This design comes from an exercise in tuning for small area and a short achievable clock period on the open sky130 flow, not from production work.
RTL that was checked went through simulation tests only; none was proved equivalent to the original.
Some runs may be left out. An edit can pass the tests and still lose a function that they never use.
Function not checked in runs 2, 3, 6 to 8, 10 and 18 to 20: the RTL went through the layout flow alone.
Power and IR drop assume default switching activity.

--- flow/config.mk ---
export PLATFORM = sky130hd
export DESIGN_NAME = arith_eg3_mod
export DESIGN_NICKNAME = arith_eg3_mod
export VERILOG_FILES = /design/flow/design.v
export SDC_FILE = /design/flow/constraint.sdc
export NUM_CORES = 4
export LEC_CHECK = 0
export CAP_MARGIN = 20
export CORE_MARGIN = 2
export CORE_UTILIZATION = 40
export SLEW_MARGIN = 20
--- flow/constraint.sdc ---
create_clock -name core_clock -period 75.0 [get_ports {clk}]
set_input_delay 15.0000 -clock core_clock [delete_from_list [all_inputs] [get_ports {clk}]]
set_output_delay 15.0000 -clock core_clock [all_outputs]
set_load 0.01 [all_outputs]
--- flow/design.v ---
module arith_eg3_mod(
    input clk,
    input rst,
    input int a,
    input int b,
    input [1:0] sel,
    output int r
);
    localparam int K1 = 11;
    localparam int K2 = 24;
    localparam int RIPPLE_MAX = 4;    
    logic        mul0, mul1, mul2;       
    logic        div0, div1, div2;       
    logic        inv0, inv1, inv2;       
    logic        nq0,  nq1,  nq2;        
    logic [31:0] ns0,  ns1,  ns2;        
    logic [31:0] y0,   y1,   y2;         
    logic [31:0] xr1,  xr2;              
    logic [31:0] qr1,  qr2;              
    wire  [2:0]        m_mul = {mul2, mul1, mul0};
    wire  [2:0]        m_div = {div2, div1, div0};
    wire  [2:0]        m_inv = {inv2, inv1, inv0};
    wire  [2:0][31:0]  nsrc  = {ns2, ns1, ns0};
    wire  [2:0][31:0]  y     = {y2, y1, y0};
    wire  [2:0][31:0]  xreg  = {xr2, xr1, 32'd0};
    wire  [31:0][31:0] xo;       
    wire  [31:0] qc;               
    wire        s_div = (sel == 2'd3);
    wire        s_mul = (sel == 2'd2);
    wire        s_inv = sel[0];
    wire [31:0] a_abs = a[31] ? -a : a;
    wire [31:0] b_abs = b[31] ? -b : b;
    assign mul0 = s_mul;
    assign div0 = s_div;
    assign inv0 = s_inv;
    assign nq0  = s_div & (a[31] ^ b[31]) & (b != 32'd0);
    assign ns0  = s_div ? a_abs : a;
    assign y0   = (s_div ? b_abs : b) ^ {32{s_inv}};
    for (genvar k = 0; k < 32; k++) begin : row
        localparam int S = (k < K1) ? 0 : (k < K2) ? 1 : 2;
        wire         nb = ~m_mul[S] & nsrc[S][31-k];
        wire [k:0]   xin;
        if (k == 0)                  assign xin = nb;
        else if (k == K1 || k == K2) assign xin = {xreg[S][k-1:0], nb};
        else                         assign xin = {xo[k-1][k-1:0], nb};
        wire [k:0]   s;
        wire         co;
        alu_row #(.W(k+1), .FAST(k >= RIPPLE_MAX)) add (.x(xin), .y(y[S][k:0]), .ci(m_inv[S]), .s(s), .co(co));
        wire hz;
        if (k == 31) assign hz = 1'b1;
        else         assign hz = &y[S][31:k+1];
        wire keep = m_mul[S] ? nsrc[S][31-k] : m_div[S] ? (co & hz) : (k == 31);
        assign qc[31-k] = keep;
        assign xo[k] = {{(31-k){1'b0}}, keep ? s : xin};
    end
    logic sd, sx;    
    always_ff @(posedge clk) begin
        mul1 <= mul0;
        div1 <= div0;
        inv1 <= inv0;
        nq1  <= nq0;
        ns1  <= ns0;
        y1   <= y0;
        xr1  <= xo[K1-1];
        qr1  <= qc;
        mul2 <= mul1;
        div2 <= div1;
        inv2 <= inv1;
        nq2  <= nq1;
        ns2  <= ns1;
        y2   <= y1;
        xr2  <= xo[K2-1];
        qr2  <= {qr1[31:32-K1], qc[31-K1:0]};
        if (rst) begin
            sd <= 1'b0;
            sx <= 1'b0;
        end else begin
            sd <= div1;
            sx <= ~div1;
        end
    end
    wire [31:0] q = {qr2[31:32-K2], qc[31-K2:0]};
    wire [31:0] qf = nq2 ? -q : q;
    assign r = ({32{sd}} & qf) | ({32{sx}} & xo[31]);
endmodule
module alu_row #(parameter int W = 8, parameter bit FAST = 1) (
    input  [W-1:0] x,
    input  [W-1:0] y,
    input          ci,
    output [W-1:0] s,
    output         co
);
    wire [W-1:0] p = x ^ y;
    wire [W:0]   c;
    assign c[0] = ci;
    if (!FAST || W < 3) begin : ripple
        for (genvar j = 0; j < W; j++) begin : bit_
            assign c[j+1] = (x[j] & y[j]) | (c[j] & p[j]);
        end
    end else begin : prefix
        localparam int L = (W > 16) ? 5 : (W > 8) ? 4 : (W > 4) ? 3 : (W > 2) ? 2 : 1;
        wire [W-1:0] g [0:L];
        wire [W-1:0] q [0:L];
        assign g[0][0] = (x[0] & y[0]) | (ci & p[0]);
        assign q[0][0] = 1'b0;
        for (genvar j = 1; j < W; j++) begin : gp
            assign g[0][j] = x[j] & y[j];
            assign q[0][j] = p[j];
        end
        for (genvar l = 0; l < L; l++) begin : lev
            for (genvar j = 0; j < W; j++) begin : node
                if ((j >> l) & 1) begin : comb
                    localparam int J = ((j >> (l + 1)) << (l + 1)) + (1 << l) - 1;
                    assign g[l+1][j] = g[l][j] | (q[l][j] & g[l][J]);
                    assign q[l+1][j] = q[l][j] & q[l][J];
                end else begin : pass
                    assign g[l+1][j] = g[l][j];
                    assign q[l+1][j] = q[l][j];
                end
            end
        end
        for (genvar j = 0; j < W; j++) begin : carry
            assign c[j+1] = g[L][j];
        end
    end
    assign s  = p ^ c[W-1:0];
    assign co = c[W];
endmodule
--- flow/run.sh ---
#!/bin/bash
# synth_recipe.tcl (not shown) runs the flow's synth.tcl, then flattens the netlist and writes it again
# the make line also repeats each setting of config.mk as NAME=value (left out here)
make -C /OpenROAD-flow-scripts/flow DESIGN_CONFIG=/design/flow/config.mk WORK_HOME=/design/flow/orfs CLKGATE_MAP_FILE= SYNTH_SCRIPT=/design/flow/synth_recipe.tcl finish
Fig. 1: run 1, placed standard cells
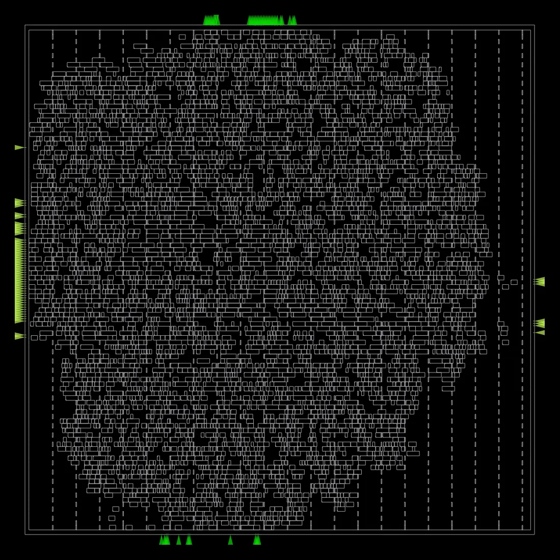
Seq area share: 9.17%
Seq Cell Count: 173
TAP cells: 1,155

Fig. 2: run 1, M2 wires
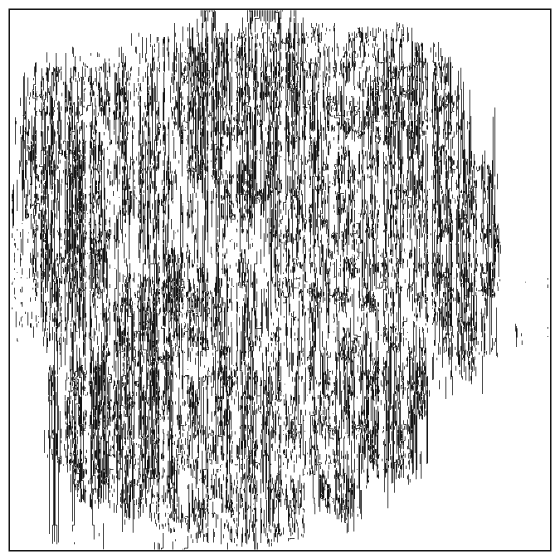
The layer carries 55.6 mm of wire. The wires run mostly vertical. 4,349 nets have wire on it. The longest straight run is 116 um. The layer holds 45% of the routed length.
GR Layer Usage met2: 44.7%
Post-Route WL: 124,000 um
via count: 33,900

Fig. 3: run 1, wires after detailed routing
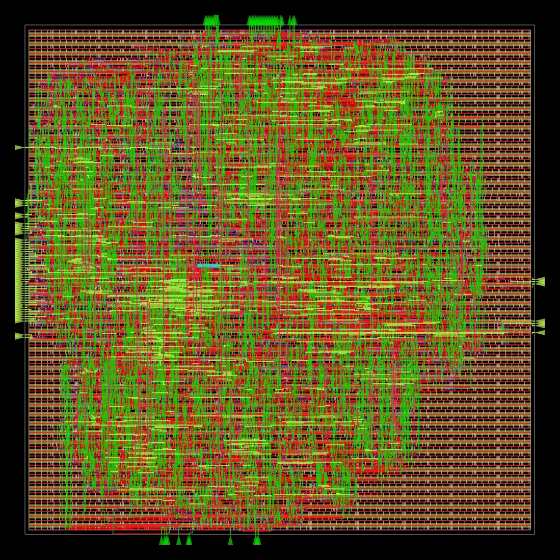
gr usage total: 27.3%
top sig layer: met5

==> impl_results.md, run 1 <==
* Hold Crit Class: reg2reg
* Worst Hold Slack at 327 ps
* Placed standard-cell area at 37,200 um2
* Post-synth top flop: dfxtp_1
* Sequential share of power at 7.6%
* Worst hold path depth at 0
* Top fanout value on the critical path at 39
* Max IR drop VDD at 0.0208 mV
* Fin crit share at 59.9%
* Post_cts resized at 0
* Worst Tran Pin Value at 1040 ps
* P&R area growth vs syn at 8.23%
* Clock slew at reported path FFs at 70 ps
* Worst endpoint required time at 60,000 ps
* Number of port buffers at 99
* Inserted Clock Buffers at 17
* Final core occ at 43.6%
* Count of cell types in the netlist at 119
* Leading cell kind: multi-input combinational cells
* Synth cell count leaders: ha_1 (462), nor2_1 (398), nand2_1 (394)
* DRT met1 WL at 56,100 um
* Worst setup EP type: primary output
* Post-Synth Simple-Gate Area at 19.1%
* Post-CTS setup buffer count at 0
* R2r worst-path depth at 144
* Worst skew pair latency at 480 ps
* Crit Path Category: reg2out
* Most frequent cells in the layout: ha_1 (462), nor2_1 (397), nand2_1 (394)
* Final instance area at 37,800 um2
* Min Tclk post-route at 44,930 ps
* Status: complete, no violations
* Placed wire-length estimate at 101,000 um
==> inputs of run 2 (changes only) <==
--- a/flow/design.v
+++ b/flow/design.v
@@ -98,7 +98,7 @@
             assign c[j+1] = (x[j] & y[j]) | (c[j] & p[j]);
         end
     end else begin : prefix
-        localparam int L = (W > 16) ? 5 : (W > 8) ? 4 : (W > 4) ? 3 : (W > 2) ? 2 : 1;
+        localparam int L = $clog2(W);
         wire [W-1:0] g [0:L];
         wire [W-1:0] q [0:L];
         assign g[0][0] = (x[0] & y[0]) | (ci & p[0]);
Fig. 4: run 2, I/O nets highlighted
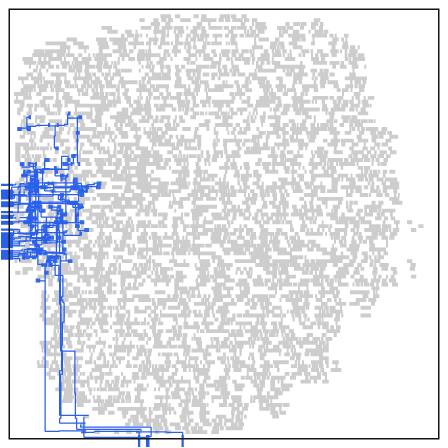
Blue shows b, bits 32, direction input, edge 28 left, 4 bottom, end cells 118, buffers 32, wire 2,900 um.

==> run 2 against run 1 <==
  * Still clean
  * Non-clock buffer count unchanged
  * Via count unchanged
  * Global-route usage unchanged
  * Clock-buffer cell count unchanged
  * Combinational power about the same
  * Final area unchanged
  * Largest power group unchanged
  * Highest routed layer unchanged
==> impl_results.md, run 2 <==
* Via count at 33,900
* Worst endpoint required time at 60,000 ps
* Synth cell count leaders: ha_1 (462), nor2_1 (398), nand2_1 (394)
* Status: complete, no violations
* Sequential share of power at 7.6%
* TAP cells at 1,155
* Placed wire-length estimate at 101,000 um
* Placed standard-cell area at 37,200 um2
* Count of cell types in the netlist at 119
* Post-synth top flop: dfxtp_1
* Hold Crit Class: reg2reg
* Top fanout value on the critical path at 39
* Inserted Clock Buffers at 17
* R2r worst-path depth at 144
* Most frequent cells in the layout: ha_1 (462), nor2_1 (397), nand2_1 (394)
* Max IR drop VDD at 0.0208 mV
* R2r endpoint: xr2[18]
* Crit Path Category: reg2out
* Fin. max-slew vios at 0
* Clock slew at reported path FFs at 70 ps
* Fin crit share at 59.9%
* H-Tree Depth at 4
* Worst Tran Pin Value at 1040 ps
* Top sig layer: met5
* Final core occ at 43.6%
* GR Layer Usage met2 at 44.7%
* Final instance area at 37,800 um2
* Post-Route WL at 124,000 um
* Seq Cell Count at 173
* Post-CTS setup buffer count at 0
* Leading cell kind: multi-input combinational cells
* Seq. pwr at 0.135 mW
* P&R area growth vs syn at 8.23%
* Worst hold path depth at 0
* Post_cts resized at 0
* Synth top area share at 16.6%
* Min Tclk post-route at 44,930 ps
* TritonCTS clock tree: yes
* Post-Synth Simple-Gate Area at 19.1%
* Gr usage total at 27.3%
Fig. 5: run 2, wire density map
The die is cut into 30 by 30 equal tiles; dark purple is low, yellow is high, scaled to the fullest tile. Values are wire area over tile area, all layers added.
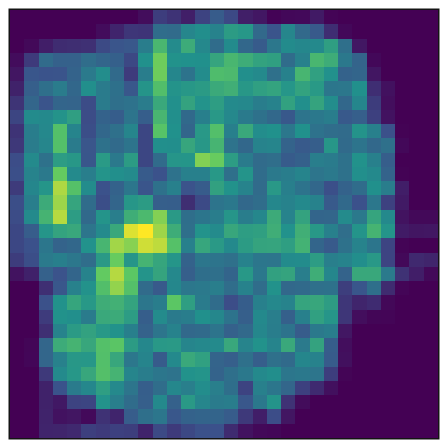
22% of the tiles are over half the peak. The mean over all tiles is 0.22. The emptiest ninth of the die: lower right. 19% of the tiles are nearly empty. The fullest tile reaches 0.69.
wire per inst: 21.7 um

Fig. 6: run 2, clock wires, drivers and flops
The bar under the picture is 100 um long.
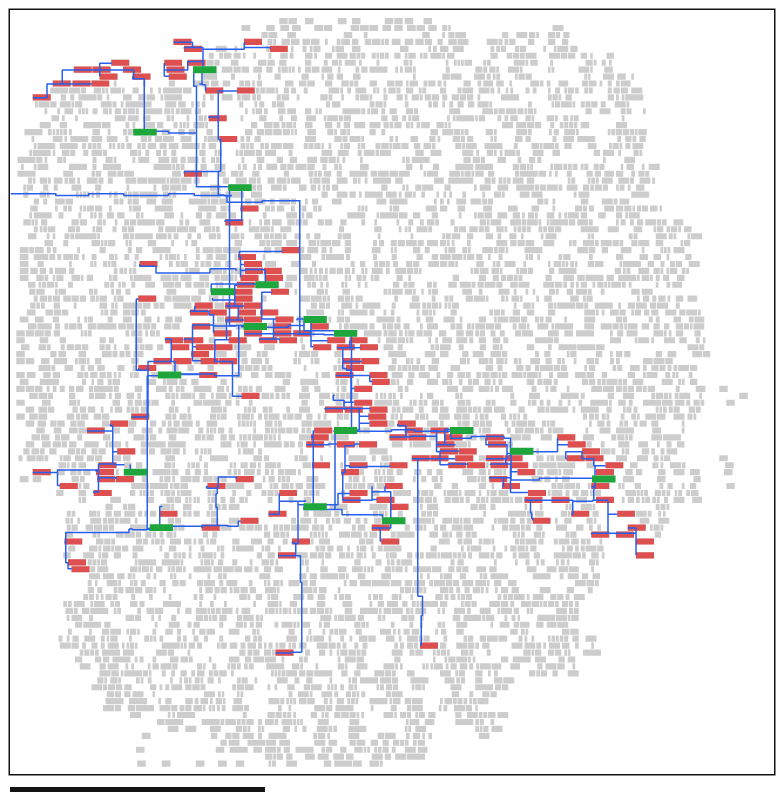

==> inputs of run 3 (changes only) <==
--- a/flow/config.mk
+++ b/flow/config.mk
@@ -7,5 +7,6 @@
 export LEC_CHECK = 0
 export CAP_MARGIN = 20
 export CORE_MARGIN = 2
-export CORE_UTILIZATION = 40
+export CORE_UTILIZATION = 65
+export PLACE_DENSITY = 0.75
 export SLEW_MARGIN = 20
Fig. 7: run 3, clock wires, drivers and flops
The bar under the picture is 50 um long.
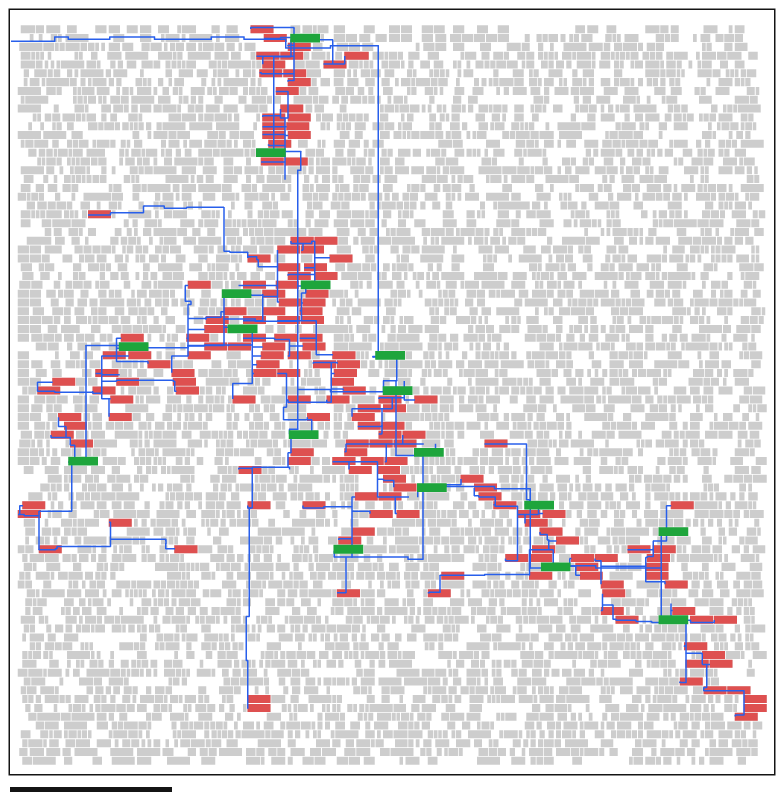
Red shows flip-flops, count 173. Blue shows clock wires, length 2,300 um. Green shows clock-net drivers, count 17.
There are 18 routed clock nets.
worst skew pair latency: 470 ps
clk pwr: 0.0917 mW
Clock Skew: 19.5 ps
clock power share: 5.1%

==> run 3 against run 2 <==
  * Critical endpoint unchanged
  * Fmax fell by 0.23%
  * Sequential power barely moved
  * Clock-buffer cell count is 1 lower
  * Global-route usage grew 13 points
  * Core utilization rose by 27 points
  * Critical path type unchanged
  * Via count increased by 2.4%
  * Non-clock buffer count fell by 6
  * Wire length decreased by 7.3%
  * Sequential share of layout area rose by 0.14 points
==> impl_results.md, run 3 <==
* Placed wire-length estimate at 92,900 um
* Post-synth ARST share at 0%
* Seq area share at 9.31%
* Min Tclk post-route at 45,030 ps
* Worst endpoint required time at 60,000 ps
* Top fanout value on the critical path at 39
* Gr usage total at 40.7%
* P_leak at 17.1 nW
* TAP cells at 688
* Synth cell count leaders: ha_1 (462), nor2_1 (398), nand2_1 (394)
* Final core occ at 70.4%
* Max IR drop VDD at 0.0235 mV
* Fillcell total at 4,555
* Post_cts resized at 0
* Wire per inst at 21.9 um
* P&R area growth vs syn at 6.56%
* Worst setup EP type: primary output
* Most frequent cells in the layout: ha_1 (462), nor2_1 (396), nand2_1 (394)
* Placed standard-cell area at 36,600 um2
* Nonclk inv count at 249
* Die X at 236 um
* Number of port buffers at 99
* Hold Vio Cnt, Final at 0
* Post-Synth Simple-Gate Area at 19.1%
* Worst Tran Pin Value at 1160 ps
* Status: complete, no violations
* R2r endpoint: xr2[18]
* Seq Cell Count at 173
* Sequential share of power at 7.6%
* Cell count after synthesis at 4,499
* H-Tree Depth at 4
* Worst path top cell family by delay: compound AO/OA/AOI/OAI gates
* TritonCTS clock tree: yes
* Initial core utilization at 66.1%
* Power, Total at 1.79 mW
* GR Layer Usage met2 at 64.2%
* Final instance area at 37,200 um2
* Fin. max-slew vios at 0
* Hold Crit Class: reg2reg
* Synth top area share at 16.6%
* Multi-input combinational area share at 80.5%
* Worst path depth at 91
* Largest registers: y1 (32), y2 (32)
* Clock slew at reported path FFs at 70 ps
* Share of cells above drive strength 1 at 6.01%
* Leading cell kind: multi-input combinational cells
* R2r worst-path depth at 142
* Post-CTS setup buffer count at 0
* Count of cell types in the netlist at 119
* Worst Hold Slack at 327 ps
* Post-synth top flop: dfxtp_1
* Comb power frac at 87.3%
* Crit Path Category: reg2out
* Inserted Clock Buffers at 17
* Die Area at 55,600 um2
* Seq. pwr at 0.136 mW
* Grt met3 use at 6.45%
* Worst hold path depth at 0
* Switching power at 0.963 mW
* Critical path arrival at 30,030 ps
Fig. 8: run 3, wires after detailed routing
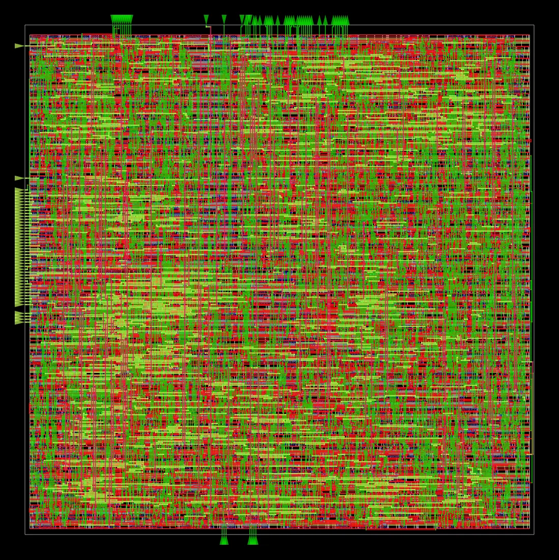
Post-Route WL: 115,000 um
top sig layer: met4
DRT met1 WL: 48,200 um
met2 WL: 49,700 um
Met3 Wirelength: 11,100 um

==> inputs of run 4 (changes only) <==
--- a/flow/design.v
+++ b/flow/design.v
@@ -98,7 +98,7 @@
             assign c[j+1] = (x[j] & y[j]) | (c[j] & p[j]);
         end
     end else begin : prefix
-        localparam int L = $clog2(W);
+        localparam int L = (W > 16) ? 5 : (W > 8) ? 4 : (W > 4) ? 3 : (W > 2) ? 2 : 1;
         wire [W-1:0] g [0:L];
         wire [W-1:0] q [0:L];
         assign g[0][0] = (x[0] & y[0]) | (ci & p[0]);
==> flow/config.mk (replaced) <==
export PLATFORM = sky130hd
export DESIGN_NAME = arith_eg3_mod
export DESIGN_NICKNAME = arith_eg3_mod
export VERILOG_FILES = /design/flow/design.v
export SDC_FILE = /design/flow/constraint.sdc
export NUM_CORES = 4
export LEC_CHECK = 0
export CAP_MARGIN = 85
export CORE_MARGIN = 2
export CORE_UTILIZATION = 40
export SLEW_MARGIN = 92
==> run 4 against run 3 <==
  * The flow now stops in detailed placement
  * Synthesized cell count unchanged
  * Area after synthesis unchanged
==> impl_results.md, run 4 <==
* Synth warn at 29
* Count leader, synth: ha_1
* Adder-cell share of the synthesized area at 25.2%
* Err: [ERROR DPL-0038] Utilization greater than 100%, impossible to legalize
* Syn_nets at 5,180
* Synth top area cells: ha_1 (17%), dfxtp_1 (9.9%), fa_1 (8.7%), xnor2_1 (6.8%), a21oi_1 (5.0%)
* Register bit count reported by yosys at 173
* EDFF count, synth at 0
* Failing step: detailed placement
* Row count at 108
* Count of cell types in the netlist at 119
* Synth cell count leaders: ha_1 (462), nor2_1 (398), nand2_1 (394)
* Status: aborted with a tool error
* Cell taking the most area after synthesis: ha_1
* Post-Synth Simple-Gate Area at 19.1%
* DIE HEIGHT at 299 um
* Die X at 299 um
* Mux cell area share after synthesis at 4.60%
* Sequential share of the synthesized area at 9.92%
* Synth top area share at 16.6%
* Post-synth ARST share at 0%
* Area share of xor/xnor cells in the synthesized design at 10.6%
* Number of port buffers at 99
* Syn Area/Cell at 7.76 um2
* Post-synth top flop: dfxtp_1
* Cell count after synthesis at 4,499
* I/O Pins at 100
* Compound-Gate Fraction of Synth Area at 26.2%
* Final GP Congestion at 0.965
* Mapped cell area at 34,900 um2
* Initial core utilization at 40.3%
* Largest family of logic cells by synthesized area: compound AO/OA/AOI/OAI gates
==> inputs of run 5 (changes only) <==
--- a/flow/config.mk
+++ b/flow/config.mk
@@ -5,7 +5,7 @@
 export SDC_FILE = /design/flow/constraint.sdc
 export NUM_CORES = 4
 export LEC_CHECK = 0
-export CAP_MARGIN = 85
+export CAP_MARGIN = 20
 export CORE_MARGIN = 2
 export CORE_UTILIZATION = 40
-export SLEW_MARGIN = 92
+export SLEW_MARGIN = 50
Fig. 9: run 5, M2 wires
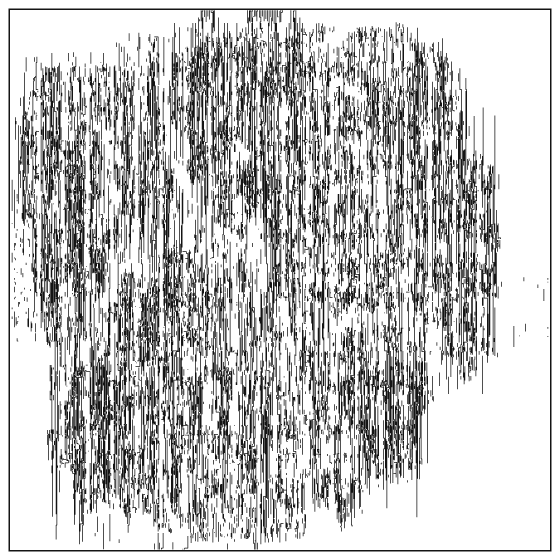
4,365 nets have wire on it. The longest straight run is 77.2 um.
via count: 33,900
GR Layer Usage met2: 44.1%

Fig. 10: run 5, placed standard cells
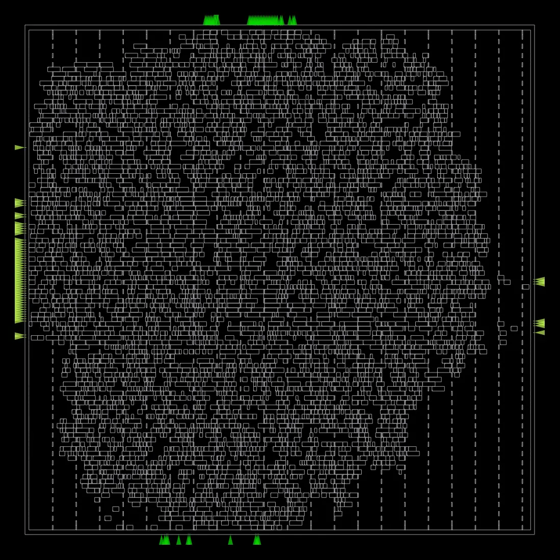
Seq area share: 9.16%
final instance count without filler cells: 5,705
row count: 108

==> run 5 against run 4 <==
  * Synthesized cell count did not move
  * Area after synthesis did not move
  * Now clean on timing, DRC and antenna
==> impl_results.md, run 5 <==
* Status: complete, no violations
* Gr usage total at 27.1%
* Post-Synth Simple-Gate Area at 19.1%
* H-Tree Depth at 4
* Synth cell count leaders: ha_1 (462), nor2_1 (398), nand2_1 (394)
* Sequential share of power at 7.5%
* Largest registers: y1 (32), y2 (32)
* R2r worst-path depth at 145
* Worst hold path depth at 0
* Post_cts resized at 0
* Critical path arrival at 29,190 ps
* TritonCTS clock tree: yes
* Seq Cell Count at 173
* Worst skew pair latency at 470 ps
* Clock power share at 5.1%
* Post-synth ARST share at 0%
* Synth top area cells: ha_1 (17%), dfxtp_1 (9.9%), fa_1 (8.7%), xnor2_1 (6.8%), a21oi_1 (5.0%)
* Worst Tran Pin Value at 769 ps
* Syn Area/Cell at 7.76 um2
* Nonclk inv count at 249
* Met2 WL at 55,200 um
* Leading cell kind: multi-input combinational cells
* P&R area growth vs syn at 8.61%
* Inserted Clock Buffers at 17
* Hold Crit Class: reg2reg
* Initial core utilization at 40.3%
* Die Area at 89,700 um2
* Crit Path Category: reg2out
* Final instance area at 37,900 um2
* Worst endpoint required time at 60,000 ps
* TAP cells at 1,155
* Synth warn at 29
* Worst setup EP type: primary output
* Register bit count reported by yosys at 173
* Power, Total at 1.80 mW
* P_leak at 17.1 nW
* Final GP Congestion at 0.965
* Top sig layer: met5
Fig. 11: run 5, I/O nets highlighted
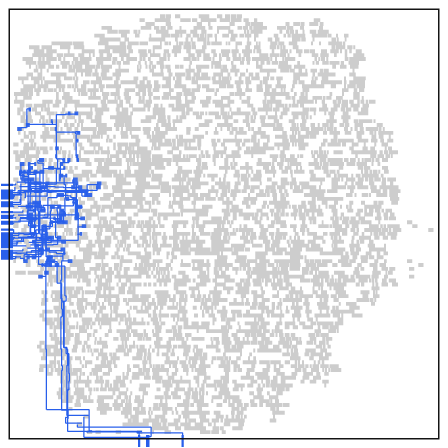

==> inputs of run 6 (changes only) <==
--- a/flow/design.v
+++ b/flow/design.v
@@ -7,7 +7,7 @@
     output int r
 );
     localparam int K1 = 11;
-    localparam int K2 = 24;
+    localparam int K2 = 25;
     localparam int RIPPLE_MAX = 4;    
     logic        mul0, mul1, mul2;       
     logic        div0, div1, div2;       
--- a/flow/config.mk
+++ b/flow/config.mk
@@ -8,4 +8,4 @@
 export CAP_MARGIN = 20
 export CORE_MARGIN = 2
 export CORE_UTILIZATION = 40
-export SLEW_MARGIN = 50
+export SLEW_MARGIN = 70
Fig. 12: run 6, I/O nets highlighted
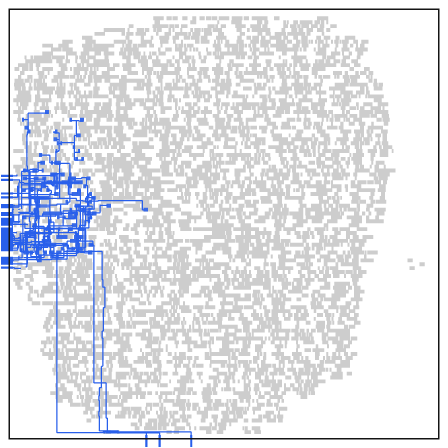
Blue shows b, bits 32, direction input, edge 29 left, 3 bottom, end cells 125, buffers 33, wire 3,170 um.

Fig. 13: run 6, M2 wires
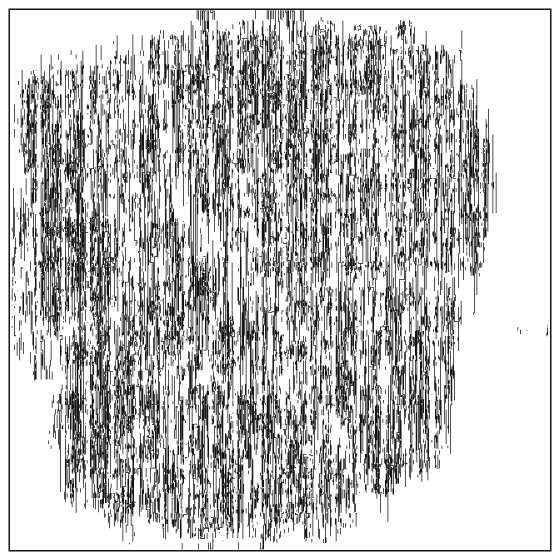
The longest straight run is 90.6 um. The wires run mostly vertical.

==> run 6 against run 5 <==
  * Largest power group unchanged
  * Worst setup slack better by 1000 ps
  * Combinational power is 6% higher
  * Critical endpoint is now xr2[20]
  * Sequential power about the same
==> impl_results.md, run 6 <==
* Status: complete, no violations
* Largest family of logic cells by synthesized area: compound AO/OA/AOI/OAI gates
* Compound-Gate Fraction of Synth Area at 26.9%
* Met3 Wirelength at 8500 um
* Final core occ at 45.9%
* Via count at 34,400
* Share of cells above drive strength 1 at 11.6%
* Count of cell types in the netlist at 94
* Most frequent cells in the layout: ha_1 (462), nand2_1 (380), nor2_1 (351)
* Cell taking the most area after synthesis: ha_1
* Largest registers: y1 (32), y2 (32)
* Placed wire-length estimate at 101,000 um
* Final GP Congestion at 0.952
* Inserted Clock Buffers at 17
* Cell count after synthesis at 4,435
* Worst hold path depth at 0
* Switching power at 1.02 mW
* Syn_nets at 5,116
* Grt met3 use at 3.27%
* Top sig layer: met4
* Hold Vio Cnt, Final at 0
* Fillcell total at 8,615
* Hold Crit Class: reg2reg
* Worst setup EP type: register
* Final instance count without filler cells at 5,672
* Synth top area cells: ha_1 (17%), dfxtp_1 (10%), fa_1 (8.7%), xnor2_1 (6.8%), a21oi_1 (4.7%)
* Row count at 107
* Min Tclk post-route at 43,180 ps
* Clock slew at reported path FFs at 70 ps
* Post-synth ARST share at 0%
* Met2 WL at 56,100 um
* Critical path arrival at 43,610 ps
* Synth warn at 29
* DRT met1 WL at 58,100 um
* Fin. max-slew vios at 0
* Mux cell area share after synthesis at 4.46%
* P&R area growth vs syn at 13.2%
* GR Layer Usage met2 at 44.2%
* Crit Path Category: reg2reg
* Count leader, synth: ha_1
* Comb power frac at 87.8%
* Number of port buffers at 99
* Seq. pwr at 0.137 mW
* I/O Pins at 100
* Clk pwr at 0.0939 mW
* R2r endpoint: xr2[20]
* Initial core utilization at 40.5%
* Clock Skew at 20.2 ps
* Post-Synth Simple-Gate Area at 18.5%
* Die Area at 88,900 um2
* Clock power share at 4.9%
* Placed standard-cell area at 38,100 um2
* Seq Cell Count at 174
* Post-synth top flop: dfxtp_1
* Top fanout value on the critical path at 44
* Die X at 298 um
Fig. 14: run 6, placed standard cells
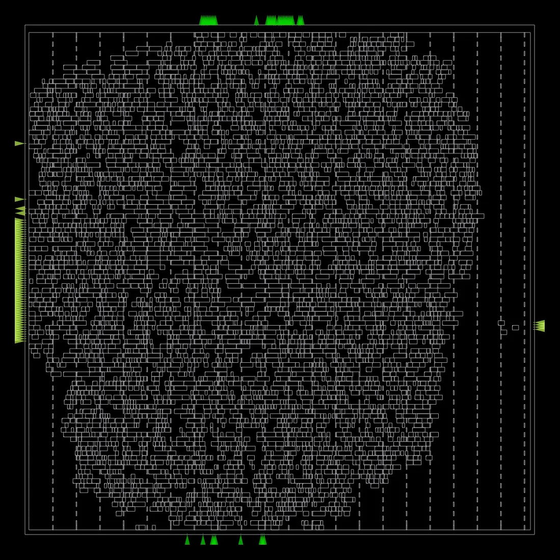

==> inputs of run 7 (changes only) <==
--- a/flow/config.mk
+++ b/flow/config.mk
@@ -8,4 +8,4 @@
 export CAP_MARGIN = 20
 export CORE_MARGIN = 2
 export CORE_UTILIZATION = 40
-export SLEW_MARGIN = 70
+export SLEW_MARGIN = 75
Fig. 15: run 7, placed standard cells
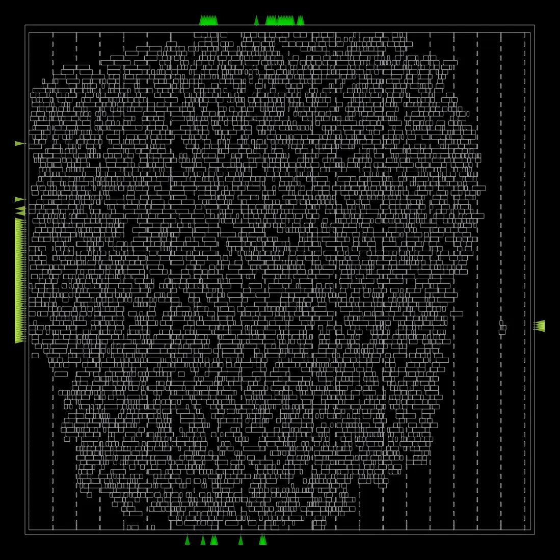
final instance count without filler cells: 5,712
Seq Cell Count: 174
final core occ: 47.5%
Core ar.: 85,400 um2

Fig. 16: run 7, I/O nets highlighted
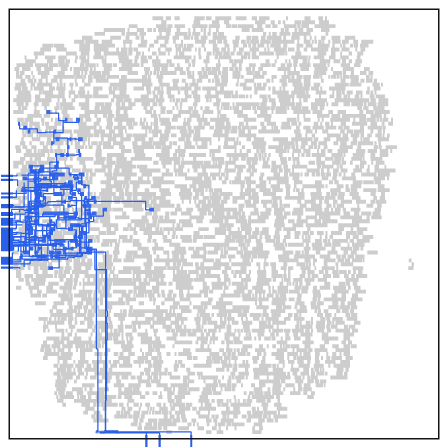
Blue shows b, bits 32, direction input, edge 29 left, 3 bottom, end cells 125, buffers 33, wire 3,150 um.

==> run 7 against run 6 <==
  * Die area unchanged
  * Still clean
  * Sequential power about the same
  * Critical endpoint unchanged
  * Clock power down 4.6%
  * Total power up 2.8%
  * Fmax up 3.7%
  * Hold slack better by 1.1 ps
  * First-iteration DRC count up 4.1%
  * Largest power group unchanged
==> impl_results.md, run 7 <==
* Top sig layer: met4
* Gr usage total at 27.9%
* Die Area at 88,900 um2
* Clock slew at reported path FFs at 80 ps
* Fin crit share at 55.5%
* DRT met1 WL at 57,600 um
* Initial core utilization at 40.5%
* Worst path top cell family by delay: compound AO/OA/AOI/OAI gates
* Syn Area/Cell at 7.81 um2
* Switching power at 1.05 mW
* Largest family of logic cells by synthesized area: compound AO/OA/AOI/OAI gates
* Number of port buffers at 99
* Post-Route WL at 128,000 um
* Worst endpoint required time at 75,440 ps
* Worst path depth at 170
* Sequential share of the synthesized area at 10.1%
* Critical path arrival at 42,100 ps
* Synth cell count leaders: ha_1 (462), nand2_1 (385), nor2_1 (363)
* Met3 Wirelength at 9100 um
* Cell count after synthesis at 4,435
* Hold Crit Class: reg2reg
* Worst Tran Pin Value at 421 ps
* Count of cell types in the netlist at 94
* Placed wire-length estimate at 102,000 um
* Final instance area at 40,500 um2
* Placed standard-cell area at 39,200 um2
* Status: complete, no violations
* Row count at 107
* Clock power share at 4.6%
* Cell taking the most area after synthesis: ha_1
* Compound-Gate Fraction of Synth Area at 26.9%
* Comb power frac at 88.4%
* Via count at 34,600
* P&R area growth vs syn at 17.1%
* Max IR drop VDD at 0.0230 mV
* Area share of xor/xnor cells in the synthesized design at 10.6%
* Post_cts resized at 0
* Grt met3 use at 3.53%
* Worst Hold Slack at 328 ps
* Final GP Congestion at 0.952
* Largest registers: y1 (32), y2 (32)
* Register bit count reported by yosys at 174
Fig. 17: run 7, wire density map
The die is cut into 30 by 30 equal tiles; dark purple is low, yellow is high, scaled to the fullest tile. Values are wire area over tile area, all layers added.
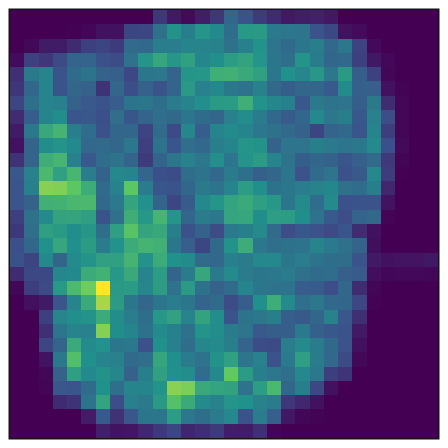

==> inputs of run 8 (changes only) <==
--- a/flow/config.mk
+++ b/flow/config.mk
@@ -5,7 +5,8 @@
 export SDC_FILE = /design/flow/constraint.sdc
 export NUM_CORES = 4
 export LEC_CHECK = 0
+export ABC_AREA = 1
 export CAP_MARGIN = 20
 export CORE_MARGIN = 2
 export CORE_UTILIZATION = 40
-export SLEW_MARGIN = 75
+export SLEW_MARGIN = 65
Fig. 18: run 8, wire density map
The die is cut into 30 by 30 equal tiles; dark purple is low, yellow is high, scaled to the fullest tile. Values are wire area over tile area, all layers added.
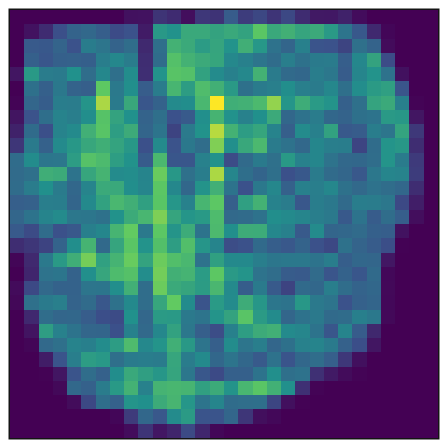
18% of the tiles are nearly empty. 24% of the tiles are over half the peak. The fullest tile reaches 0.61. The emptiest ninth of the die: lower right. The mean over all tiles is 0.21.
via count: 35,300
gr usage total: 25.8%
wire per inst: 17.2 um
Post-Route WL: 116,000 um

==> run 8 against run 7 <==
  * Sequential power down 4%
  * Core utilization decreased by 3.5 points
  * Still clean
  * Critical path type is now reg2out
  * Largest power group unchanged
  * Area after synthesis is 1.6% higher
  * Synthesized cell count grew 24%
  * Clock skew fell by 11 ps
==> impl_results.md, run 8 <==
* Syn Area/Cell at 6.38 um2
* Top fanout value on the critical path at 42
* Number of port buffers at 99
* I/O Pins at 100
* Clock slew at reported path FFs at 70 ps
* Comb power frac at 84.8%
* Status: complete, no violations
* Worst Tran Pin Value at 510 ps
* Placed standard-cell area at 37,500 um2
* Worst skew pair latency at 480 ps
* Die X at 301 um
* Worst path top cell family by delay: simple AND/OR/NAND/NOR gates
* DRT met1 WL at 53,100 um
* Cell taking the most area after synthesis: nand2_1
* Most frequent cells in the layout: nand2_1 (1,607), nand3_1 (645), inv_1 (619)
* TritonCTS clock tree: yes
* Clk pwr at 0.0895 mW
* Min Tclk post-route at 39,220 ps
* Max IR drop VDD at 0.0217 mV
* Met3 Wirelength at 5910 um
* Fillcell total at 9,292
* Die Area at 90,300 um2
* Largest registers: y1 (32), y2 (32)
* Cell count after synthesis at 5,516
* TAP cells at 1,155
* Post_cts resized at 0
* Crit Path Category: reg2out
* Sequential share of the synthesized area at 9.90%
* EDFF count, synth at 0
* Synth top area cells: nand2_1 (17%), ha_1 (16%), dfxtp_1 (9.9%), nand3_1 (9.2%), fa_1 (8.6%)
* Register bit count reported by yosys at 174
* Fin. max-slew vios at 0
* Worst Hold Slack at 328 ps
* Count of cell types in the netlist at 71
* Core ar. at 86,900 um2
* P_leak at 20.0 nW
* Row count at 108
* Worst setup EP type: primary output
Fig. 19: run 8, clock wires, drivers and flops
The bar under the picture is 100 um long.
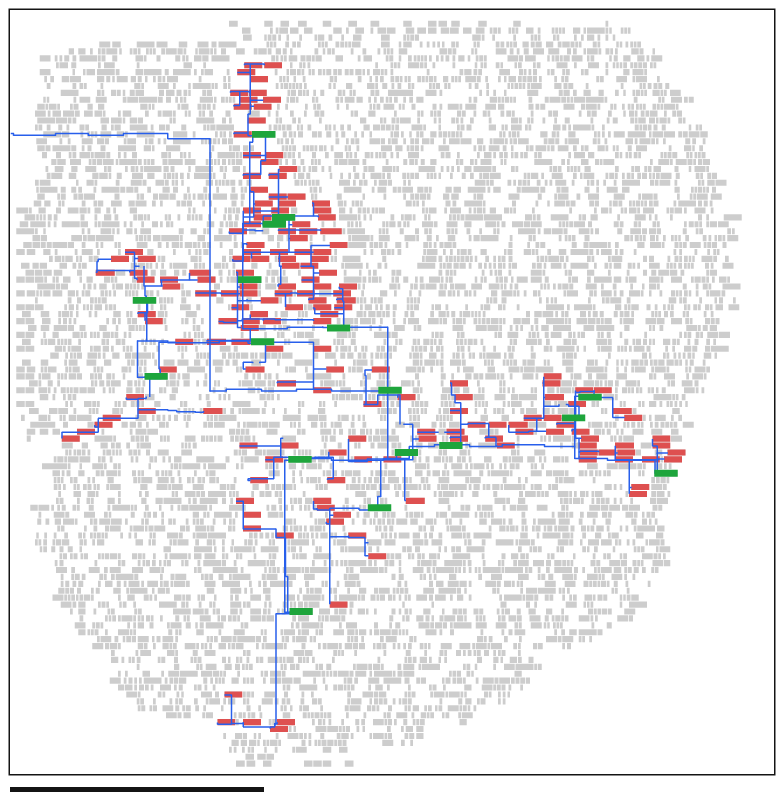
Red shows flip-flops, count 174. Blue shows clock wires, length 2,410 um. Green shows clock-net drivers, count 17.
There are 18 routed clock nets.

Fig. 20: run 8, M2 wires
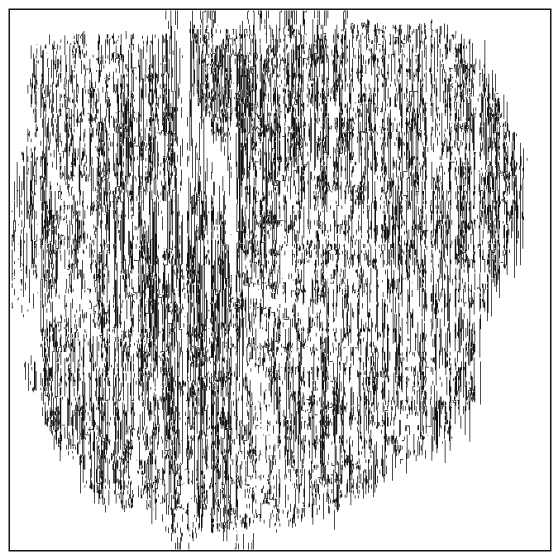

==> inputs of run 9 (changes only) <==
--- a/flow/design.v
+++ b/flow/design.v
@@ -7,7 +7,7 @@
     output int r
 );
     localparam int K1 = 11;
-    localparam int K2 = 25;
+    localparam int K2 = 24;
     localparam int RIPPLE_MAX = 4;    
     logic        mul0, mul1, mul2;       
     logic        div0, div1, div2;       
--- a/flow/config.mk
+++ b/flow/config.mk
@@ -5,7 +5,6 @@
 export SDC_FILE = /design/flow/constraint.sdc
 export NUM_CORES = 4
 export LEC_CHECK = 0
-export ABC_AREA = 1
 export CAP_MARGIN = 20
 export CORE_MARGIN = 2
 export CORE_UTILIZATION = 40
Fig. 21: run 9, M2 wires
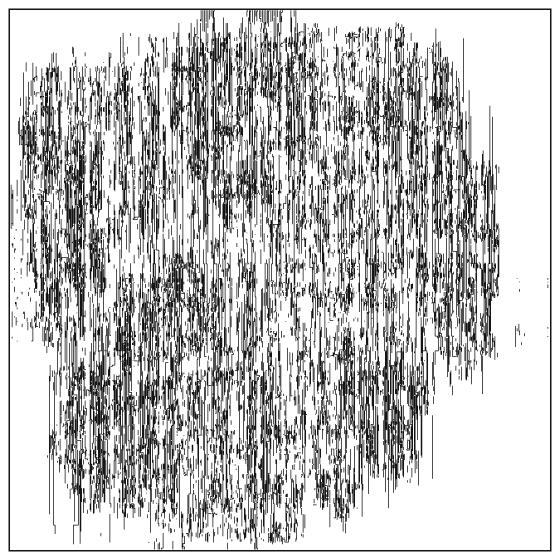
The wires run mostly vertical. 4,364 nets have wire on it. The layer carries 55.3 mm of wire.
GR Layer Usage met2: 44.1%
Post-Route WL: 124,000 um
via count: 34,000

Fig. 22: run 9, wire density map
The die is cut into 30 by 30 equal tiles; dark purple is low, yellow is high, scaled to the fullest tile. Values are wire area over tile area, all layers added.
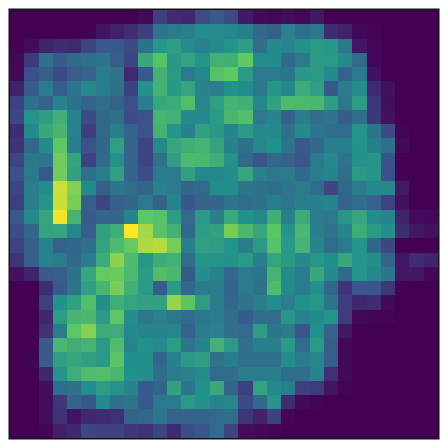
The fullest tile reaches 0.67. 25% of the tiles are over half the peak. The emptiest ninth of the die: lower right. The mean over all tiles is 0.23.

==> run 9 against run 8 <==
  * Sequential power grew 3%
  * Cell count shrank 15%
  * Final area grew 0.65%
  * Register-to-register slack improved by 2600 ps
  * Area after synthesis decreased by 0.72%
  * Via count down 3.5%
  * Wire length rose by 7.2%
==> impl_results.md, run 9 <==
* Clock slew at reported path FFs at 70 ps
* Count of cell types in the netlist at 119
* Inserted Clock Buffers at 17
* Final instance area at 38,500 um2
* Post-Synth Simple-Gate Area at 19.1%
* Worst setup EP type: primary output
* Fin. max-slew vios at 0
* Sequential share of power at 7.5%
* DIE HEIGHT at 299 um
* Final GP Congestion at 0.965
* Crit Path Category: reg2out
* Nonclk inv count at 249
* Compound-Gate Fraction of Synth Area at 26.2%
* Most frequent cells in the layout: ha_1 (462), nor2_1 (393), nand2_1 (392)
* P&R area growth vs syn at 10.1%
* Worst path top cell family by delay: compound AO/OA/AOI/OAI gates
* Worst path depth at 93
* Synth top area cells: ha_1 (17%), dfxtp_1 (9.9%), fa_1 (8.7%), xnor2_1 (6.8%), a21oi_1 (5.0%)
* Adder-cell share of the synthesized area at 25.2%
* Wire per inst at 21.7 um
* Final instance count without filler cells at 5,710
* Count leader, synth: ha_1
* Placed wire-length estimate at 101,000 um
* Critical path arrival at 27,100 ps
* Synth warn at 29
* Hold Crit Class: reg2reg
* Largest registers: y1 (32), y2 (32)
* Sequential share of the synthesized area at 9.92%
* Comb power frac at 87.7%
* Mapped cell area at 34,900 um2
* Seq. pwr at 0.136 mW
* Max IR drop VDD at 0.0227 mV
* Power, Total at 1.82 mW
* Grt met3 use at 3.75%
* H-Tree Depth at 4
* Row count at 108
* Leading cell kind: multi-input combinational cells
* Gr usage total at 27.1%
* Multi-input combinational area share at 79.4%
* Status: complete, no violations
* Fillcell total at 8,735
* Share of cells above drive strength 1 at 9.44%
* Final core occ at 44.4%
* Area share of xor/xnor cells in the synthesized design at 10.6%
* Register bit count reported by yosys at 173
* Worst hold path depth at 0
* Hold Vio Cnt, Final at 0
* Cell count after synthesis at 4,499
* Initial core utilization at 40.3%
Fig. 23: run 9, wires after detailed routing
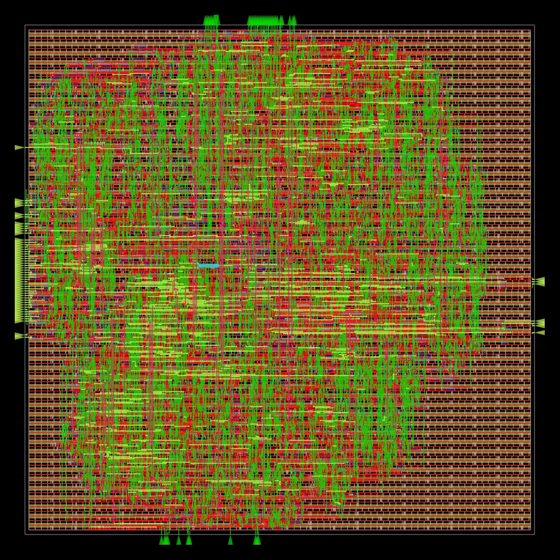

==> inputs of run 10 (changes only) <==
--- a/flow/design.v
+++ b/flow/design.v
@@ -7,7 +7,7 @@
     output int r
 );
     localparam int K1 = 11;
-    localparam int K2 = 24;
+    localparam int K2 = 25;
     localparam int RIPPLE_MAX = 4;    
     logic        mul0, mul1, mul2;       
     logic        div0, div1, div2;       
--- a/flow/config.mk
+++ b/flow/config.mk
@@ -5,7 +5,8 @@
 export SDC_FILE = /design/flow/constraint.sdc
 export NUM_CORES = 4
 export LEC_CHECK = 0
+export ABC_AREA = 1
 export CAP_MARGIN = 20
 export CORE_MARGIN = 2
 export CORE_UTILIZATION = 40
-export SLEW_MARGIN = 65
+export SLEW_MARGIN = 72
Fig. 24: run 10, wires after detailed routing
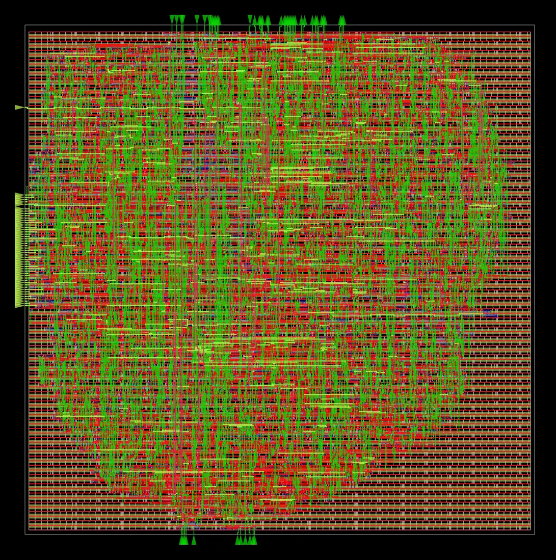
gr usage total: 25.7%
met2 WL: 54,000 um
wire per inst: 17.2 um
Met3 Wirelength: 4900 um
Post-Route WL: 116,000 um

==> run 10 against run 9 <==
  * Cell count is 18% higher
  * Non-clock buffer count fell by 8
  * Clock power is 2.5% higher
  * Via count increased by 3.8%
  * Largest cell class unchanged
  * Largest power group unchanged
  * Highest routed layer is now met4
==> impl_results.md, run 10 <==
* Worst path top cell family by delay: simple AND/OR/NAND/NOR gates
* Core ar. at 86,900 um2
* Fin crit share at 51.3%
* Post-synth ARST share at 0%
* Count leader, synth: nand2_1
* Adder-cell share of the synthesized area at 25.0%
* Top sig layer: met4
* GR Layer Usage met2 at 43.7%
* I/O Pins at 100
* Largest registers: y1 (32), y2 (32)
* Post_cts resized at 0
* Clock slew at reported path FFs at 70 ps
* Placed standard-cell area at 37,700 um2
* Die X at 301 um
* Post-CTS setup buffer count at 0
* Syn_nets at 6,197
* Post-Synth Simple-Gate Area at 37.8%
* Synth top area share at 17.2%
* Synth cell count leaders: nand2_1 (1,613), nand3_1 (645), inv_1 (632)
* Compound-Gate Fraction of Synth Area at 10.1%
* Critical path arrival at 23,450 ps
* R2r worst-path depth at 257
* Switching power at 0.816 mW
* Nonclk inv count at 664
* Row count at 108
* Min Tclk post-route at 38,450 ps
* Inserted Clock Buffers at 17
* Syn Area/Cell at 6.38 um2
* DIE HEIGHT at 301 um
* Mapped cell area at 35,200 um2
* H-Tree Depth at 4
* Sequential share of power at 9.0%
* Seq. pwr at 0.132 mW
* Cell taking the most area after synthesis: nand2_1
* Clk pwr at 0.0909 mW
* Clock Skew at 22.9 ps
* Synth top area cells: nand2_1 (17%), ha_1 (16%), dfxtp_1 (9.9%), nand3_1 (9.2%), fa_1 (8.6%)
* Status: complete, no violations
* Clock power share at 6.2%
* Number of port buffers at 99
* Crit Path Category: reg2out
* Hold Vio Cnt, Final at 0
* Multi-input combinational area share at 75.1%
* Leading cell kind: multi-input combinational cells
* Share of cells above drive strength 1 at 8.31%
* TritonCTS clock tree: yes
* Worst skew pair latency at 480 ps
* DRT met1 WL at 54,100 um
* EDFF count, synth at 0
* Worst setup EP type: primary output
* Seq Cell Count at 174
Fig. 25: run 10, placed standard cells
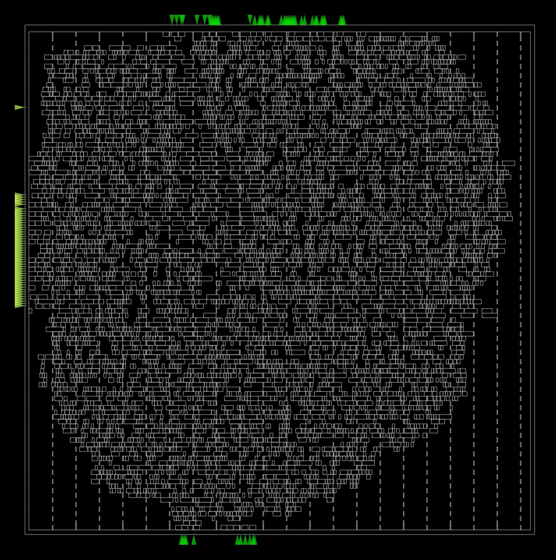
Seq area share: 9.22%
fillcell total: 9,184
final core occ: 44.3%
final instance count without filler cells: 6,738

Fig. 26: run 10, M2 wires
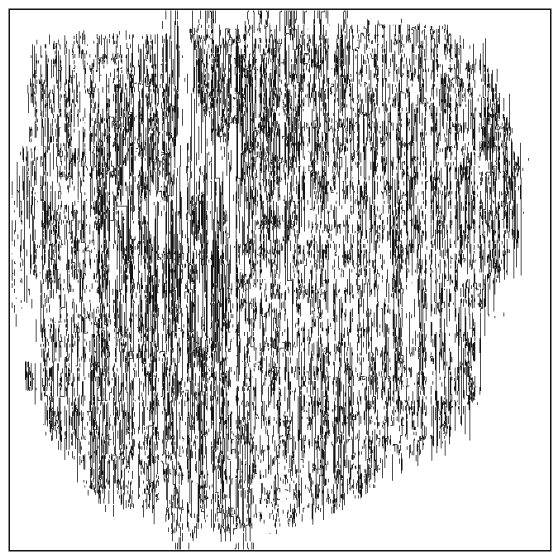

==> inputs of run 11 (changes only) <==
--- a/flow/design.v
+++ b/flow/design.v
@@ -6,7 +6,7 @@
     input [1:0] sel,
     output int r
 );
-    localparam int K1 = 11;
+    localparam int K1 = 12;
     localparam int K2 = 25;
     localparam int RIPPLE_MAX = 4;    
     logic        mul0, mul1, mul2;       
--- a/flow/config.mk
+++ b/flow/config.mk
@@ -9,4 +9,4 @@
 export CAP_MARGIN = 20
 export CORE_MARGIN = 2
 export CORE_UTILIZATION = 40
-export SLEW_MARGIN = 72
+export SLEW_MARGIN = 65
Fig. 27: run 11, M2 wires
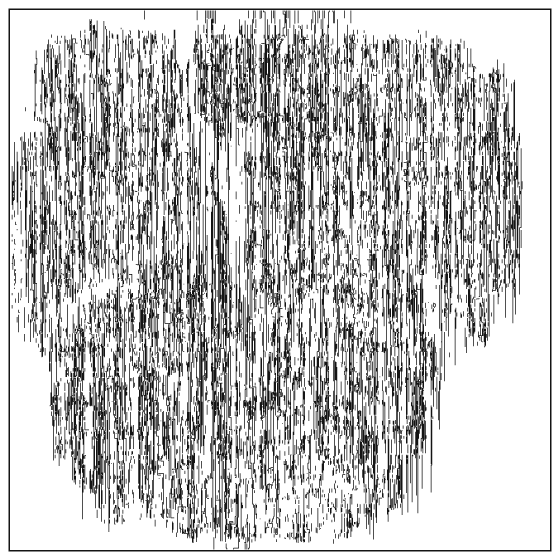
The layer carries 54.9 mm of wire. The longest straight run is 92.5 um.
via count: 35,500
Post-Route WL: 119,000 um

==> run 11 against run 10 <==
  * Still clean on timing, DRC and antenna
  * Core utilization fell by 0.30 points
  * Sequential share of layout area rose by 0.055 points
  * Register-to-register slack got worse by 140 ps
  * Synthesized cell count rose by 1.1%
  * Flip-flop and latch count rose by 1
  * Clock skew rose by 5.1 ps
  * Area after synthesis barely moved
  * Cell count rose by 1.0%
  * Hold slack got worse by 4.8 ps
  * Non-clock buffer count rose by 1
  * Critical path depth did not move
  * Worst setup slack got worse by 680 ps
  * Largest cell class unchanged
==> impl_results.md, run 11 <==
* Initial core utilization at 40.5%
* Seq. pwr at 0.137 mW
* Sequential share of the synthesized area at 9.96%
* Most frequent cells in the layout: nand2_1 (1,664), nand3_1 (680), inv_1 (662)
* Met2 WL at 54,900 um
* Top sig layer: met5
* DIE HEIGHT at 301 um
* Hold Vio Cnt, Final at 0
* Final instance count without filler cells at 6,806
* Fillcell total at 9,326
* Clock Skew at 28.0 ps
* Count of cell types in the netlist at 64
* Placed standard-cell area at 37,600 um2
* Met3 Wirelength at 6490 um
* Mapped cell area at 35,200 um2
* Cell taking the most area after synthesis: nand2_1
* Inserted Clock Buffers at 17
* Final core occ at 44.0%
* I/O Pins at 100
* Final instance area at 38,200 um2
* Worst hold path depth at 0
* Sequential share of power at 9.8%
* Worst Hold Slack at 324 ps
* Adder-cell share of the synthesized area at 25.0%
* R2r endpoint: xr2[0]
* Post-CTS setup buffer count at 0
* Fin crit share at 52.2%
* Top fanout value on the critical path at 40
* Gr usage total at 26.3%
* P&R area growth vs syn at 8.63%
* Leading cell kind: multi-input combinational cells
* Compound-Gate Fraction of Synth Area at 9.50%
* Nonclk inv count at 703
* Status: complete, no violations
* Hold Crit Class: reg2reg
* Placed wire-length estimate at 97,600 um
* Die Area at 90,300 um2
* DRT met1 WL at 54,100 um
* EDFF count, synth at 0
* Comb power frac at 83.5%
* Row count at 108
* Share of cells above drive strength 1 at 7.15%
* Power, Total at 1.39 mW
* Count leader, synth: nand2_1
* Max IR drop VDD at 0.0146 mV
* Synth cell count leaders: nand2_1 (1,666), nand3_1 (680), inv_1 (672)
* Seq Cell Count at 175
* R2r worst-path depth at 269
* Final GP Congestion at 0.935
* Synth top area cells: nand2_1 (18%), ha_1 (16%), dfxtp_1 (10%), nand3_1 (9.7%), fa_1 (8.5%)
Fig. 28: run 11, I/O nets highlighted
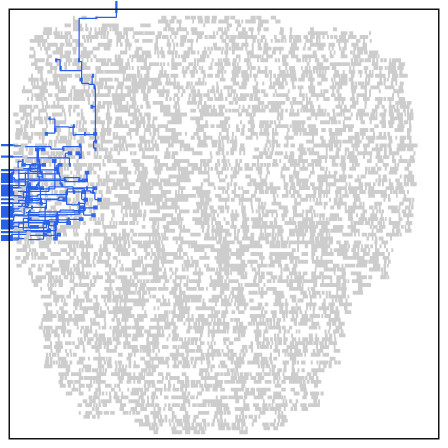
Blue shows b, bits 32, direction input, edge 31 left, 1 top, end cells 93, buffers 32, wire 1,750 um.

Fig. 29: run 11, wire density map
The die is cut into 30 by 30 equal tiles; dark purple is low, yellow is high, scaled to the fullest tile. Values are wire area over tile area, all layers added.
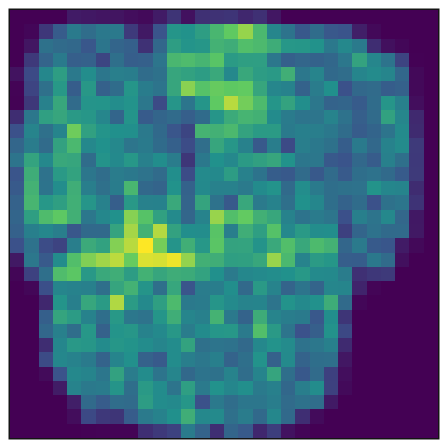

==> inputs of run 12 (changes only) <==
--- a/flow/config.mk
+++ b/flow/config.mk
@@ -9,4 +9,4 @@
 export CAP_MARGIN = 20
 export CORE_MARGIN = 2
 export CORE_UTILIZATION = 40
-export SLEW_MARGIN = 65
+export SLEW_MARGIN = 76
Fig. 30: run 12, wire density map
The die is cut into 30 by 30 equal tiles; dark purple is low, yellow is high, scaled to the fullest tile. Values are wire area over tile area, all layers added.
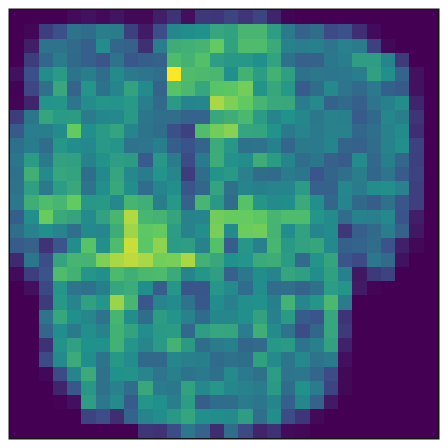
17% of the tiles are nearly empty. 28% of the tiles are over half the peak. The emptiest ninth of the die: lower right. The mean over all tiles is 0.21. The fullest tile reaches 0.57.
gr usage total: 26.4%
wire per inst: 17.3 um
via count: 35,700

==> run 12 against run 11 <==
  * Non-clock buffer count is 16 higher
  * Register-to-register slack better by 1500 ps
  * Global-route usage is 0.081 points higher
  * Critical endpoint unchanged
  * Largest cell class unchanged
==> impl_results.md, run 12 <==
* Status: complete, no violations
* Worst path depth at 153
* TAP cells at 1,155
* Adder-cell share of the synthesized area at 25.0%
* Max IR drop VDD at 0.0166 mV
* Multi-input combinational area share at 74.3%
* Largest registers: y1 (32), y2 (32)
* Share of cells above drive strength 1 at 8.93%
* Core ar. at 86,900 um2
* DIE HEIGHT at 301 um
* Count of cell types in the netlist at 64
* Worst hold path depth at 0
* Cell taking the most area after synthesis: nand2_1
* Post-synth ARST share at 0%
* Mux cell area share after synthesis at 0%
* Hold Vio Cnt, Final at 0
* P_leak at 20.4 nW
* Power, Total at 1.41 mW
* Leading cell kind: multi-input combinational cells
* Post-Route WL at 118,000 um
* Inserted Clock Buffers at 17
* Hold Crit Class: reg2reg
* Cell count after synthesis at 5,578
* Area share of xor/xnor cells in the synthesized design at 7.74%
* Compound-Gate Fraction of Synth Area at 9.50%
* R2r endpoint: xr2[0]
* P&R area growth vs syn at 10.2%
* Grt met3 use at 2.59%
* GR Layer Usage met2 at 45.2%
* Met3 Wirelength at 5440 um
* Top sig layer: met5
* Worst setup EP type: primary output
* Synth cell count leaders: nand2_1 (1,666), nand3_1 (680), inv_1 (672)
* Critical path arrival at 23,400 ps
* Post-CTS setup buffer count at 0
* EDFF count, synth at 0
* Count leader, synth: nand2_1
Fig. 31: run 12, placed standard cells
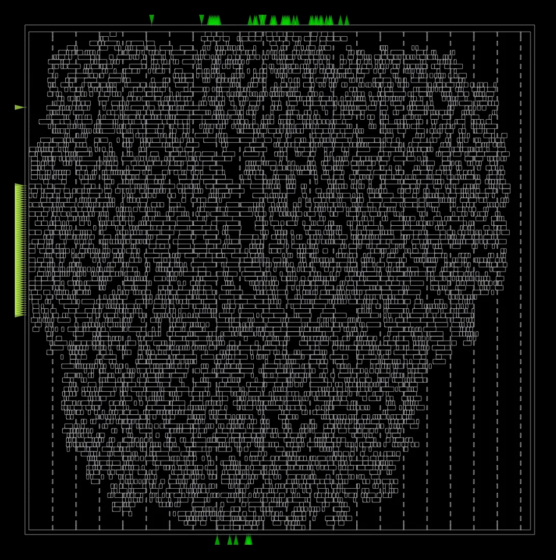
Seq area share: 9.26%
final instance count without filler cells: 6,820
fillcell total: 9,227
Seq Cell Count: 175

Fig. 32: run 12, M2 wires
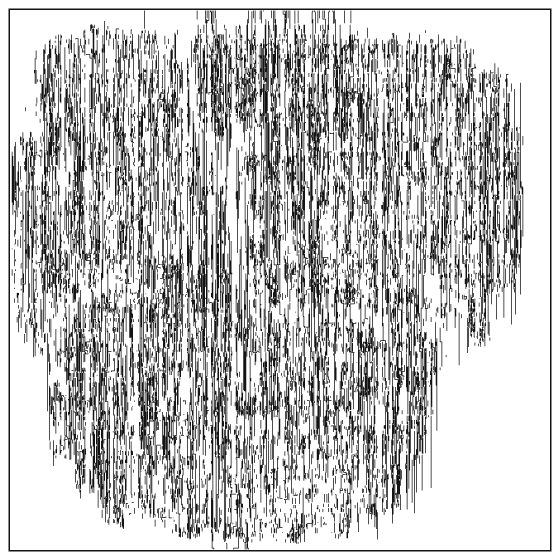

==> inputs of run 13 (changes only) <==
--- a/flow/config.mk
+++ b/flow/config.mk
@@ -9,4 +9,4 @@
 export CAP_MARGIN = 20
 export CORE_MARGIN = 2
 export CORE_UTILIZATION = 40
-export SLEW_MARGIN = 76
+export SLEW_MARGIN = 78
Fig. 33: run 13, M2 wires
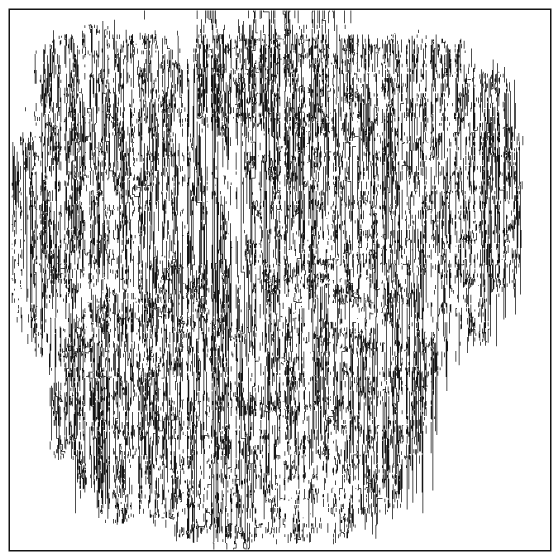
5,091 nets have wire on it. The layer carries 55.6 mm of wire. The wires run mostly vertical. The longest straight run is 115 um. The layer holds 47% of the routed length.
GR Layer Usage met2: 45.6%
via count: 35,800
Post-Route WL: 118,000 um

Fig. 34: run 13, clock wires, drivers and flops
The bar under the picture is 100 um long.
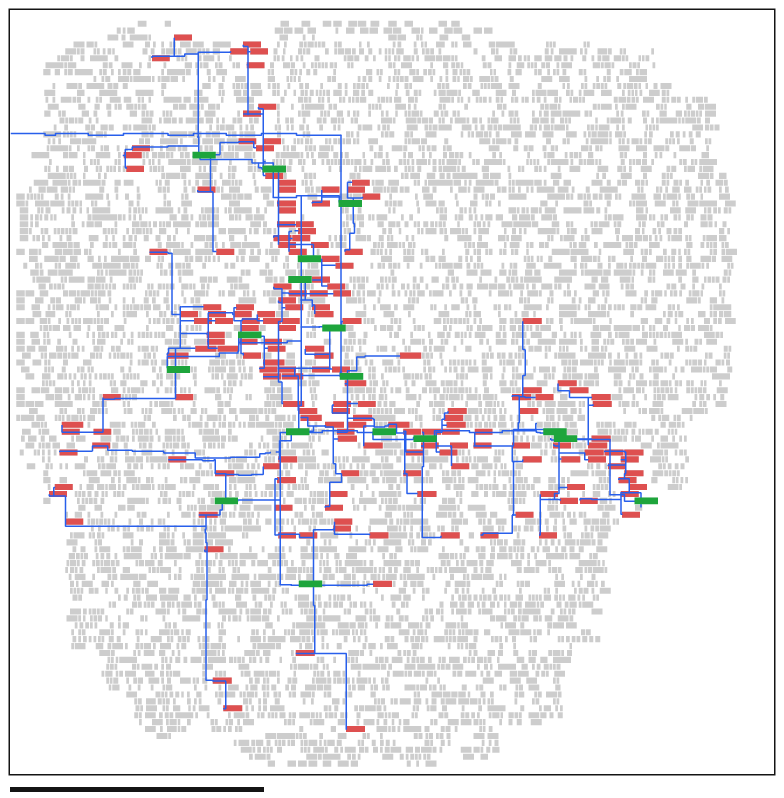
Green shows clock-net drivers, count 17. Red shows flip-flops, count 175. Blue shows clock wires, length 2,870 um.
There are 18 routed clock nets.

==> run 13 against run 12 <==
  * Core utilization grew 0.33 points
  * Worst setup slack gained 280 ps
  * Fmax grew 0.75%
  * Combinational power is essentially flat
  * Die area is the same
  * Wire length grew 0.12%
  * Clock skew is essentially flat
  * First-iteration DRC count grew 3.7%
  * Non-clock buffer count grew 12
  * Register-to-register slack gained 240 ps
  * Hold slack lost 1.7 ps
  * Flip-flop and latch count is the same
==> impl_results.md, run 13 <==
* Top sig layer: met4
* Cell taking the most area after synthesis: nand2_1
* Status: complete, no violations
* Wire per inst at 17.3 um
* Max IR drop VDD at 0.0172 mV
* Worst path depth at 156
* Synth cell count leaders: nand2_1 (1,666), nand3_1 (680), inv_1 (672)
* Clock power share at 6.9%
* Final GP Congestion at 0.935
* Multi-input combinational area share at 74.2%
* Post-synth top flop: dfxtp_1
* TritonCTS clock tree: yes
* Cell count after synthesis at 5,578
* Number of port buffers at 99
* Share of cells above drive strength 1 at 9.46%
* Placed wire-length estimate at 98,400 um
* Worst skew pair latency at 480 ps
* Post-CTS setup buffer count at 0
* Sequential share of the synthesized area at 9.96%
* Worst Tran Pin Value at 357 ps
* Leading cell kind: multi-input combinational cells
* Post-Synth Simple-Gate Area at 38.6%
* Largest family of logic cells by synthesized area: simple AND/OR/NAND/NOR gates
* P&R area growth vs syn at 11.1%
* Register bit count reported by yosys at 175
* Met2 WL at 55,600 um
* Syn_nets at 6,258
* Fin. max-slew vios at 0
* H-Tree Depth at 4
* Most frequent cells in the layout: nand2_1 (1,658), nand3_1 (678), inv_1 (651)
* DRT met1 WL at 54,000 um
Fig. 35: run 13, wires after detailed routing
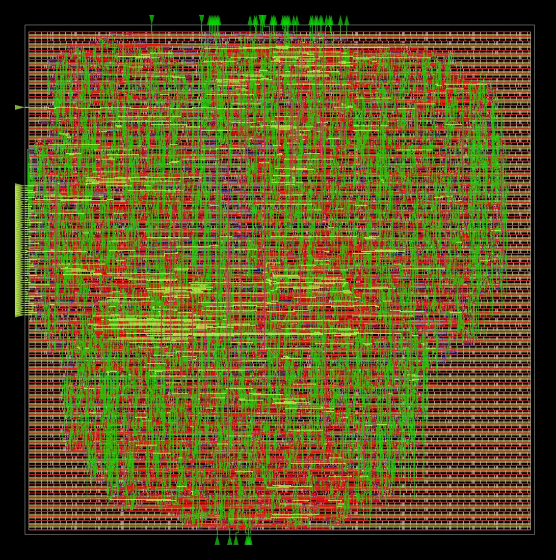

==> inputs of run 14 (changes only) <==
--- a/flow/config.mk
+++ b/flow/config.mk
@@ -6,7 +6,7 @@
 export NUM_CORES = 4
 export LEC_CHECK = 0
 export ABC_AREA = 1
-export CAP_MARGIN = 20
+export CAP_MARGIN = 60
 export CORE_MARGIN = 2
 export CORE_UTILIZATION = 40
-export SLEW_MARGIN = 78
+export SLEW_MARGIN = 72
Fig. 36: run 14, wires after detailed routing
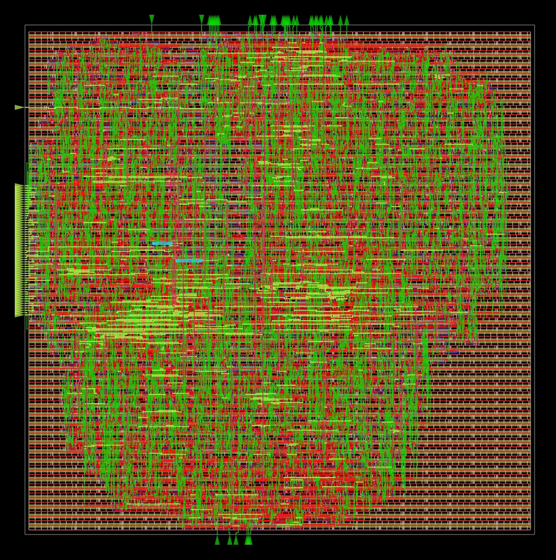
met2 WL: 55,300 um
gr usage total: 26.4%
Post-Route WL: 119,000 um
via count: 35,700
Met3 Wirelength: 5880 um

Fig. 37: run 14, wire density map
The die is cut into 30 by 30 equal tiles; dark purple is low, yellow is high, scaled to the fullest tile. Values are wire area over tile area, all layers added.
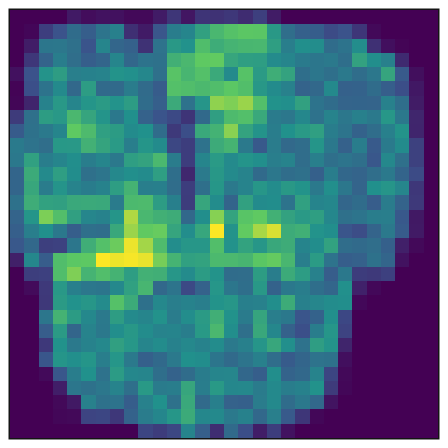
The fullest tile reaches 0.58. The emptiest ninth of the die: lower right. The mean over all tiles is 0.21. 17% of the tiles are nearly empty. 27% of the tiles are over half the peak.

==> run 14 against run 13 <==
  * Clock-buffer cell count down 2
  * Via count down 0.39%
  * Synthesized cell count unchanged
  * Total power down 1.4%
  * Hold slack better by 3.8 ps
  * Fmax down 0.72%
  * Register-to-register slack worse by 460 ps
  * Critical endpoint unchanged
==> impl_results.md, run 14 <==
* Status: complete, no violations
* Mapped cell area at 35,200 um2
* Clock slew at reported path FFs at 80 ps
* Leading cell kind: multi-input combinational cells
* Clock Skew at 17.7 ps
* Hold Vio Cnt, Final at 0
* R2r endpoint: xr2[7]
* Compound-Gate Fraction of Synth Area at 9.50%
* Worst setup EP type: primary output
* Syn_nets at 6,258
* TritonCTS clock tree: yes
* Fin crit share at 51.2%
* Final core occ at 44.3%
* Multi-input combinational area share at 74.5%
* Syn Area/Cell at 6.30 um2
* Clk pwr at 0.0915 mW
* Count leader, synth: nand2_1
* Core ar. at 86,900 um2
* Mux cell area share after synthesis at 0%
* Most frequent cells in the layout: nand2_1 (1,660), nand3_1 (680), inv_1 (654)
* Largest registers: y1 (32), y2 (32)
* Top sig layer: met5
* P_leak at 20.3 nW
* Row count at 108
* Worst Hold Slack at 329 ps
* Final GP Congestion at 0.935
* Crit Path Category: reg2out
* Worst endpoint required time at 60,000 ps
==> inputs of run 15 (changes only) <==
--- a/flow/config.mk
+++ b/flow/config.mk
@@ -6,7 +6,7 @@
 export NUM_CORES = 4
 export LEC_CHECK = 0
 export ABC_AREA = 1
-export CAP_MARGIN = 60
+export CAP_MARGIN = 20
 export CORE_MARGIN = 2
 export CORE_UTILIZATION = 40
 export SLEW_MARGIN = 72
Fig. 38: run 15, I/O nets highlighted
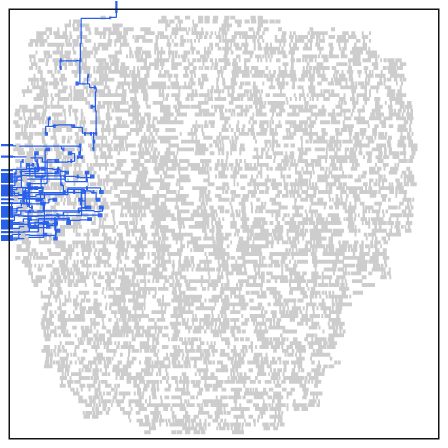
Blue shows b, bits 32, direction input, edge 31 left, 1 top, end cells 93, buffers 32, wire 1,780 um.

Fig. 39: run 15, M2 wires
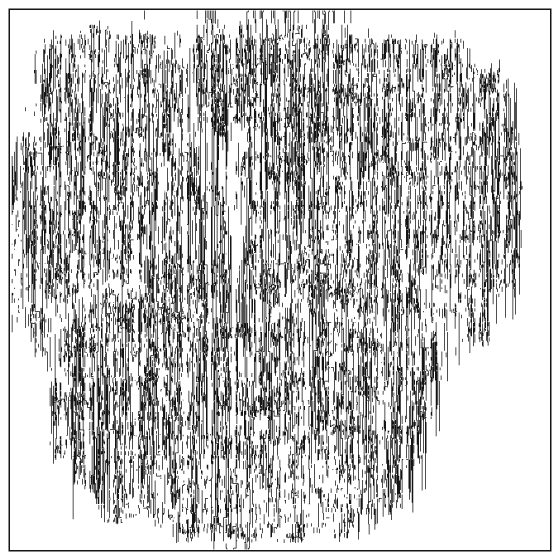
5,043 nets have wire on it. The layer holds 47% of the routed length. The longest straight run is 101 um. The wires run mostly vertical. The layer carries 55.3 mm of wire.

==> run 15 against run 14 <==
  * Still clean
  * Area after synthesis unchanged
  * Highest routed layer unchanged
  * Clock power about the same
  * Worst setup slack unchanged
  * Sequential power about the same
  * Critical path depth unchanged
  * Synthesized cell count unchanged
  * Final area unchanged
  * Core utilization unchanged
  * Fmax unchanged
  * Clock skew unchanged
==> impl_results.md, run 15 <==
* DIE HEIGHT at 301 um
* Die Area at 90,300 um2
* Post-Route WL at 119,000 um
* Placed wire-length estimate at 97,800 um
* Status: complete, no violations
* Mapped cell area at 35,200 um2
* Top fanout value on the critical path at 40
* Seq. pwr at 0.136 mW
* P&R area growth vs syn at 9.40%
* Synth top area cells: nand2_1 (18%), ha_1 (16%), dfxtp_1 (10%), nand3_1 (9.7%), fa_1 (8.5%)
* Via count at 35,700
* Count of cell types in the netlist at 64
* Worst hold path depth at 0
* Number of port buffers at 99
* Cell count after synthesis at 5,578
* Placed standard-cell area at 37,800 um2
* Sequential share of the synthesized area at 9.96%
* GR Layer Usage met2 at 45.3%
* Critical path arrival at 23,390 ps
* Clock slew at reported path FFs at 80 ps
* Met2 WL at 55,300 um
* Switching power at 0.778 mW
* DRT met1 WL at 54,600 um
* Fin crit share at 51.2%
* Fillcell total at 9,161
* Multi-input combinational area share at 74.5%
* Syn_nets at 6,258
* H-Tree Depth at 4
* Initial core utilization at 40.5%
* Post-Synth Simple-Gate Area at 38.6%
* Fin. max-slew vios at 0
* Post-synth top flop: dfxtp_1
* Row count at 108
* Wire per inst at 17.5 um
* Compound-Gate Fraction of Synth Area at 9.50%
* TritonCTS clock tree: yes
* Sequential share of power at 9.7%
* Worst Hold Slack at 329 ps
Fig. 40: run 15, placed standard cells
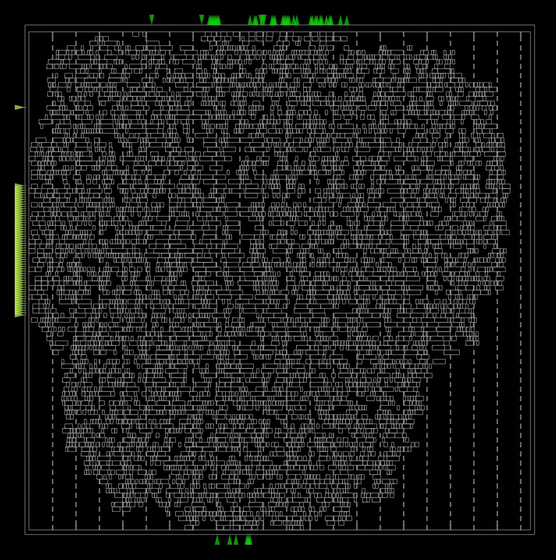

==> inputs of run 16 (changes only) <==
--- a/flow/config.mk
+++ b/flow/config.mk
@@ -8,5 +8,6 @@
 export ABC_AREA = 1
 export CAP_MARGIN = 20
 export CORE_MARGIN = 2
-export CORE_UTILIZATION = 40
+export CORE_UTILIZATION = 55
+export PLACE_DENSITY = 0.7
 export SLEW_MARGIN = 72
Fig. 41: run 16, placed standard cells
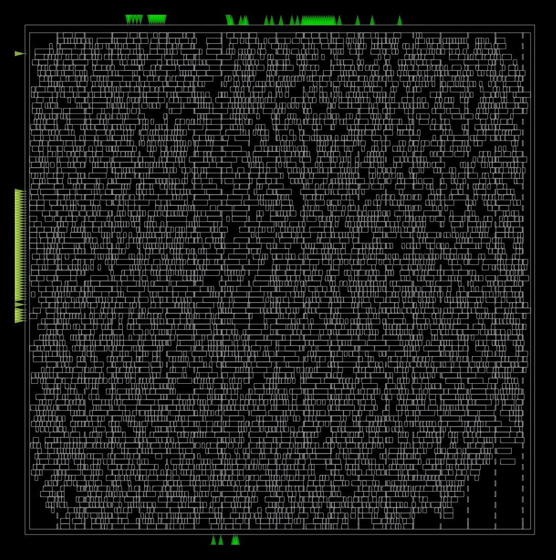
TAP cells: 846
Core ar.: 63,200 um2
final instance count without filler cells: 6,489

Fig. 42: run 16, wire density map
The die is cut into 26 by 26 equal tiles; dark purple is low, yellow is high, scaled to the fullest tile. Values are wire area over tile area, all layers added.
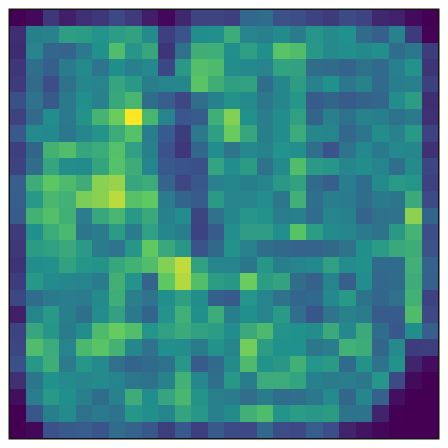
The mean over all tiles is 0.27. The fullest tile reaches 0.63. 32% of the tiles are over half the peak. The densest ninth of the die: middle left. 2.1% of the tiles are nearly empty.
Post-Route WL: 111,000 um
via count: 35,600
wire per inst: 17.2 um
gr usage total: 33.7%

==> run 16 against run 15 <==
  * Still clean
  * Die area decreased by 27%
  * Critical path depth is 3 higher
  * Flip-flop and latch count stayed put
  * Total power decreased by 0.55%
  * First-iteration DRC count is 18% higher
  * Largest power group unchanged
==> impl_results.md, run 16 <==
* GR Layer Usage met2 at 57.1%
* Post-synth ARST share at 0%
* Nonclk inv count at 703
* Post-Synth Simple-Gate Area at 38.6%
* P_leak at 20.2 nW
* Clock power share at 6.5%
* Switching power at 0.772 mW
* Seq Cell Count at 175
* I/O Pins at 100
* Fin. max-slew vios at 0
* Power, Total at 1.39 mW
* Synth top area cells: nand2_1 (18%), ha_1 (16%), dfxtp_1 (10%), nand3_1 (9.7%), fa_1 (8.5%)
* Mapped cell area at 35,200 um2
* Worst setup EP type: primary output
* Mux cell area share after synthesis at 0%
* Status: complete, no violations
* Worst path top cell family by delay: simple AND/OR/NAND/NOR gates
* Post-CTS setup buffer count at 0
* Post-synth top flop: dfxtp_1
* Leading cell kind: multi-input combinational cells
* Worst hold path depth at 0
* Placed wire-length estimate at 92,500 um
* Final core occ at 60.2%
* Register bit count reported by yosys at 175
* Max IR drop VDD at 0.0206 mV
* Die Area at 66,000 um2
* Worst endpoint required time at 60,000 ps
* Die X at 257 um
* Seq. pwr at 0.138 mW
* Final GP Congestion at 0.962
* Largest registers: y1 (32), y2 (32)
* Count of cell types in the netlist at 64
* Worst Tran Pin Value at 429 ps
* Fin crit share at 52.1%
* EDFF count, synth at 0
* Number of port buffers at 99
* Inserted Clock Buffers at 17
* Share of cells above drive strength 1 at 7.97%
* Seq area share at 9.43%
* Comb power frac at 83.6%
* Met3 Wirelength at 6150 um
* Clock slew at reported path FFs at 60 ps
Fig. 43: run 16, clock wires, drivers and flops
The bar under the picture is 100 um long.
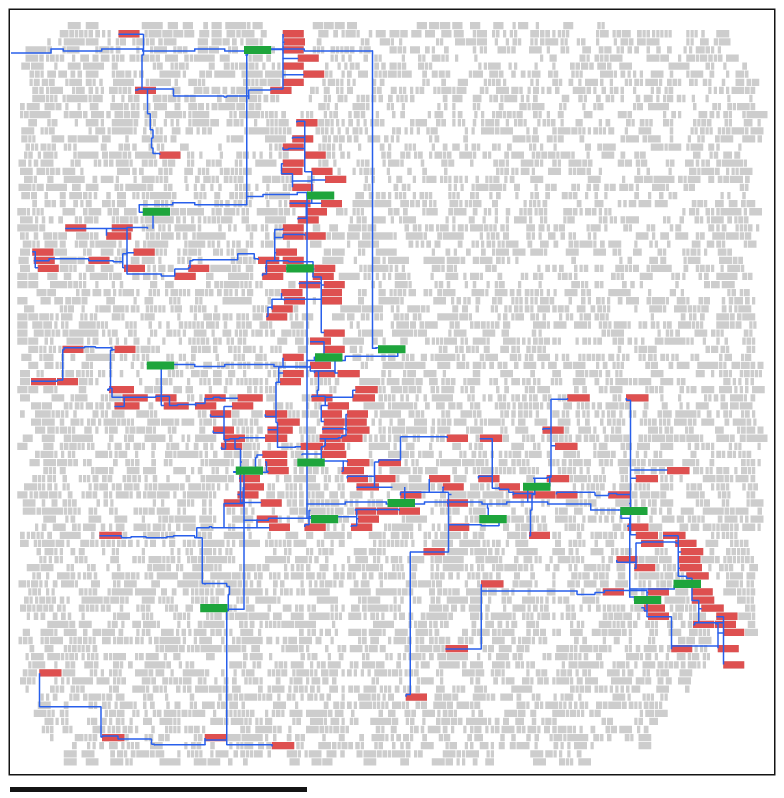

==> inputs of run 17 (changes only) <==
--- a/flow/config.mk
+++ b/flow/config.mk
@@ -8,6 +8,7 @@
 export ABC_AREA = 1
 export CAP_MARGIN = 20
 export CORE_MARGIN = 2
-export CORE_UTILIZATION = 55
-export PLACE_DENSITY = 0.7
+export CORE_UTILIZATION = 40
+export GPL_ROUTABILITY_DRIVEN = 0
+export PLACE_DENSITY = 0.8
 export SLEW_MARGIN = 72
Fig. 44: run 17, clock wires, drivers and flops
The bar under the picture is 100 um long.
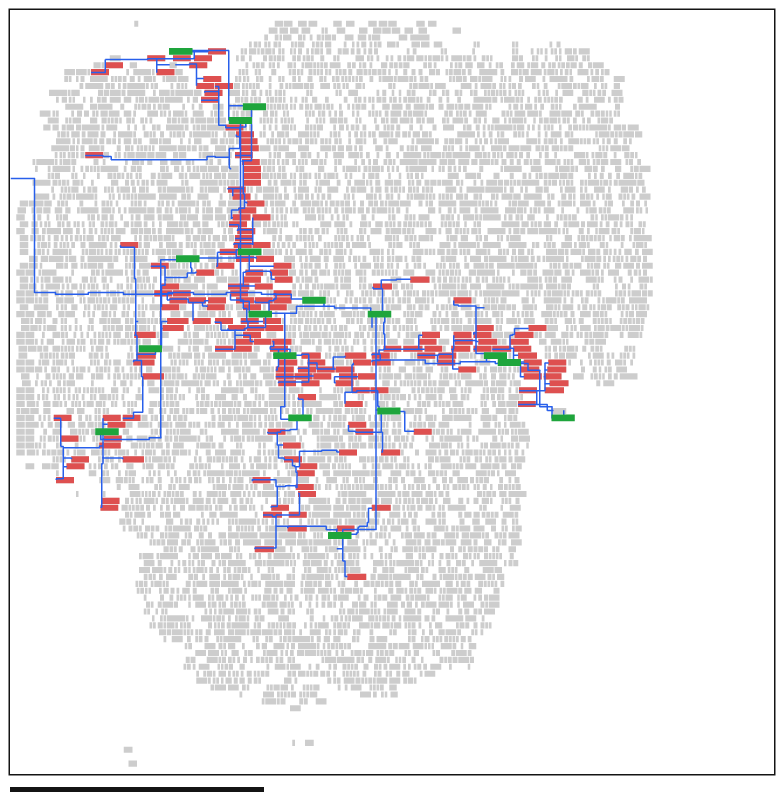
Red shows flip-flops, count 175. Blue shows clock wires, length 2,270 um. Green shows clock-net drivers, count 17.
There are 18 routed clock nets.
worst skew pair latency: 480 ps
clk pwr: 0.0877 mW
clock power share: 6.3%

Fig. 45: run 17, wires after detailed routing
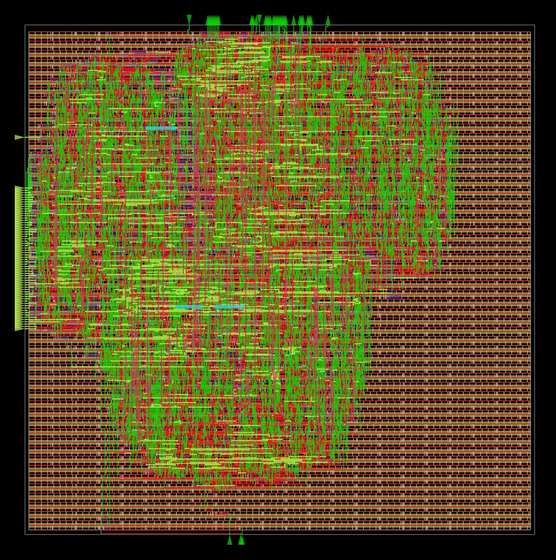
Met3 Wirelength: 8230 um
top sig layer: met5
wire per inst: 16.2 um

==> run 17 against run 16 <==
  * Wire length down 1.4%
  * Final area increased by 0.85%
  * Critical path type unchanged
  * Largest power group unchanged
  * Fmax grew 0.35%
  * Cell count up 4.8%
  * Via count grew 4.0%
  * Core utilization fell by 16 points
  * Clock power decreased by 3.0%
==> impl_results.md, run 17 <==
* Cell count after synthesis at 5,578
* Area share of xor/xnor cells in the synthesized design at 7.74%
* Worst Hold Slack at 322 ps
* Most frequent cells in the layout: nand2_1 (1,658), nand3_1 (680), inv_1 (657)
* EDFF count, synth at 0
* Placed standard-cell area at 37,600 um2
* Mux cell area share after synthesis at 0%
* Cell taking the most area after synthesis: nand2_1
* TritonCTS clock tree: yes
* Post-Synth Simple-Gate Area at 38.6%
* Post-CTS setup buffer count at 0
* Register bit count reported by yosys at 175
* Grt met3 use at 3.25%
* Count leader, synth: nand2_1
* Synth cell count leaders: nand2_1 (1,666), nand3_1 (680), inv_1 (672)
* Fin crit share at 51.9%
* Crit Path Category: reg2out
* Mapped cell area at 35,200 um2
* Synth top area cells: nand2_1 (18%), ha_1 (16%), dfxtp_1 (10%), nand3_1 (9.7%), fa_1 (8.5%)
* Synth warn at 29
* Clock Skew at 11.3 ps
* I/O Pins at 100
* Core ar. at 86,900 um2
* Switching power at 0.777 mW
* Count of cell types in the netlist at 64
* Worst path depth at 149
* Final instance count without filler cells at 6,798
* Post-Route WL at 110,000 um
* P_leak at 20.2 nW
* Fillcell total at 8,755
* DRT met1 WL at 45,400 um
* Worst path top cell family by delay: simple AND/OR/NAND/NOR gates
* TAP cells at 1,155
* Power, Total at 1.39 mW
* Initial core utilization at 40.5%
* Synth top area share at 17.8%
* Status: complete, no violations
* Post-synth ARST share at 0%
* Largest registers: y1 (32), y2 (32)
* Worst Tran Pin Value at 437 ps
* Syn Area/Cell at 6.30 um2
* R2r worst-path depth at 264
* Worst endpoint required time at 60,000 ps
* H-Tree Depth at 4
* Fin. max-slew vios at 0
* Critical path arrival at 23,910 ps
* Gr usage total at 24.0%
* Row count at 108
* Inserted Clock Buffers at 17
* Multi-input combinational area share at 74.8%
* GR Layer Usage met2 at 40.1%
* Sequential share of the synthesized area at 9.96%
* Seq area share at 9.31%
* Seq Cell Count at 175
* Max IR drop VDD at 0.0224 mV
* Final instance area at 38,300 um2
Fig. 46: run 17, M2 wires
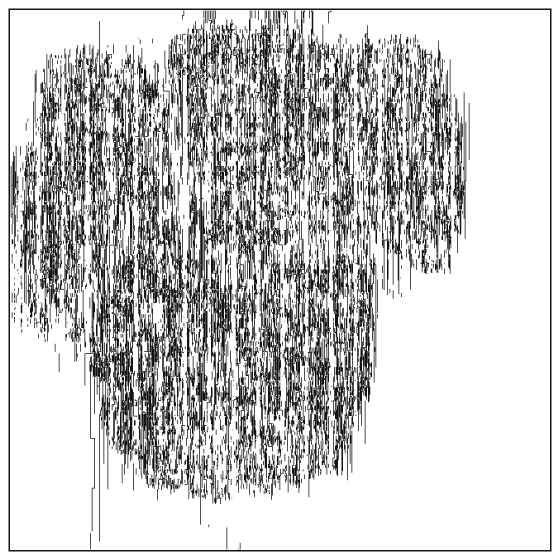

==> inputs of run 18 (changes only) <==
--- a/flow/design.v
+++ b/flow/design.v
@@ -47,8 +47,9 @@
         wire         co;
         alu_row #(.W(k+1), .FAST(k >= RIPPLE_MAX)) add (.x(xin), .y(y[S][k:0]), .ci(m_inv[S]), .s(s), .co(co));
         wire hz;
-        if (k == 31) assign hz = 1'b1;
-        else         assign hz = &y[S][31:k+1];
+        if (k == 31)     assign hz = 1'b1;
+        else if (S == 0) assign hz = b[31] ? (&b[31:k+1] & |b[k:0]) : ~|b[31:k+1];
+        else             assign hz = &y[S][31:k+1];
         wire keep = m_mul[S] ? nsrc[S][31-k] : m_div[S] ? (co & hz) : (k == 31);
         assign qc[31-k] = keep;
         assign xo[k] = {{(31-k){1'b0}}, keep ? s : xin};
--- a/flow/config.mk
+++ b/flow/config.mk
@@ -9,6 +9,4 @@
 export CAP_MARGIN = 20
 export CORE_MARGIN = 2
 export CORE_UTILIZATION = 40
-export GPL_ROUTABILITY_DRIVEN = 0
-export PLACE_DENSITY = 0.8
 export SLEW_MARGIN = 72
Fig. 47: run 18, M2 wires
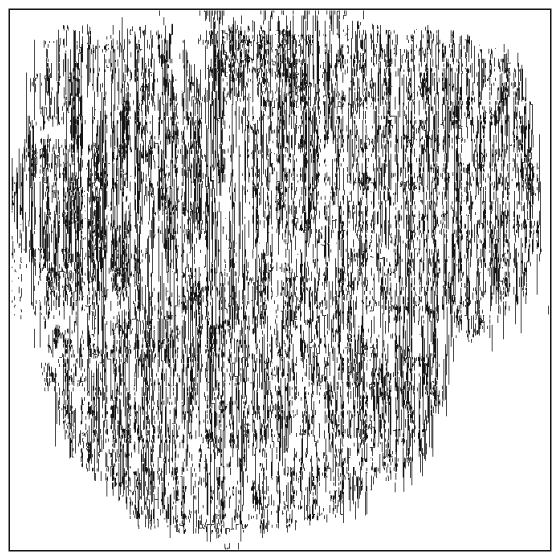
The longest straight run is 97.9 um. The wires run mostly vertical. 5,245 nets have wire on it.
via count: 36,600
GR Layer Usage met2: 44.0%

==> run 18 against run 17 <==
  * Hold slack improved by 9.6 ps
  * Clock power up 6.5%
  * Final area rose by 5.5%
  * Via count shrank 1.3%
  * Critical path type unchanged
  * Largest cell class unchanged
  * Largest power group unchanged
  * Highest routed layer unchanged
==> impl_results.md, run 18 <==
* Status: complete, no violations
* Worst skew pair latency at 460 ps
* Clock Skew at 21.5 ps
* Worst endpoint required time at 60,000 ps
* Placed standard-cell area at 39,700 um2
* Multi-input combinational area share at 75.0%
* Final GP Congestion at 0.951
* Synth top area cells: nand2_1 (16%), ha_1 (16%), dfxtp_1 (9.4%), nand3_1 (8.6%), fa_1 (8.1%)
* Fillcell total at 9,841
* Clk pwr at 0.0934 mW
* Post-CTS setup buffer count at 0
* Seq. pwr at 0.138 mW
* Worst hold path depth at 0
* Gr usage total at 25.0%
* R2r worst-path depth at 233
* Count of cell types in the netlist at 74
* Power, Total at 1.53 mW
* Worst Hold Slack at 332 ps
* Clock slew at reported path FFs at 80 ps
* Worst setup EP type: primary output
* Clock power share at 6.1%
* Fin crit share at 49.5%
* Post_cts resized at 0
* Cell taking the most area after synthesis: nand2_1
* Met2 WL at 56,000 um
* Most frequent cells in the layout: nand2_1 (1,627), inv_1 (722), nand3_1 (641)
* Post-synth ARST share at 0%
* Placed wire-length estimate at 99,300 um
* Top fanout value on the critical path at 45
* Critical path arrival at 22,090 ps
* Mapped cell area at 37,300 um2
* Post-synth top flop: dfxtp_1
* Final core occ at 43.5%
* Cell count after synthesis at 5,798
* Wire per inst at 16.6 um
* Sequential share of the synthesized area at 9.39%
* Worst path depth at 141
* Largest registers: y1 (32), y2 (32)
* Top sig layer: met5
* Synth warn at 29
* Area share of xor/xnor cells in the synthesized design at 7.66%
* Initial core utilization at 40.1%
* TritonCTS clock tree: yes
Fig. 48: run 18, I/O nets highlighted
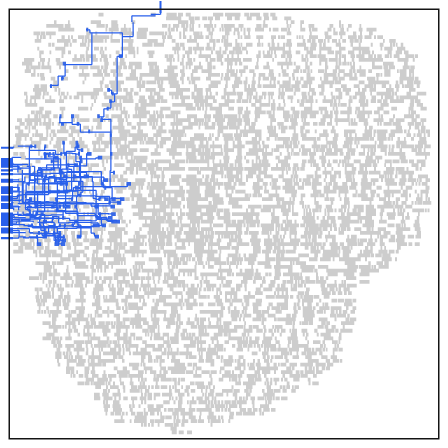
Blue shows b, bits 32, direction input, edge 31 left, 1 top, end cells 138, buffers 33, wire 3,060 um.
I/O Pins: 100
number of port buffers: 99

Fig. 49: run 18, placed standard cells
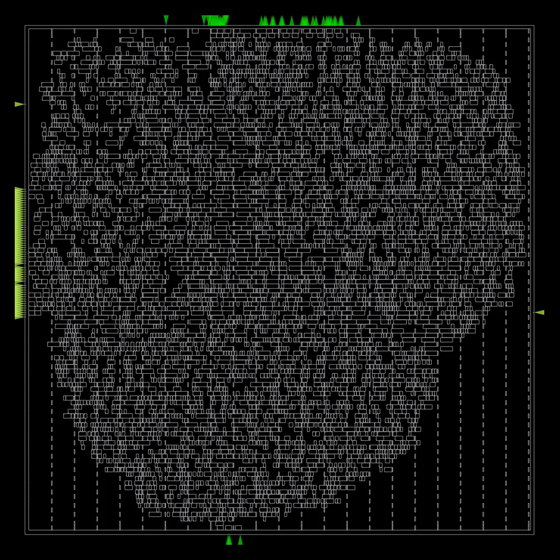

==> inputs of run 19 (changes only) <==
--- a/flow/design.v
+++ b/flow/design.v
@@ -6,8 +6,8 @@
     input [1:0] sel,
     output int r
 );
-    localparam int K1 = 12;
-    localparam int K2 = 25;
+    localparam int K1 = 8;
+    localparam int K2 = 28;
     localparam int RIPPLE_MAX = 4;    
     logic        mul0, mul1, mul2;       
     logic        div0, div1, div2;       
@@ -47,9 +47,8 @@
         wire         co;
         alu_row #(.W(k+1), .FAST(k >= RIPPLE_MAX)) add (.x(xin), .y(y[S][k:0]), .ci(m_inv[S]), .s(s), .co(co));
         wire hz;
-        if (k == 31)     assign hz = 1'b1;
-        else if (S == 0) assign hz = b[31] ? (&b[31:k+1] & |b[k:0]) : ~|b[31:k+1];
-        else             assign hz = &y[S][31:k+1];
+        if (k == 31) assign hz = 1'b1;
+        else         assign hz = &y[S][31:k+1];
         wire keep = m_mul[S] ? nsrc[S][31-k] : m_div[S] ? (co & hz) : (k == 31);
         assign qc[31-k] = keep;
         assign xo[k] = {{(31-k){1'b0}}, keep ? s : xin};
@@ -96,23 +95,23 @@
     assign c[0] = ci;
     if (!FAST || W < 3) begin : ripple
         for (genvar j = 0; j < W; j++) begin : bit_
-            assign c[j+1] = (x[j] & y[j]) | (c[j] & p[j]);
+            assign c[j+1] = p[j] ? c[j] : x[j];
         end
     end else begin : prefix
         localparam int L = (W > 16) ? 5 : (W > 8) ? 4 : (W > 4) ? 3 : (W > 2) ? 2 : 1;
         wire [W-1:0] g [0:L];
         wire [W-1:0] q [0:L];
-        assign g[0][0] = (x[0] & y[0]) | (ci & p[0]);
+        assign g[0][0] = p[0] ? ci : x[0];
         assign q[0][0] = 1'b0;
         for (genvar j = 1; j < W; j++) begin : gp
-            assign g[0][j] = x[j] & y[j];
+            assign g[0][j] = x[j];
             assign q[0][j] = p[j];
         end
         for (genvar l = 0; l < L; l++) begin : lev
             for (genvar j = 0; j < W; j++) begin : node
                 if ((j >> l) & 1) begin : comb
                     localparam int J = ((j >> (l + 1)) << (l + 1)) + (1 << l) - 1;
-                    assign g[l+1][j] = g[l][j] | (q[l][j] & g[l][J]);
+                    assign g[l+1][j] = q[l][j] ? g[l][J] : g[l][j];
                     assign q[l+1][j] = q[l][j] & q[l][J];
                 end else begin : pass
                     assign g[l+1][j] = g[l][j];
Fig. 50: run 19, placed standard cells
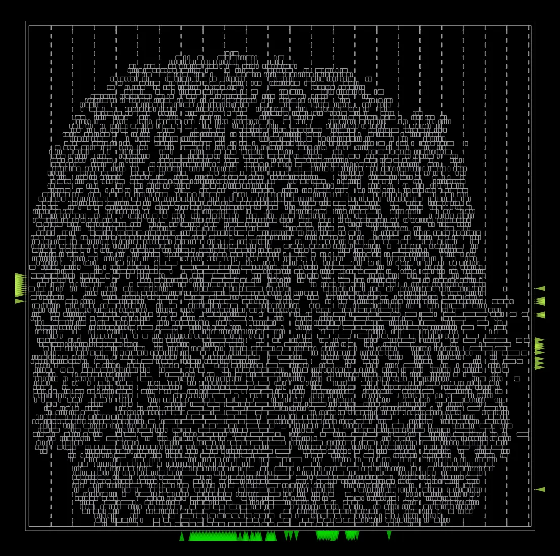
final core occ: 42.7%
final instance count without filler cells: 8,834
Seq Cell Count: 174

==> run 19 against run 18 <==
  * Via count up 28%
  * Clock skew up 2.5 ps
  * Global-route usage up 2.5 points
  * Critical path type is now reg2reg
  * Combinational power up 6%
  * Non-clock buffer count up 25
  * Largest cell class unchanged
  * Cell count up 24%
  * Core utilization down 0.85 points
  * Clock power up 2%
  * Flip-flop and latch count down 1
  * Worst setup slack better by 3600 ps
  * Critical endpoint is now xr2[25]
  * Wire length up 25%
==> impl_results.md, run 19 <==
* Fillcell total at 11,300
* Mapped cell area at 40,900 um2
* Register bit count reported by yosys at 174
* Seq. pwr at 0.129 mW
* Seq area share at 8.09%
* Post-Synth Simple-Gate Area at 56.2%
* Worst path depth at 267
* Status: complete, no violations
* Power, Total at 1.60 mW
* TAP cells at 1,368
* Met2 WL at 66,900 um
* Crit Path Category: reg2reg
* Number of port buffers at 99
* Die Area at 105,000 um2
* DRT met1 WL at 66,900 um
* Clock power share at 5.9%
* Comb power frac at 86.0%
* Largest family of logic cells by synthesized area: simple AND/OR/NAND/NOR gates
* Final instance area at 43,400 um2
* H-Tree Depth at 4
* R2r worst-path depth at 267
* Inserted Clock Buffers at 17
* Synth cell count leaders: nand2_1 (2,559), inv_1 (790), nand3_1 (788)
* Met3 Wirelength at 9120 um
* Fin. max-slew vios at 0
* Max IR drop VDD at 0.0175 mV
* Placed standard-cell area at 42,700 um2
* Clk pwr at 0.0950 mW
* Adder-cell share of the synthesized area at 0.214%
* Most frequent cells in the layout: nand2_1 (2,548), nand3_1 (788), inv_1 (777)
* Wire per inst at 16.7 um
* Count of cell types in the netlist at 85
* Fin crit share at 44.7%
* Synth top area share at 23.5%
* Share of cells above drive strength 1 at 15.5%
* Post-synth top flop: dfxtp_1
* Via count at 46,700
* Grt met3 use at 2.43%
* Clock slew at reported path FFs at 90 ps
* Worst setup EP type: register
* Min Tclk post-route at 33,510 ps
* Syn Area/Cell at 5.49 um2
* Mux cell area share after synthesis at 0.147%
* Leading cell kind: multi-input combinational cells
Fig. 51: run 19, wire density map
The die is cut into 32 by 32 equal tiles; dark purple is low, yellow is high, scaled to the fullest tile. Values are wire area over tile area, all layers added.
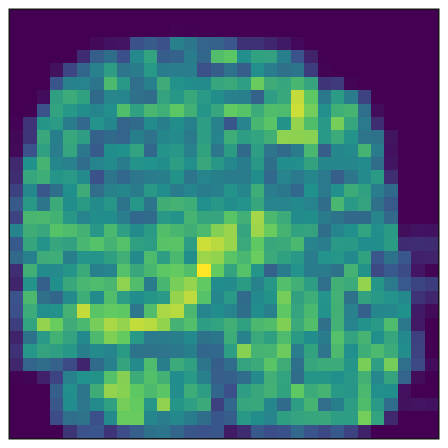
The mean over all tiles is 0.23. The densest ninth of the die: centre. The emptiest ninth of the die: upper right.

Fig. 52: run 19, M2 wires
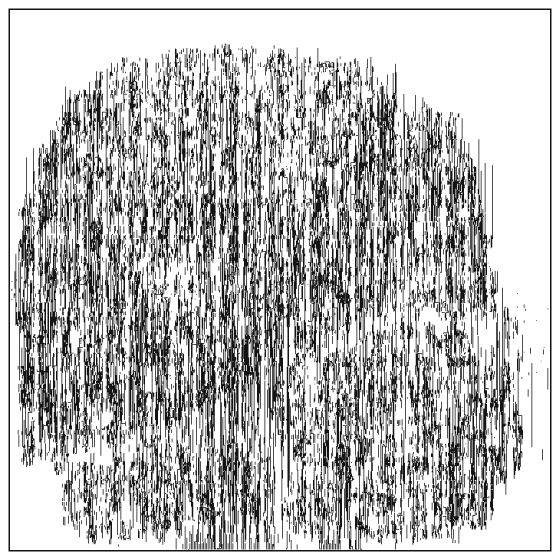

==> inputs of run 20 (changes only) <==
--- a/flow/design.v
+++ b/flow/design.v
@@ -6,8 +6,8 @@
     input [1:0] sel,
     output int r
 );
-    localparam int K1 = 8;
-    localparam int K2 = 28;
+    localparam int K1 = 7;
+    localparam int K2 = 29;
     localparam int RIPPLE_MAX = 4;    
     logic        mul0, mul1, mul2;       
     logic        div0, div1, div2;       
Fig. 53: run 20, M2 wires
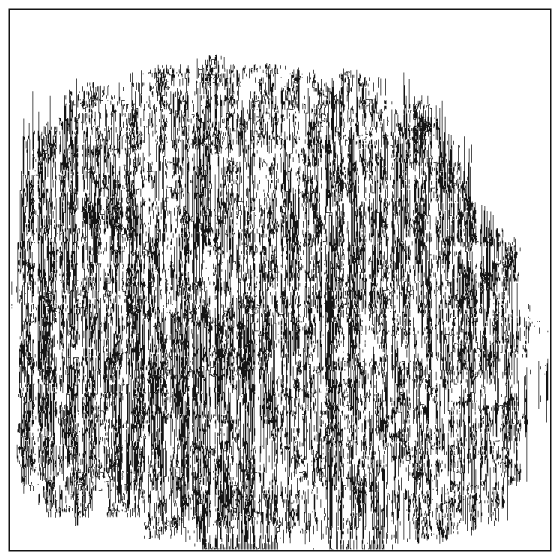
The longest straight run is 110 um. 6,287 nets have wire on it.

Fig. 54: run 20, placed standard cells
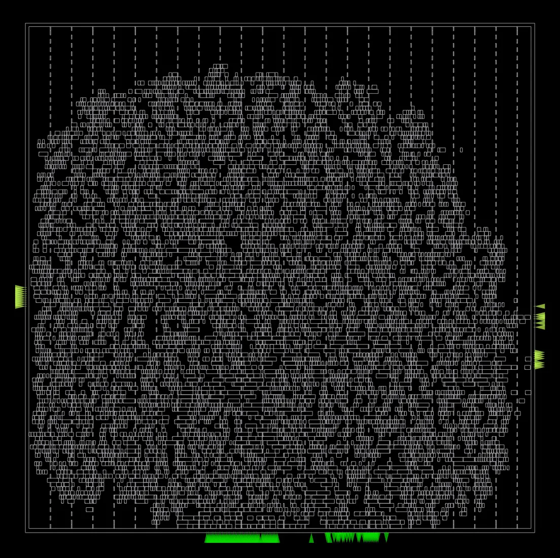
row count: 120
fillcell total: 11,800
final core occ: 42.4%
final instance count without filler cells: 9,117

==> run 20 against run 19 <==
  * Clock-buffer cell count up 1
  * Highest routed layer unchanged
  * Clock skew decreased by 12 ps
  * Register-to-register slack lost 2500 ps
  * Still clean
  * Hold slack got worse by 1.5 ps
==> impl_results.md, run 20 <==
* Inserted Clock Buffers at 17
* Synth top area share at 22.5%
* Adder-cell share of the synthesized area at 0.134%
* Count leader, synth: nand2_1
* Gr usage total at 27.1%
* P_leak at 24.2 nW
* TAP cells at 1,403
* Fin crit share at 48.0%
* Post-synth top flop: dfxtp_1
* Syn_nets at 7,779
* Placed wire-length estimate at 120,000 um
* Worst Tran Pin Value at 450 ps
* Mux cell area share after synthesis at 0.117%
* Power, Total at 1.58 mW
* Seq area share at 7.77%
* Max IR drop VDD at 0.0157 mV
* Seq. pwr at 0.127 mW
* Register bit count reported by yosys at 174
* Count of cell types in the netlist at 89
* Post_cts resized at 0
* Met3 Wirelength at 8780 um
* Hold Crit Class: reg2reg
* I/O Pins at 100
* Post-synth ARST share at 0%
* Cell taking the most area after synthesis: nand2_1
* DRT met1 WL at 68,300 um
* Worst endpoint required time at 75,390 ps
* Status: complete, no violations
* TritonCTS clock tree: yes
* Top sig layer: met4
* P&R area growth vs syn at 5.48%
Fig. 55: run 20, I/O nets highlighted
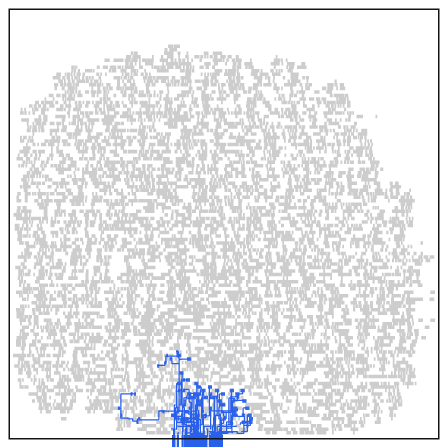

==> inputs of run 21 (changes only) <==
--- a/flow/design.v
+++ b/flow/design.v
@@ -6,8 +6,8 @@
     input [1:0] sel,
     output int r
 );
-    localparam int K1 = 7;
-    localparam int K2 = 29;
+    localparam int K1 = 9;
+    localparam int K2 = 28;
     localparam int RIPPLE_MAX = 4;    
     logic        mul0, mul1, mul2;       
     logic        div0, div1, div2;       
--- a/flow/config.mk
+++ b/flow/config.mk
@@ -9,4 +9,4 @@
 export CAP_MARGIN = 20
 export CORE_MARGIN = 2
 export CORE_UTILIZATION = 40
-export SLEW_MARGIN = 72
+export SLEW_MARGIN = 60
Fig. 56: run 21, I/O nets highlighted
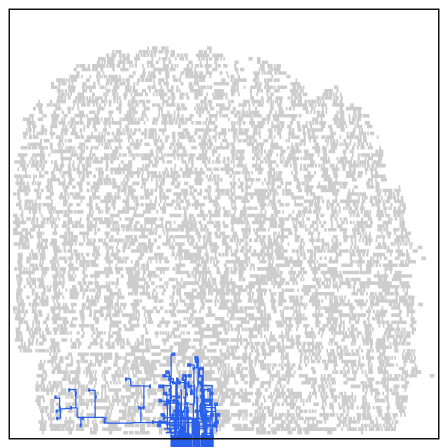
Blue shows b, bits 32, direction input, edge bottom, end cells 84, buffers 33, wire 1,890 um.

Fig. 57: run 21, wires after detailed routing
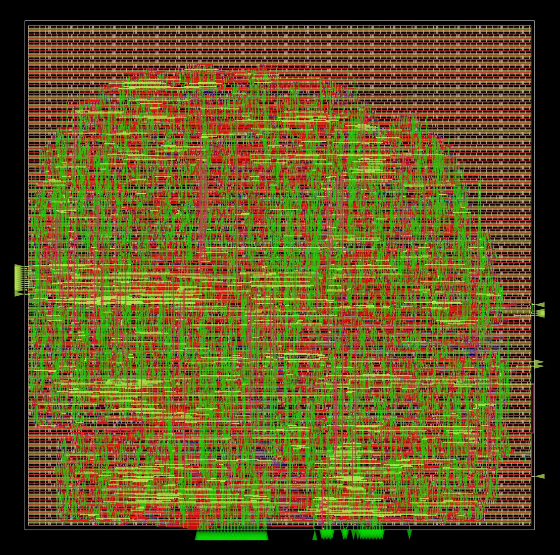
met2 WL: 65,700 um
DRT met1 WL: 66,000 um
gr usage total: 26.3%

==> run 21 against run 20 <==
  * Cell count fell by 1.6%
  * Fmax increased by 7.2%
  * Area after synthesis fell by 2.7%
  * Global-route usage shrank 0.77 points
  * Clock skew rose by 7.0 ps
  * Flip-flop and latch count increased by 1
  * Clock-buffer cell count is 1 lower
  * Critical path depth down 34
  * Total power up 2.9%
  * Combinational power up 3%
==> impl_results.md, run 21 <==
* Top fanout value on the critical path at 37
* Leading cell kind: multi-input combinational cells
* Placed wire-length estimate at 114,000 um
* Number of port buffers at 99
* Area share of xor/xnor cells in the synthesized design at 10.3%
* Hold Crit Class: reg2reg
* Count of cell types in the netlist at 88
* Register bit count reported by yosys at 175
* Post-Synth Simple-Gate Area at 55.6%
* Die Area at 107,000 um2
* Clock power share at 6.1%
* Worst hold path depth at 0
* Fin. max-slew vios at 0
* DIE HEIGHT at 327 um
* Largest registers: y1 (32), y2 (32)
* Worst Tran Pin Value at 614 ps
* I/O Pins at 100
* P&R area growth vs syn at 4.73%
* Post_cts resized at 0
* Status: complete, no violations
* Syn_nets at 7,669
* Post-synth top flop: dfxtp_1
* Synth top area share at 23.3%
* Post-synth ARST share at 0%
* H-Tree Depth at 4
* Share of cells above drive strength 1 at 15.2%
* Worst skew pair latency at 470 ps
* Cell taking the most area after synthesis: nand2_1
* Min Tclk post-route at 33,570 ps
* Die X at 327 um
* Post-CTS setup buffer count at 0
* Post-Route WL at 145,000 um
* Worst path top cell family by delay: simple AND/OR/NAND/NOR gates
* Initial core utilization at 40.3%
* Clock Skew at 19.3 ps
* Final GP Congestion at 0.937
* Worst path depth at 250
* R2r worst-path depth at 250
* Nonclk inv count at 942
* Crit Path Category: reg2reg
Fig. 58: run 21, placed standard cells
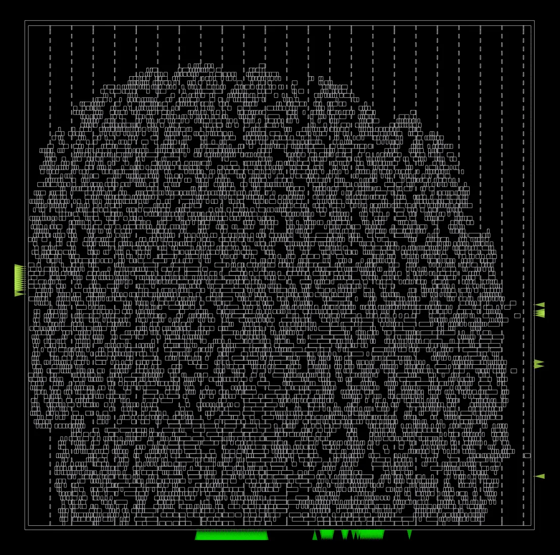

==> inputs of run 22 (changes only) <==
--- a/flow/config.mk
+++ b/flow/config.mk
@@ -9,4 +9,5 @@
 export CAP_MARGIN = 20
 export CORE_MARGIN = 2
 export CORE_UTILIZATION = 40
-export SLEW_MARGIN = 60
+export PLACE_DENSITY = 0.9
+export SLEW_MARGIN = 72
Fig. 59: run 22, placed standard cells
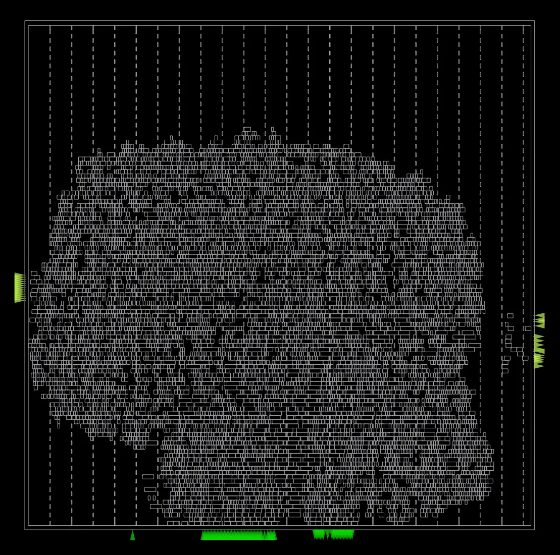
Core ar.: 103,000 um2
Seq Cell Count: 175
TAP cells: 1,380
Seq area share: 7.98%
final core occ: 42.7%

==> run 22 against run 21 <==
  * Fmax grew 2.2%
  * Global-route usage down 0.36 points
  * Worst setup slack gained 720 ps
  * Flip-flop and latch count did not move
  * Combinational power rose by 3%
  * Sequential power increased by 4%
  * Still clean
  * Final area increased by 1.2%
==> impl_results.md, run 22 <==
* Status: complete, no violations
* Row count at 118
* Area share of xor/xnor cells in the synthesized design at 10.3%
* Largest family of logic cells by synthesized area: simple AND/OR/NAND/NOR gates
* Post-synth ARST share at 0%
* Post-synth top flop: dfxtp_1
* Compound-Gate Fraction of Synth Area at 11.8%
* Count leader, synth: nand2_1
* Share of cells above drive strength 1 at 15.8%
* Post_cts resized at 0
* Comb power frac at 86.0%
* Synth cell count leaders: nand2_1 (2,595), inv_1 (841), nand3_1 (735)
* Final GP Congestion at 1.03
* Largest registers: y1 (32), y2 (32)
* Post-CTS setup buffer count at 0
* Gr usage total at 25.9%
* Adder-cell share of the synthesized area at 0.306%
* DRT met1 WL at 58,000 um
* Synth warn at 29
* Leading cell kind: multi-input combinational cells
* Post-Route WL at 145,000 um
* GR Layer Usage met2 at 40.5%
* Top fanout value on the critical path at 37
* Fin crit share at 43.8%
* Hold Vio Cnt, Final at 0
* H-Tree Depth at 4
* Inserted Clock Buffers at 17
* P_leak at 23.4 nW
* Cell count after synthesis at 7,598
* Sequential share of the synthesized area at 8.40%
* Synth top area share at 23.3%
* Wire per inst at 16.2 um
* Via count at 49,300
* Final instance area at 44,200 um2
* Worst skew pair latency at 470 ps
* Seq. pwr at 0.134 mW
* Mux cell area share after synthesis at 0.171%
* Most frequent cells in the layout: nand2_1 (2,582), inv_1 (831), nand3_1 (735)
* Fin. max-slew vios at 0
* Worst Hold Slack at 338 ps
* Crit Path Category: reg2reg
* Number of port buffers at 99
* Met3 Wirelength at 16,700 um
* P&R area growth vs syn at 5.98%
* Clock Skew at 25.5 ps
* Worst Tran Pin Value at 499 ps
* Fillcell total at 10,800
Fig. 60: run 22, M2 wires
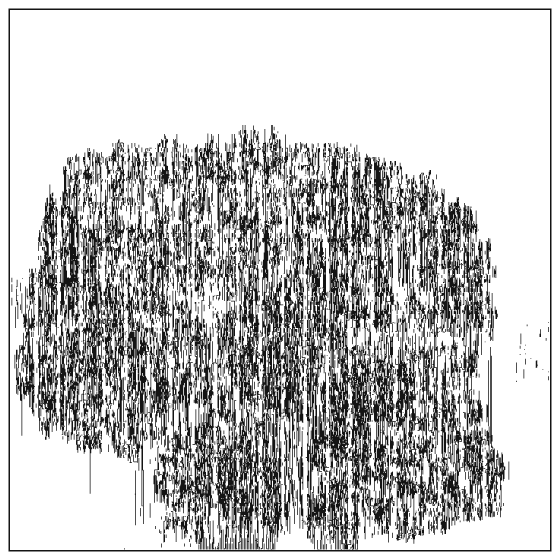
The layer carries 60.9 mm of wire. The longest straight run is 60.2 um. 6,414 nets have wire on it. The wires run mostly vertical. The layer holds 42% of the routed length.

Fig. 61: run 22, I/O nets highlighted
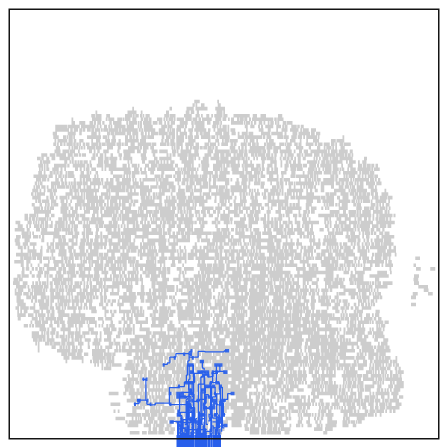

==> inputs of run 23 (changes only) <==
--- a/flow/config.mk
+++ b/flow/config.mk
@@ -9,5 +9,4 @@
 export CAP_MARGIN = 20
 export CORE_MARGIN = 2
 export CORE_UTILIZATION = 40
-export PLACE_DENSITY = 0.9
 export SLEW_MARGIN = 72
Fig. 62: run 23, I/O nets highlighted
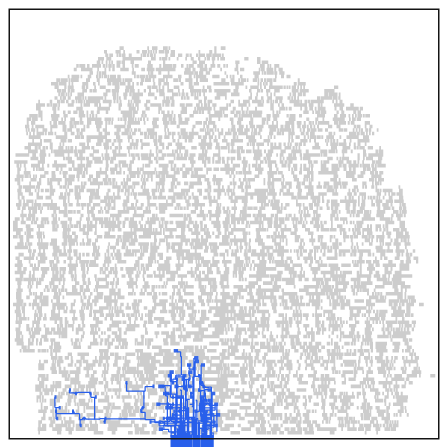
Blue shows b, bits 32, direction input, edge bottom, end cells 84, buffers 33, wire 1,900 um.

Fig. 63: run 23, clock wires, drivers and flops
The bar under the picture is 100 um long.
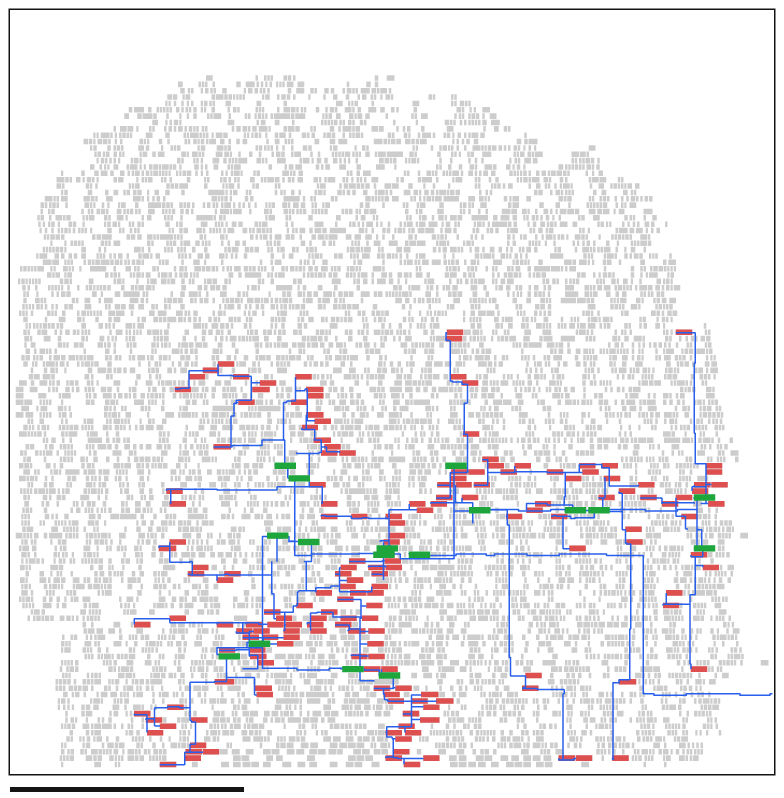
Green shows clock-net drivers, count 17. Red shows flip-flops, count 175. Blue shows clock wires, length 2,770 um.
There are 18 routed clock nets.

==> run 23 against run 22 <==
  * Largest cell class unchanged
  * Critical path depth is 11 higher
  * Worst setup slack better by 690 ps
  * Critical path type unchanged
  * Sequential power fell by 4%
  * Non-clock buffer count grew 6
  * First-iteration DRC count is 32% lower
  * Core utilization hardly changed
  * Die area unchanged
  * Largest power group unchanged
  * Global-route usage up 0.49 points
  * Clock skew barely moved
  * Highest routed layer is now met4
  * Wire length rose by 0.28%
  * Still clean
  * Sequential share of layout area about the same
  * Flip-flop and latch count unchanged
==> impl_results.md, run 23 <==
* Register bit count reported by yosys at 175
* Count leader, synth: nand2_1
* P&R area growth vs syn at 6.02%
* Worst Hold Slack at 333 ps
* Clock Skew at 25.5 ps
* Synth top area cells: nand2_1 (23%), nand3_1 (8.8%), dfxtp_1 (8.4%), nand2_2 (8.3%), inv_1 (7.6%)
* Placed standard-cell area at 43,500 um2
* Hold Crit Class: reg2reg
* Multi-input combinational area share at 74.7%
* Mux cell area share after synthesis at 0.171%
* Fillcell total at 11,400
* Via count at 46,700
* Critical path arrival at 32,500 ps
* Max IR drop VDD at 0.0220 mV
* Syn Area/Cell at 5.49 um2
* Sequential share of power at 7.9%
* Hold Vio Cnt, Final at 0
* Met2 WL at 66,500 um
* Count of cell types in the netlist at 88
* Worst setup EP type: register
* Adder-cell share of the synthesized area at 0.306%
* Fin crit share at 42.9%
* Cell count after synthesis at 7,598
* Post-Synth Simple-Gate Area at 55.6%
* Die X at 327 um
* Nonclk inv count at 942
* Synth warn at 29
* R2r endpoint: xr2[19]
* Clock power share at 6.1%
* Min Tclk post-route at 32,160 ps
* Final instance count without filler cells at 8,985
* Top sig layer: met4
* Seq Cell Count at 175
* Power, Total at 1.63 mW
* Worst path top cell family by delay: simple AND/OR/NAND/NOR gates
* Placed wire-length estimate at 115,000 um
* Post-CTS setup buffer count at 0
* Gr usage total at 26.4%
* Status: complete, no violations
* Final core occ at 42.7%
* Number of port buffers at 99
* DIE HEIGHT at 327 um
* Largest registers: y1 (32), y2 (32)
* Top fanout value on the critical path at 37
* Crit Path Category: reg2reg
* Worst path depth at 256
* Comb power frac at 86.0%
* Compound-Gate Fraction of Synth Area at 11.8%
* Post_cts resized at 0
* Wire per inst at 16.2 um
* GR Layer Usage met2 at 44.7%
* Clock slew at reported path FFs at 80 ps
* DRT met1 WL at 66,900 um

==> gallery <==
M2 wires.
picture 1
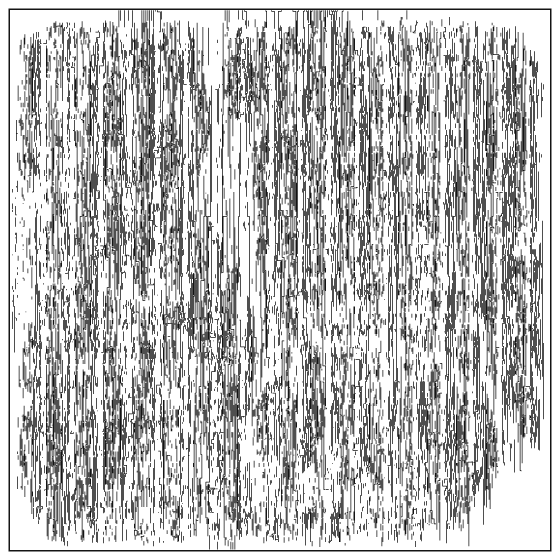
picture 2
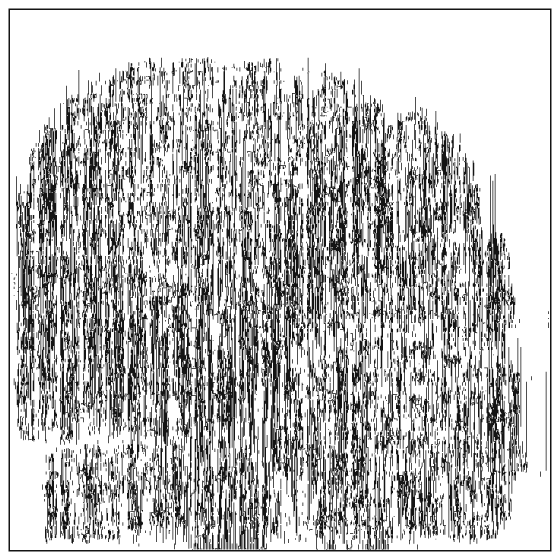
picture 3
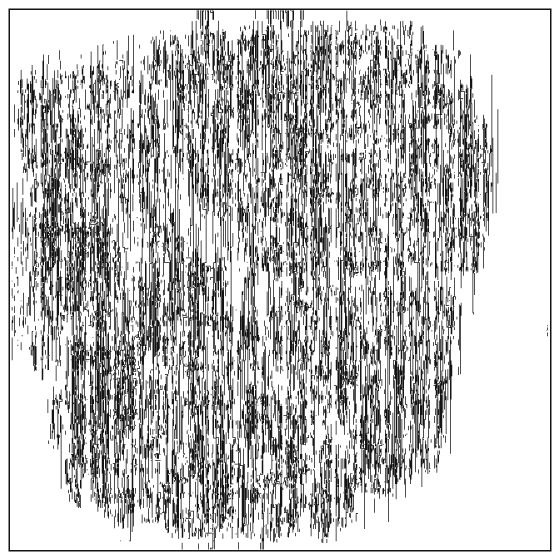
- run 7 = picture 3
- run 23 = picture 2
- run 16 = picture 1


## Gallery

Wire density map.
panel A
The die is cut into 30 by 30 equal tiles; dark purple is low, yellow is high, scaled to the fullest tile. Values are wire area over tile area, all layers added.
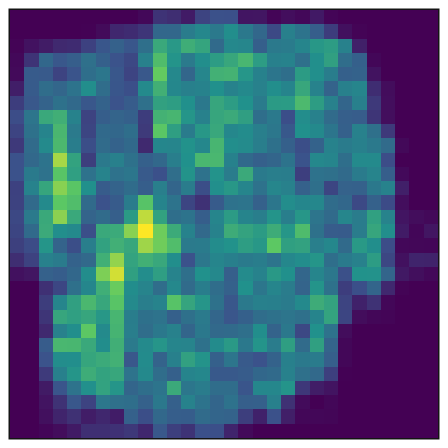
panel B
The die is cut into 30 by 30 equal tiles; dark purple is low, yellow is high, scaled to the fullest tile. Values are wire area over tile area, all layers added.
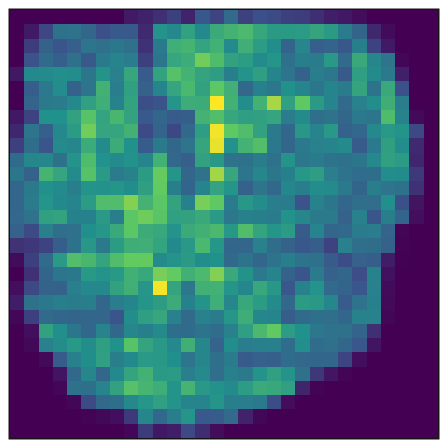
panel C
The die is cut into 33 by 33 equal tiles; dark purple is low, yellow is high, scaled to the fullest tile. Values are wire area over tile area, all layers added.
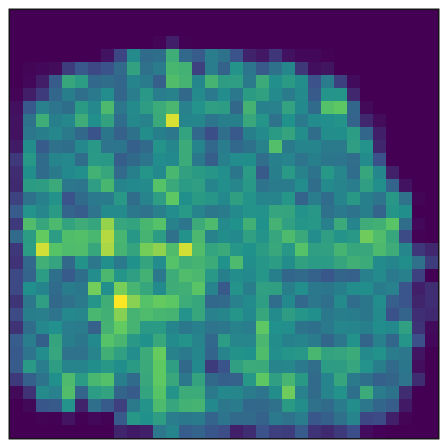
panel D
The die is cut into 33 by 33 equal tiles; dark purple is low, yellow is high, scaled to the fullest tile. Values are wire area over tile area, all layers added.
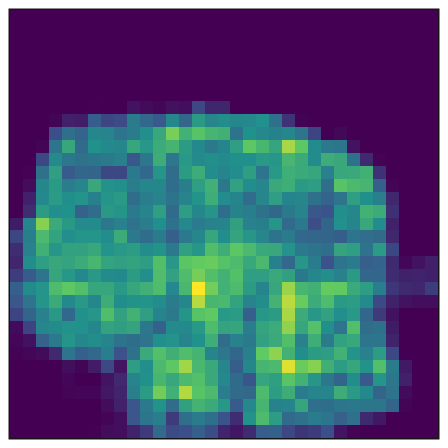
panel E
The die is cut into 30 by 30 equal tiles; dark purple is low, yellow is high, scaled to the fullest tile. Values are wire area over tile area, all layers added.
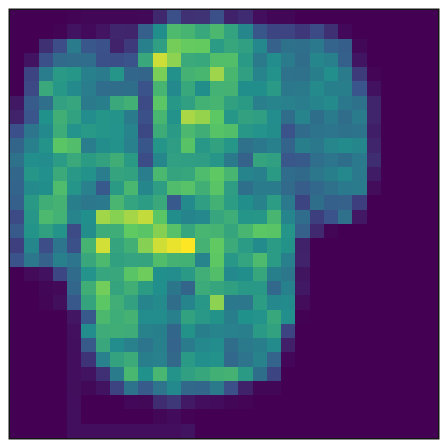
panel F
The die is cut into 24 by 24 equal tiles; dark purple is low, yellow is high, scaled to the fullest tile. Values are wire area over tile area, all layers added.
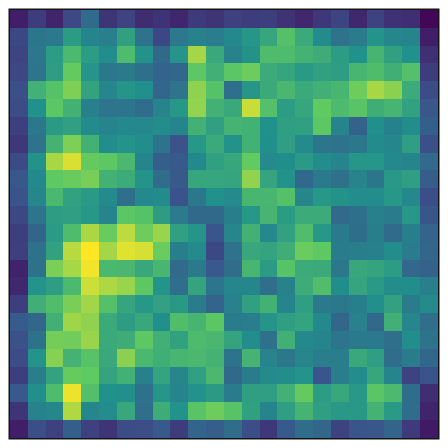
panel C: run 20
panel B: run 10
panel D: run 22
panel A: run 5
panel F: run 3
panel E: run 17

Key to panel F:
The fullest tile reaches 0.71. The mean over all tiles is 0.35. 50% of the tiles are over half the peak. The densest ninth of the die: middle left. 0.20% of the tiles are nearly empty.

-- what the ideal ports hide --
No port has a modelled driver above. Below, the same layouts with a new extraction and two added sets of constraints. Step 1: set_driving_cell puts a clkbuf_16 on clk and a buf_2 on each other input, an assumption about the parent block. Step 2, shift: input delay + t, output delay - t, t = (earliest + latest rising clock arrival at the registers) / 2. This alone moves slack from input paths to output paths. Slacks: no drivers / after step 1 / after step 2; pairs: no drivers / after step 1.
run	t (ns)	setup WS [ns]	worst setup path at the end	latest minus earliest clock arrival (ns)
run 1	0.524	30.071 / 30.016 / 30.540	register to output	0.015 / 0.014
run 2	0.524	30.071 / 30.016 / 30.540	register to output	0.015 / 0.014
run 3	0.526	29.968 / 29.905 / 30.431	register to output	0.022 / 0.022
run 5	0.520	30.811 / 30.755 / 31.275	register to output	0.016 / 0.017
run 6	0.541	31.821 / 31.821 / 31.821	register to register	0.020 / 0.020
run 7	0.544	33.341 / 33.341 / 33.341	register to register	0.027 / 0.027
run 8	0.538	35.782 / 35.711 / 35.817	register to register	0.016 / 0.016
run 9	0.523	32.900 / 32.846 / 33.369	register to output	0.014 / 0.014
run 10	0.538	36.548 / 36.483 / 37.021	register to output	0.023 / 0.023
run 11	0.526	35.867 / 35.807 / 36.333	register to output	0.028 / 0.029
run 12	0.532	36.605 / 36.542 / 37.073	register to output	0.024 / 0.023
run 13	0.524	36.890 / 36.828 / 37.305	input to register	0.029 / 0.028
run 14	0.534	36.615 / 36.551 / 36.682	input to register	0.017 / 0.018
run 15	0.534	36.615 / 36.551 / 36.682	input to register	0.017 / 0.018
run 16	0.547	35.949 / 35.885 / 36.432	register to output	0.033 / 0.032
run 17	0.524	36.087 / 36.033 / 36.239	input to register	0.015 / 0.015
run 18	0.510	37.907 / 37.849 / 37.528	input to register	0.025 / 0.025
run 19	0.532	41.487 / 41.487 / 41.487	register to register	0.025 / 0.025
run 20	0.542	39.003 / 39.003 / 39.003	register to register	0.015 / 0.015
run 21	0.516	41.430 / 41.430 / 41.430	register to register	0.019 / 0.019
run 22	0.508	42.148 / 42.148 / 42.148	register to register	0.025 / 0.025
run 23	0.513	42.838 / 42.838 / 42.541	input to register	0.025 / 0.026
After both steps every run listed still meets setup and hold. The setup slack of run 18, which loses most, moves by -0.058 ns with the drivers and by -0.379 ns with both steps.
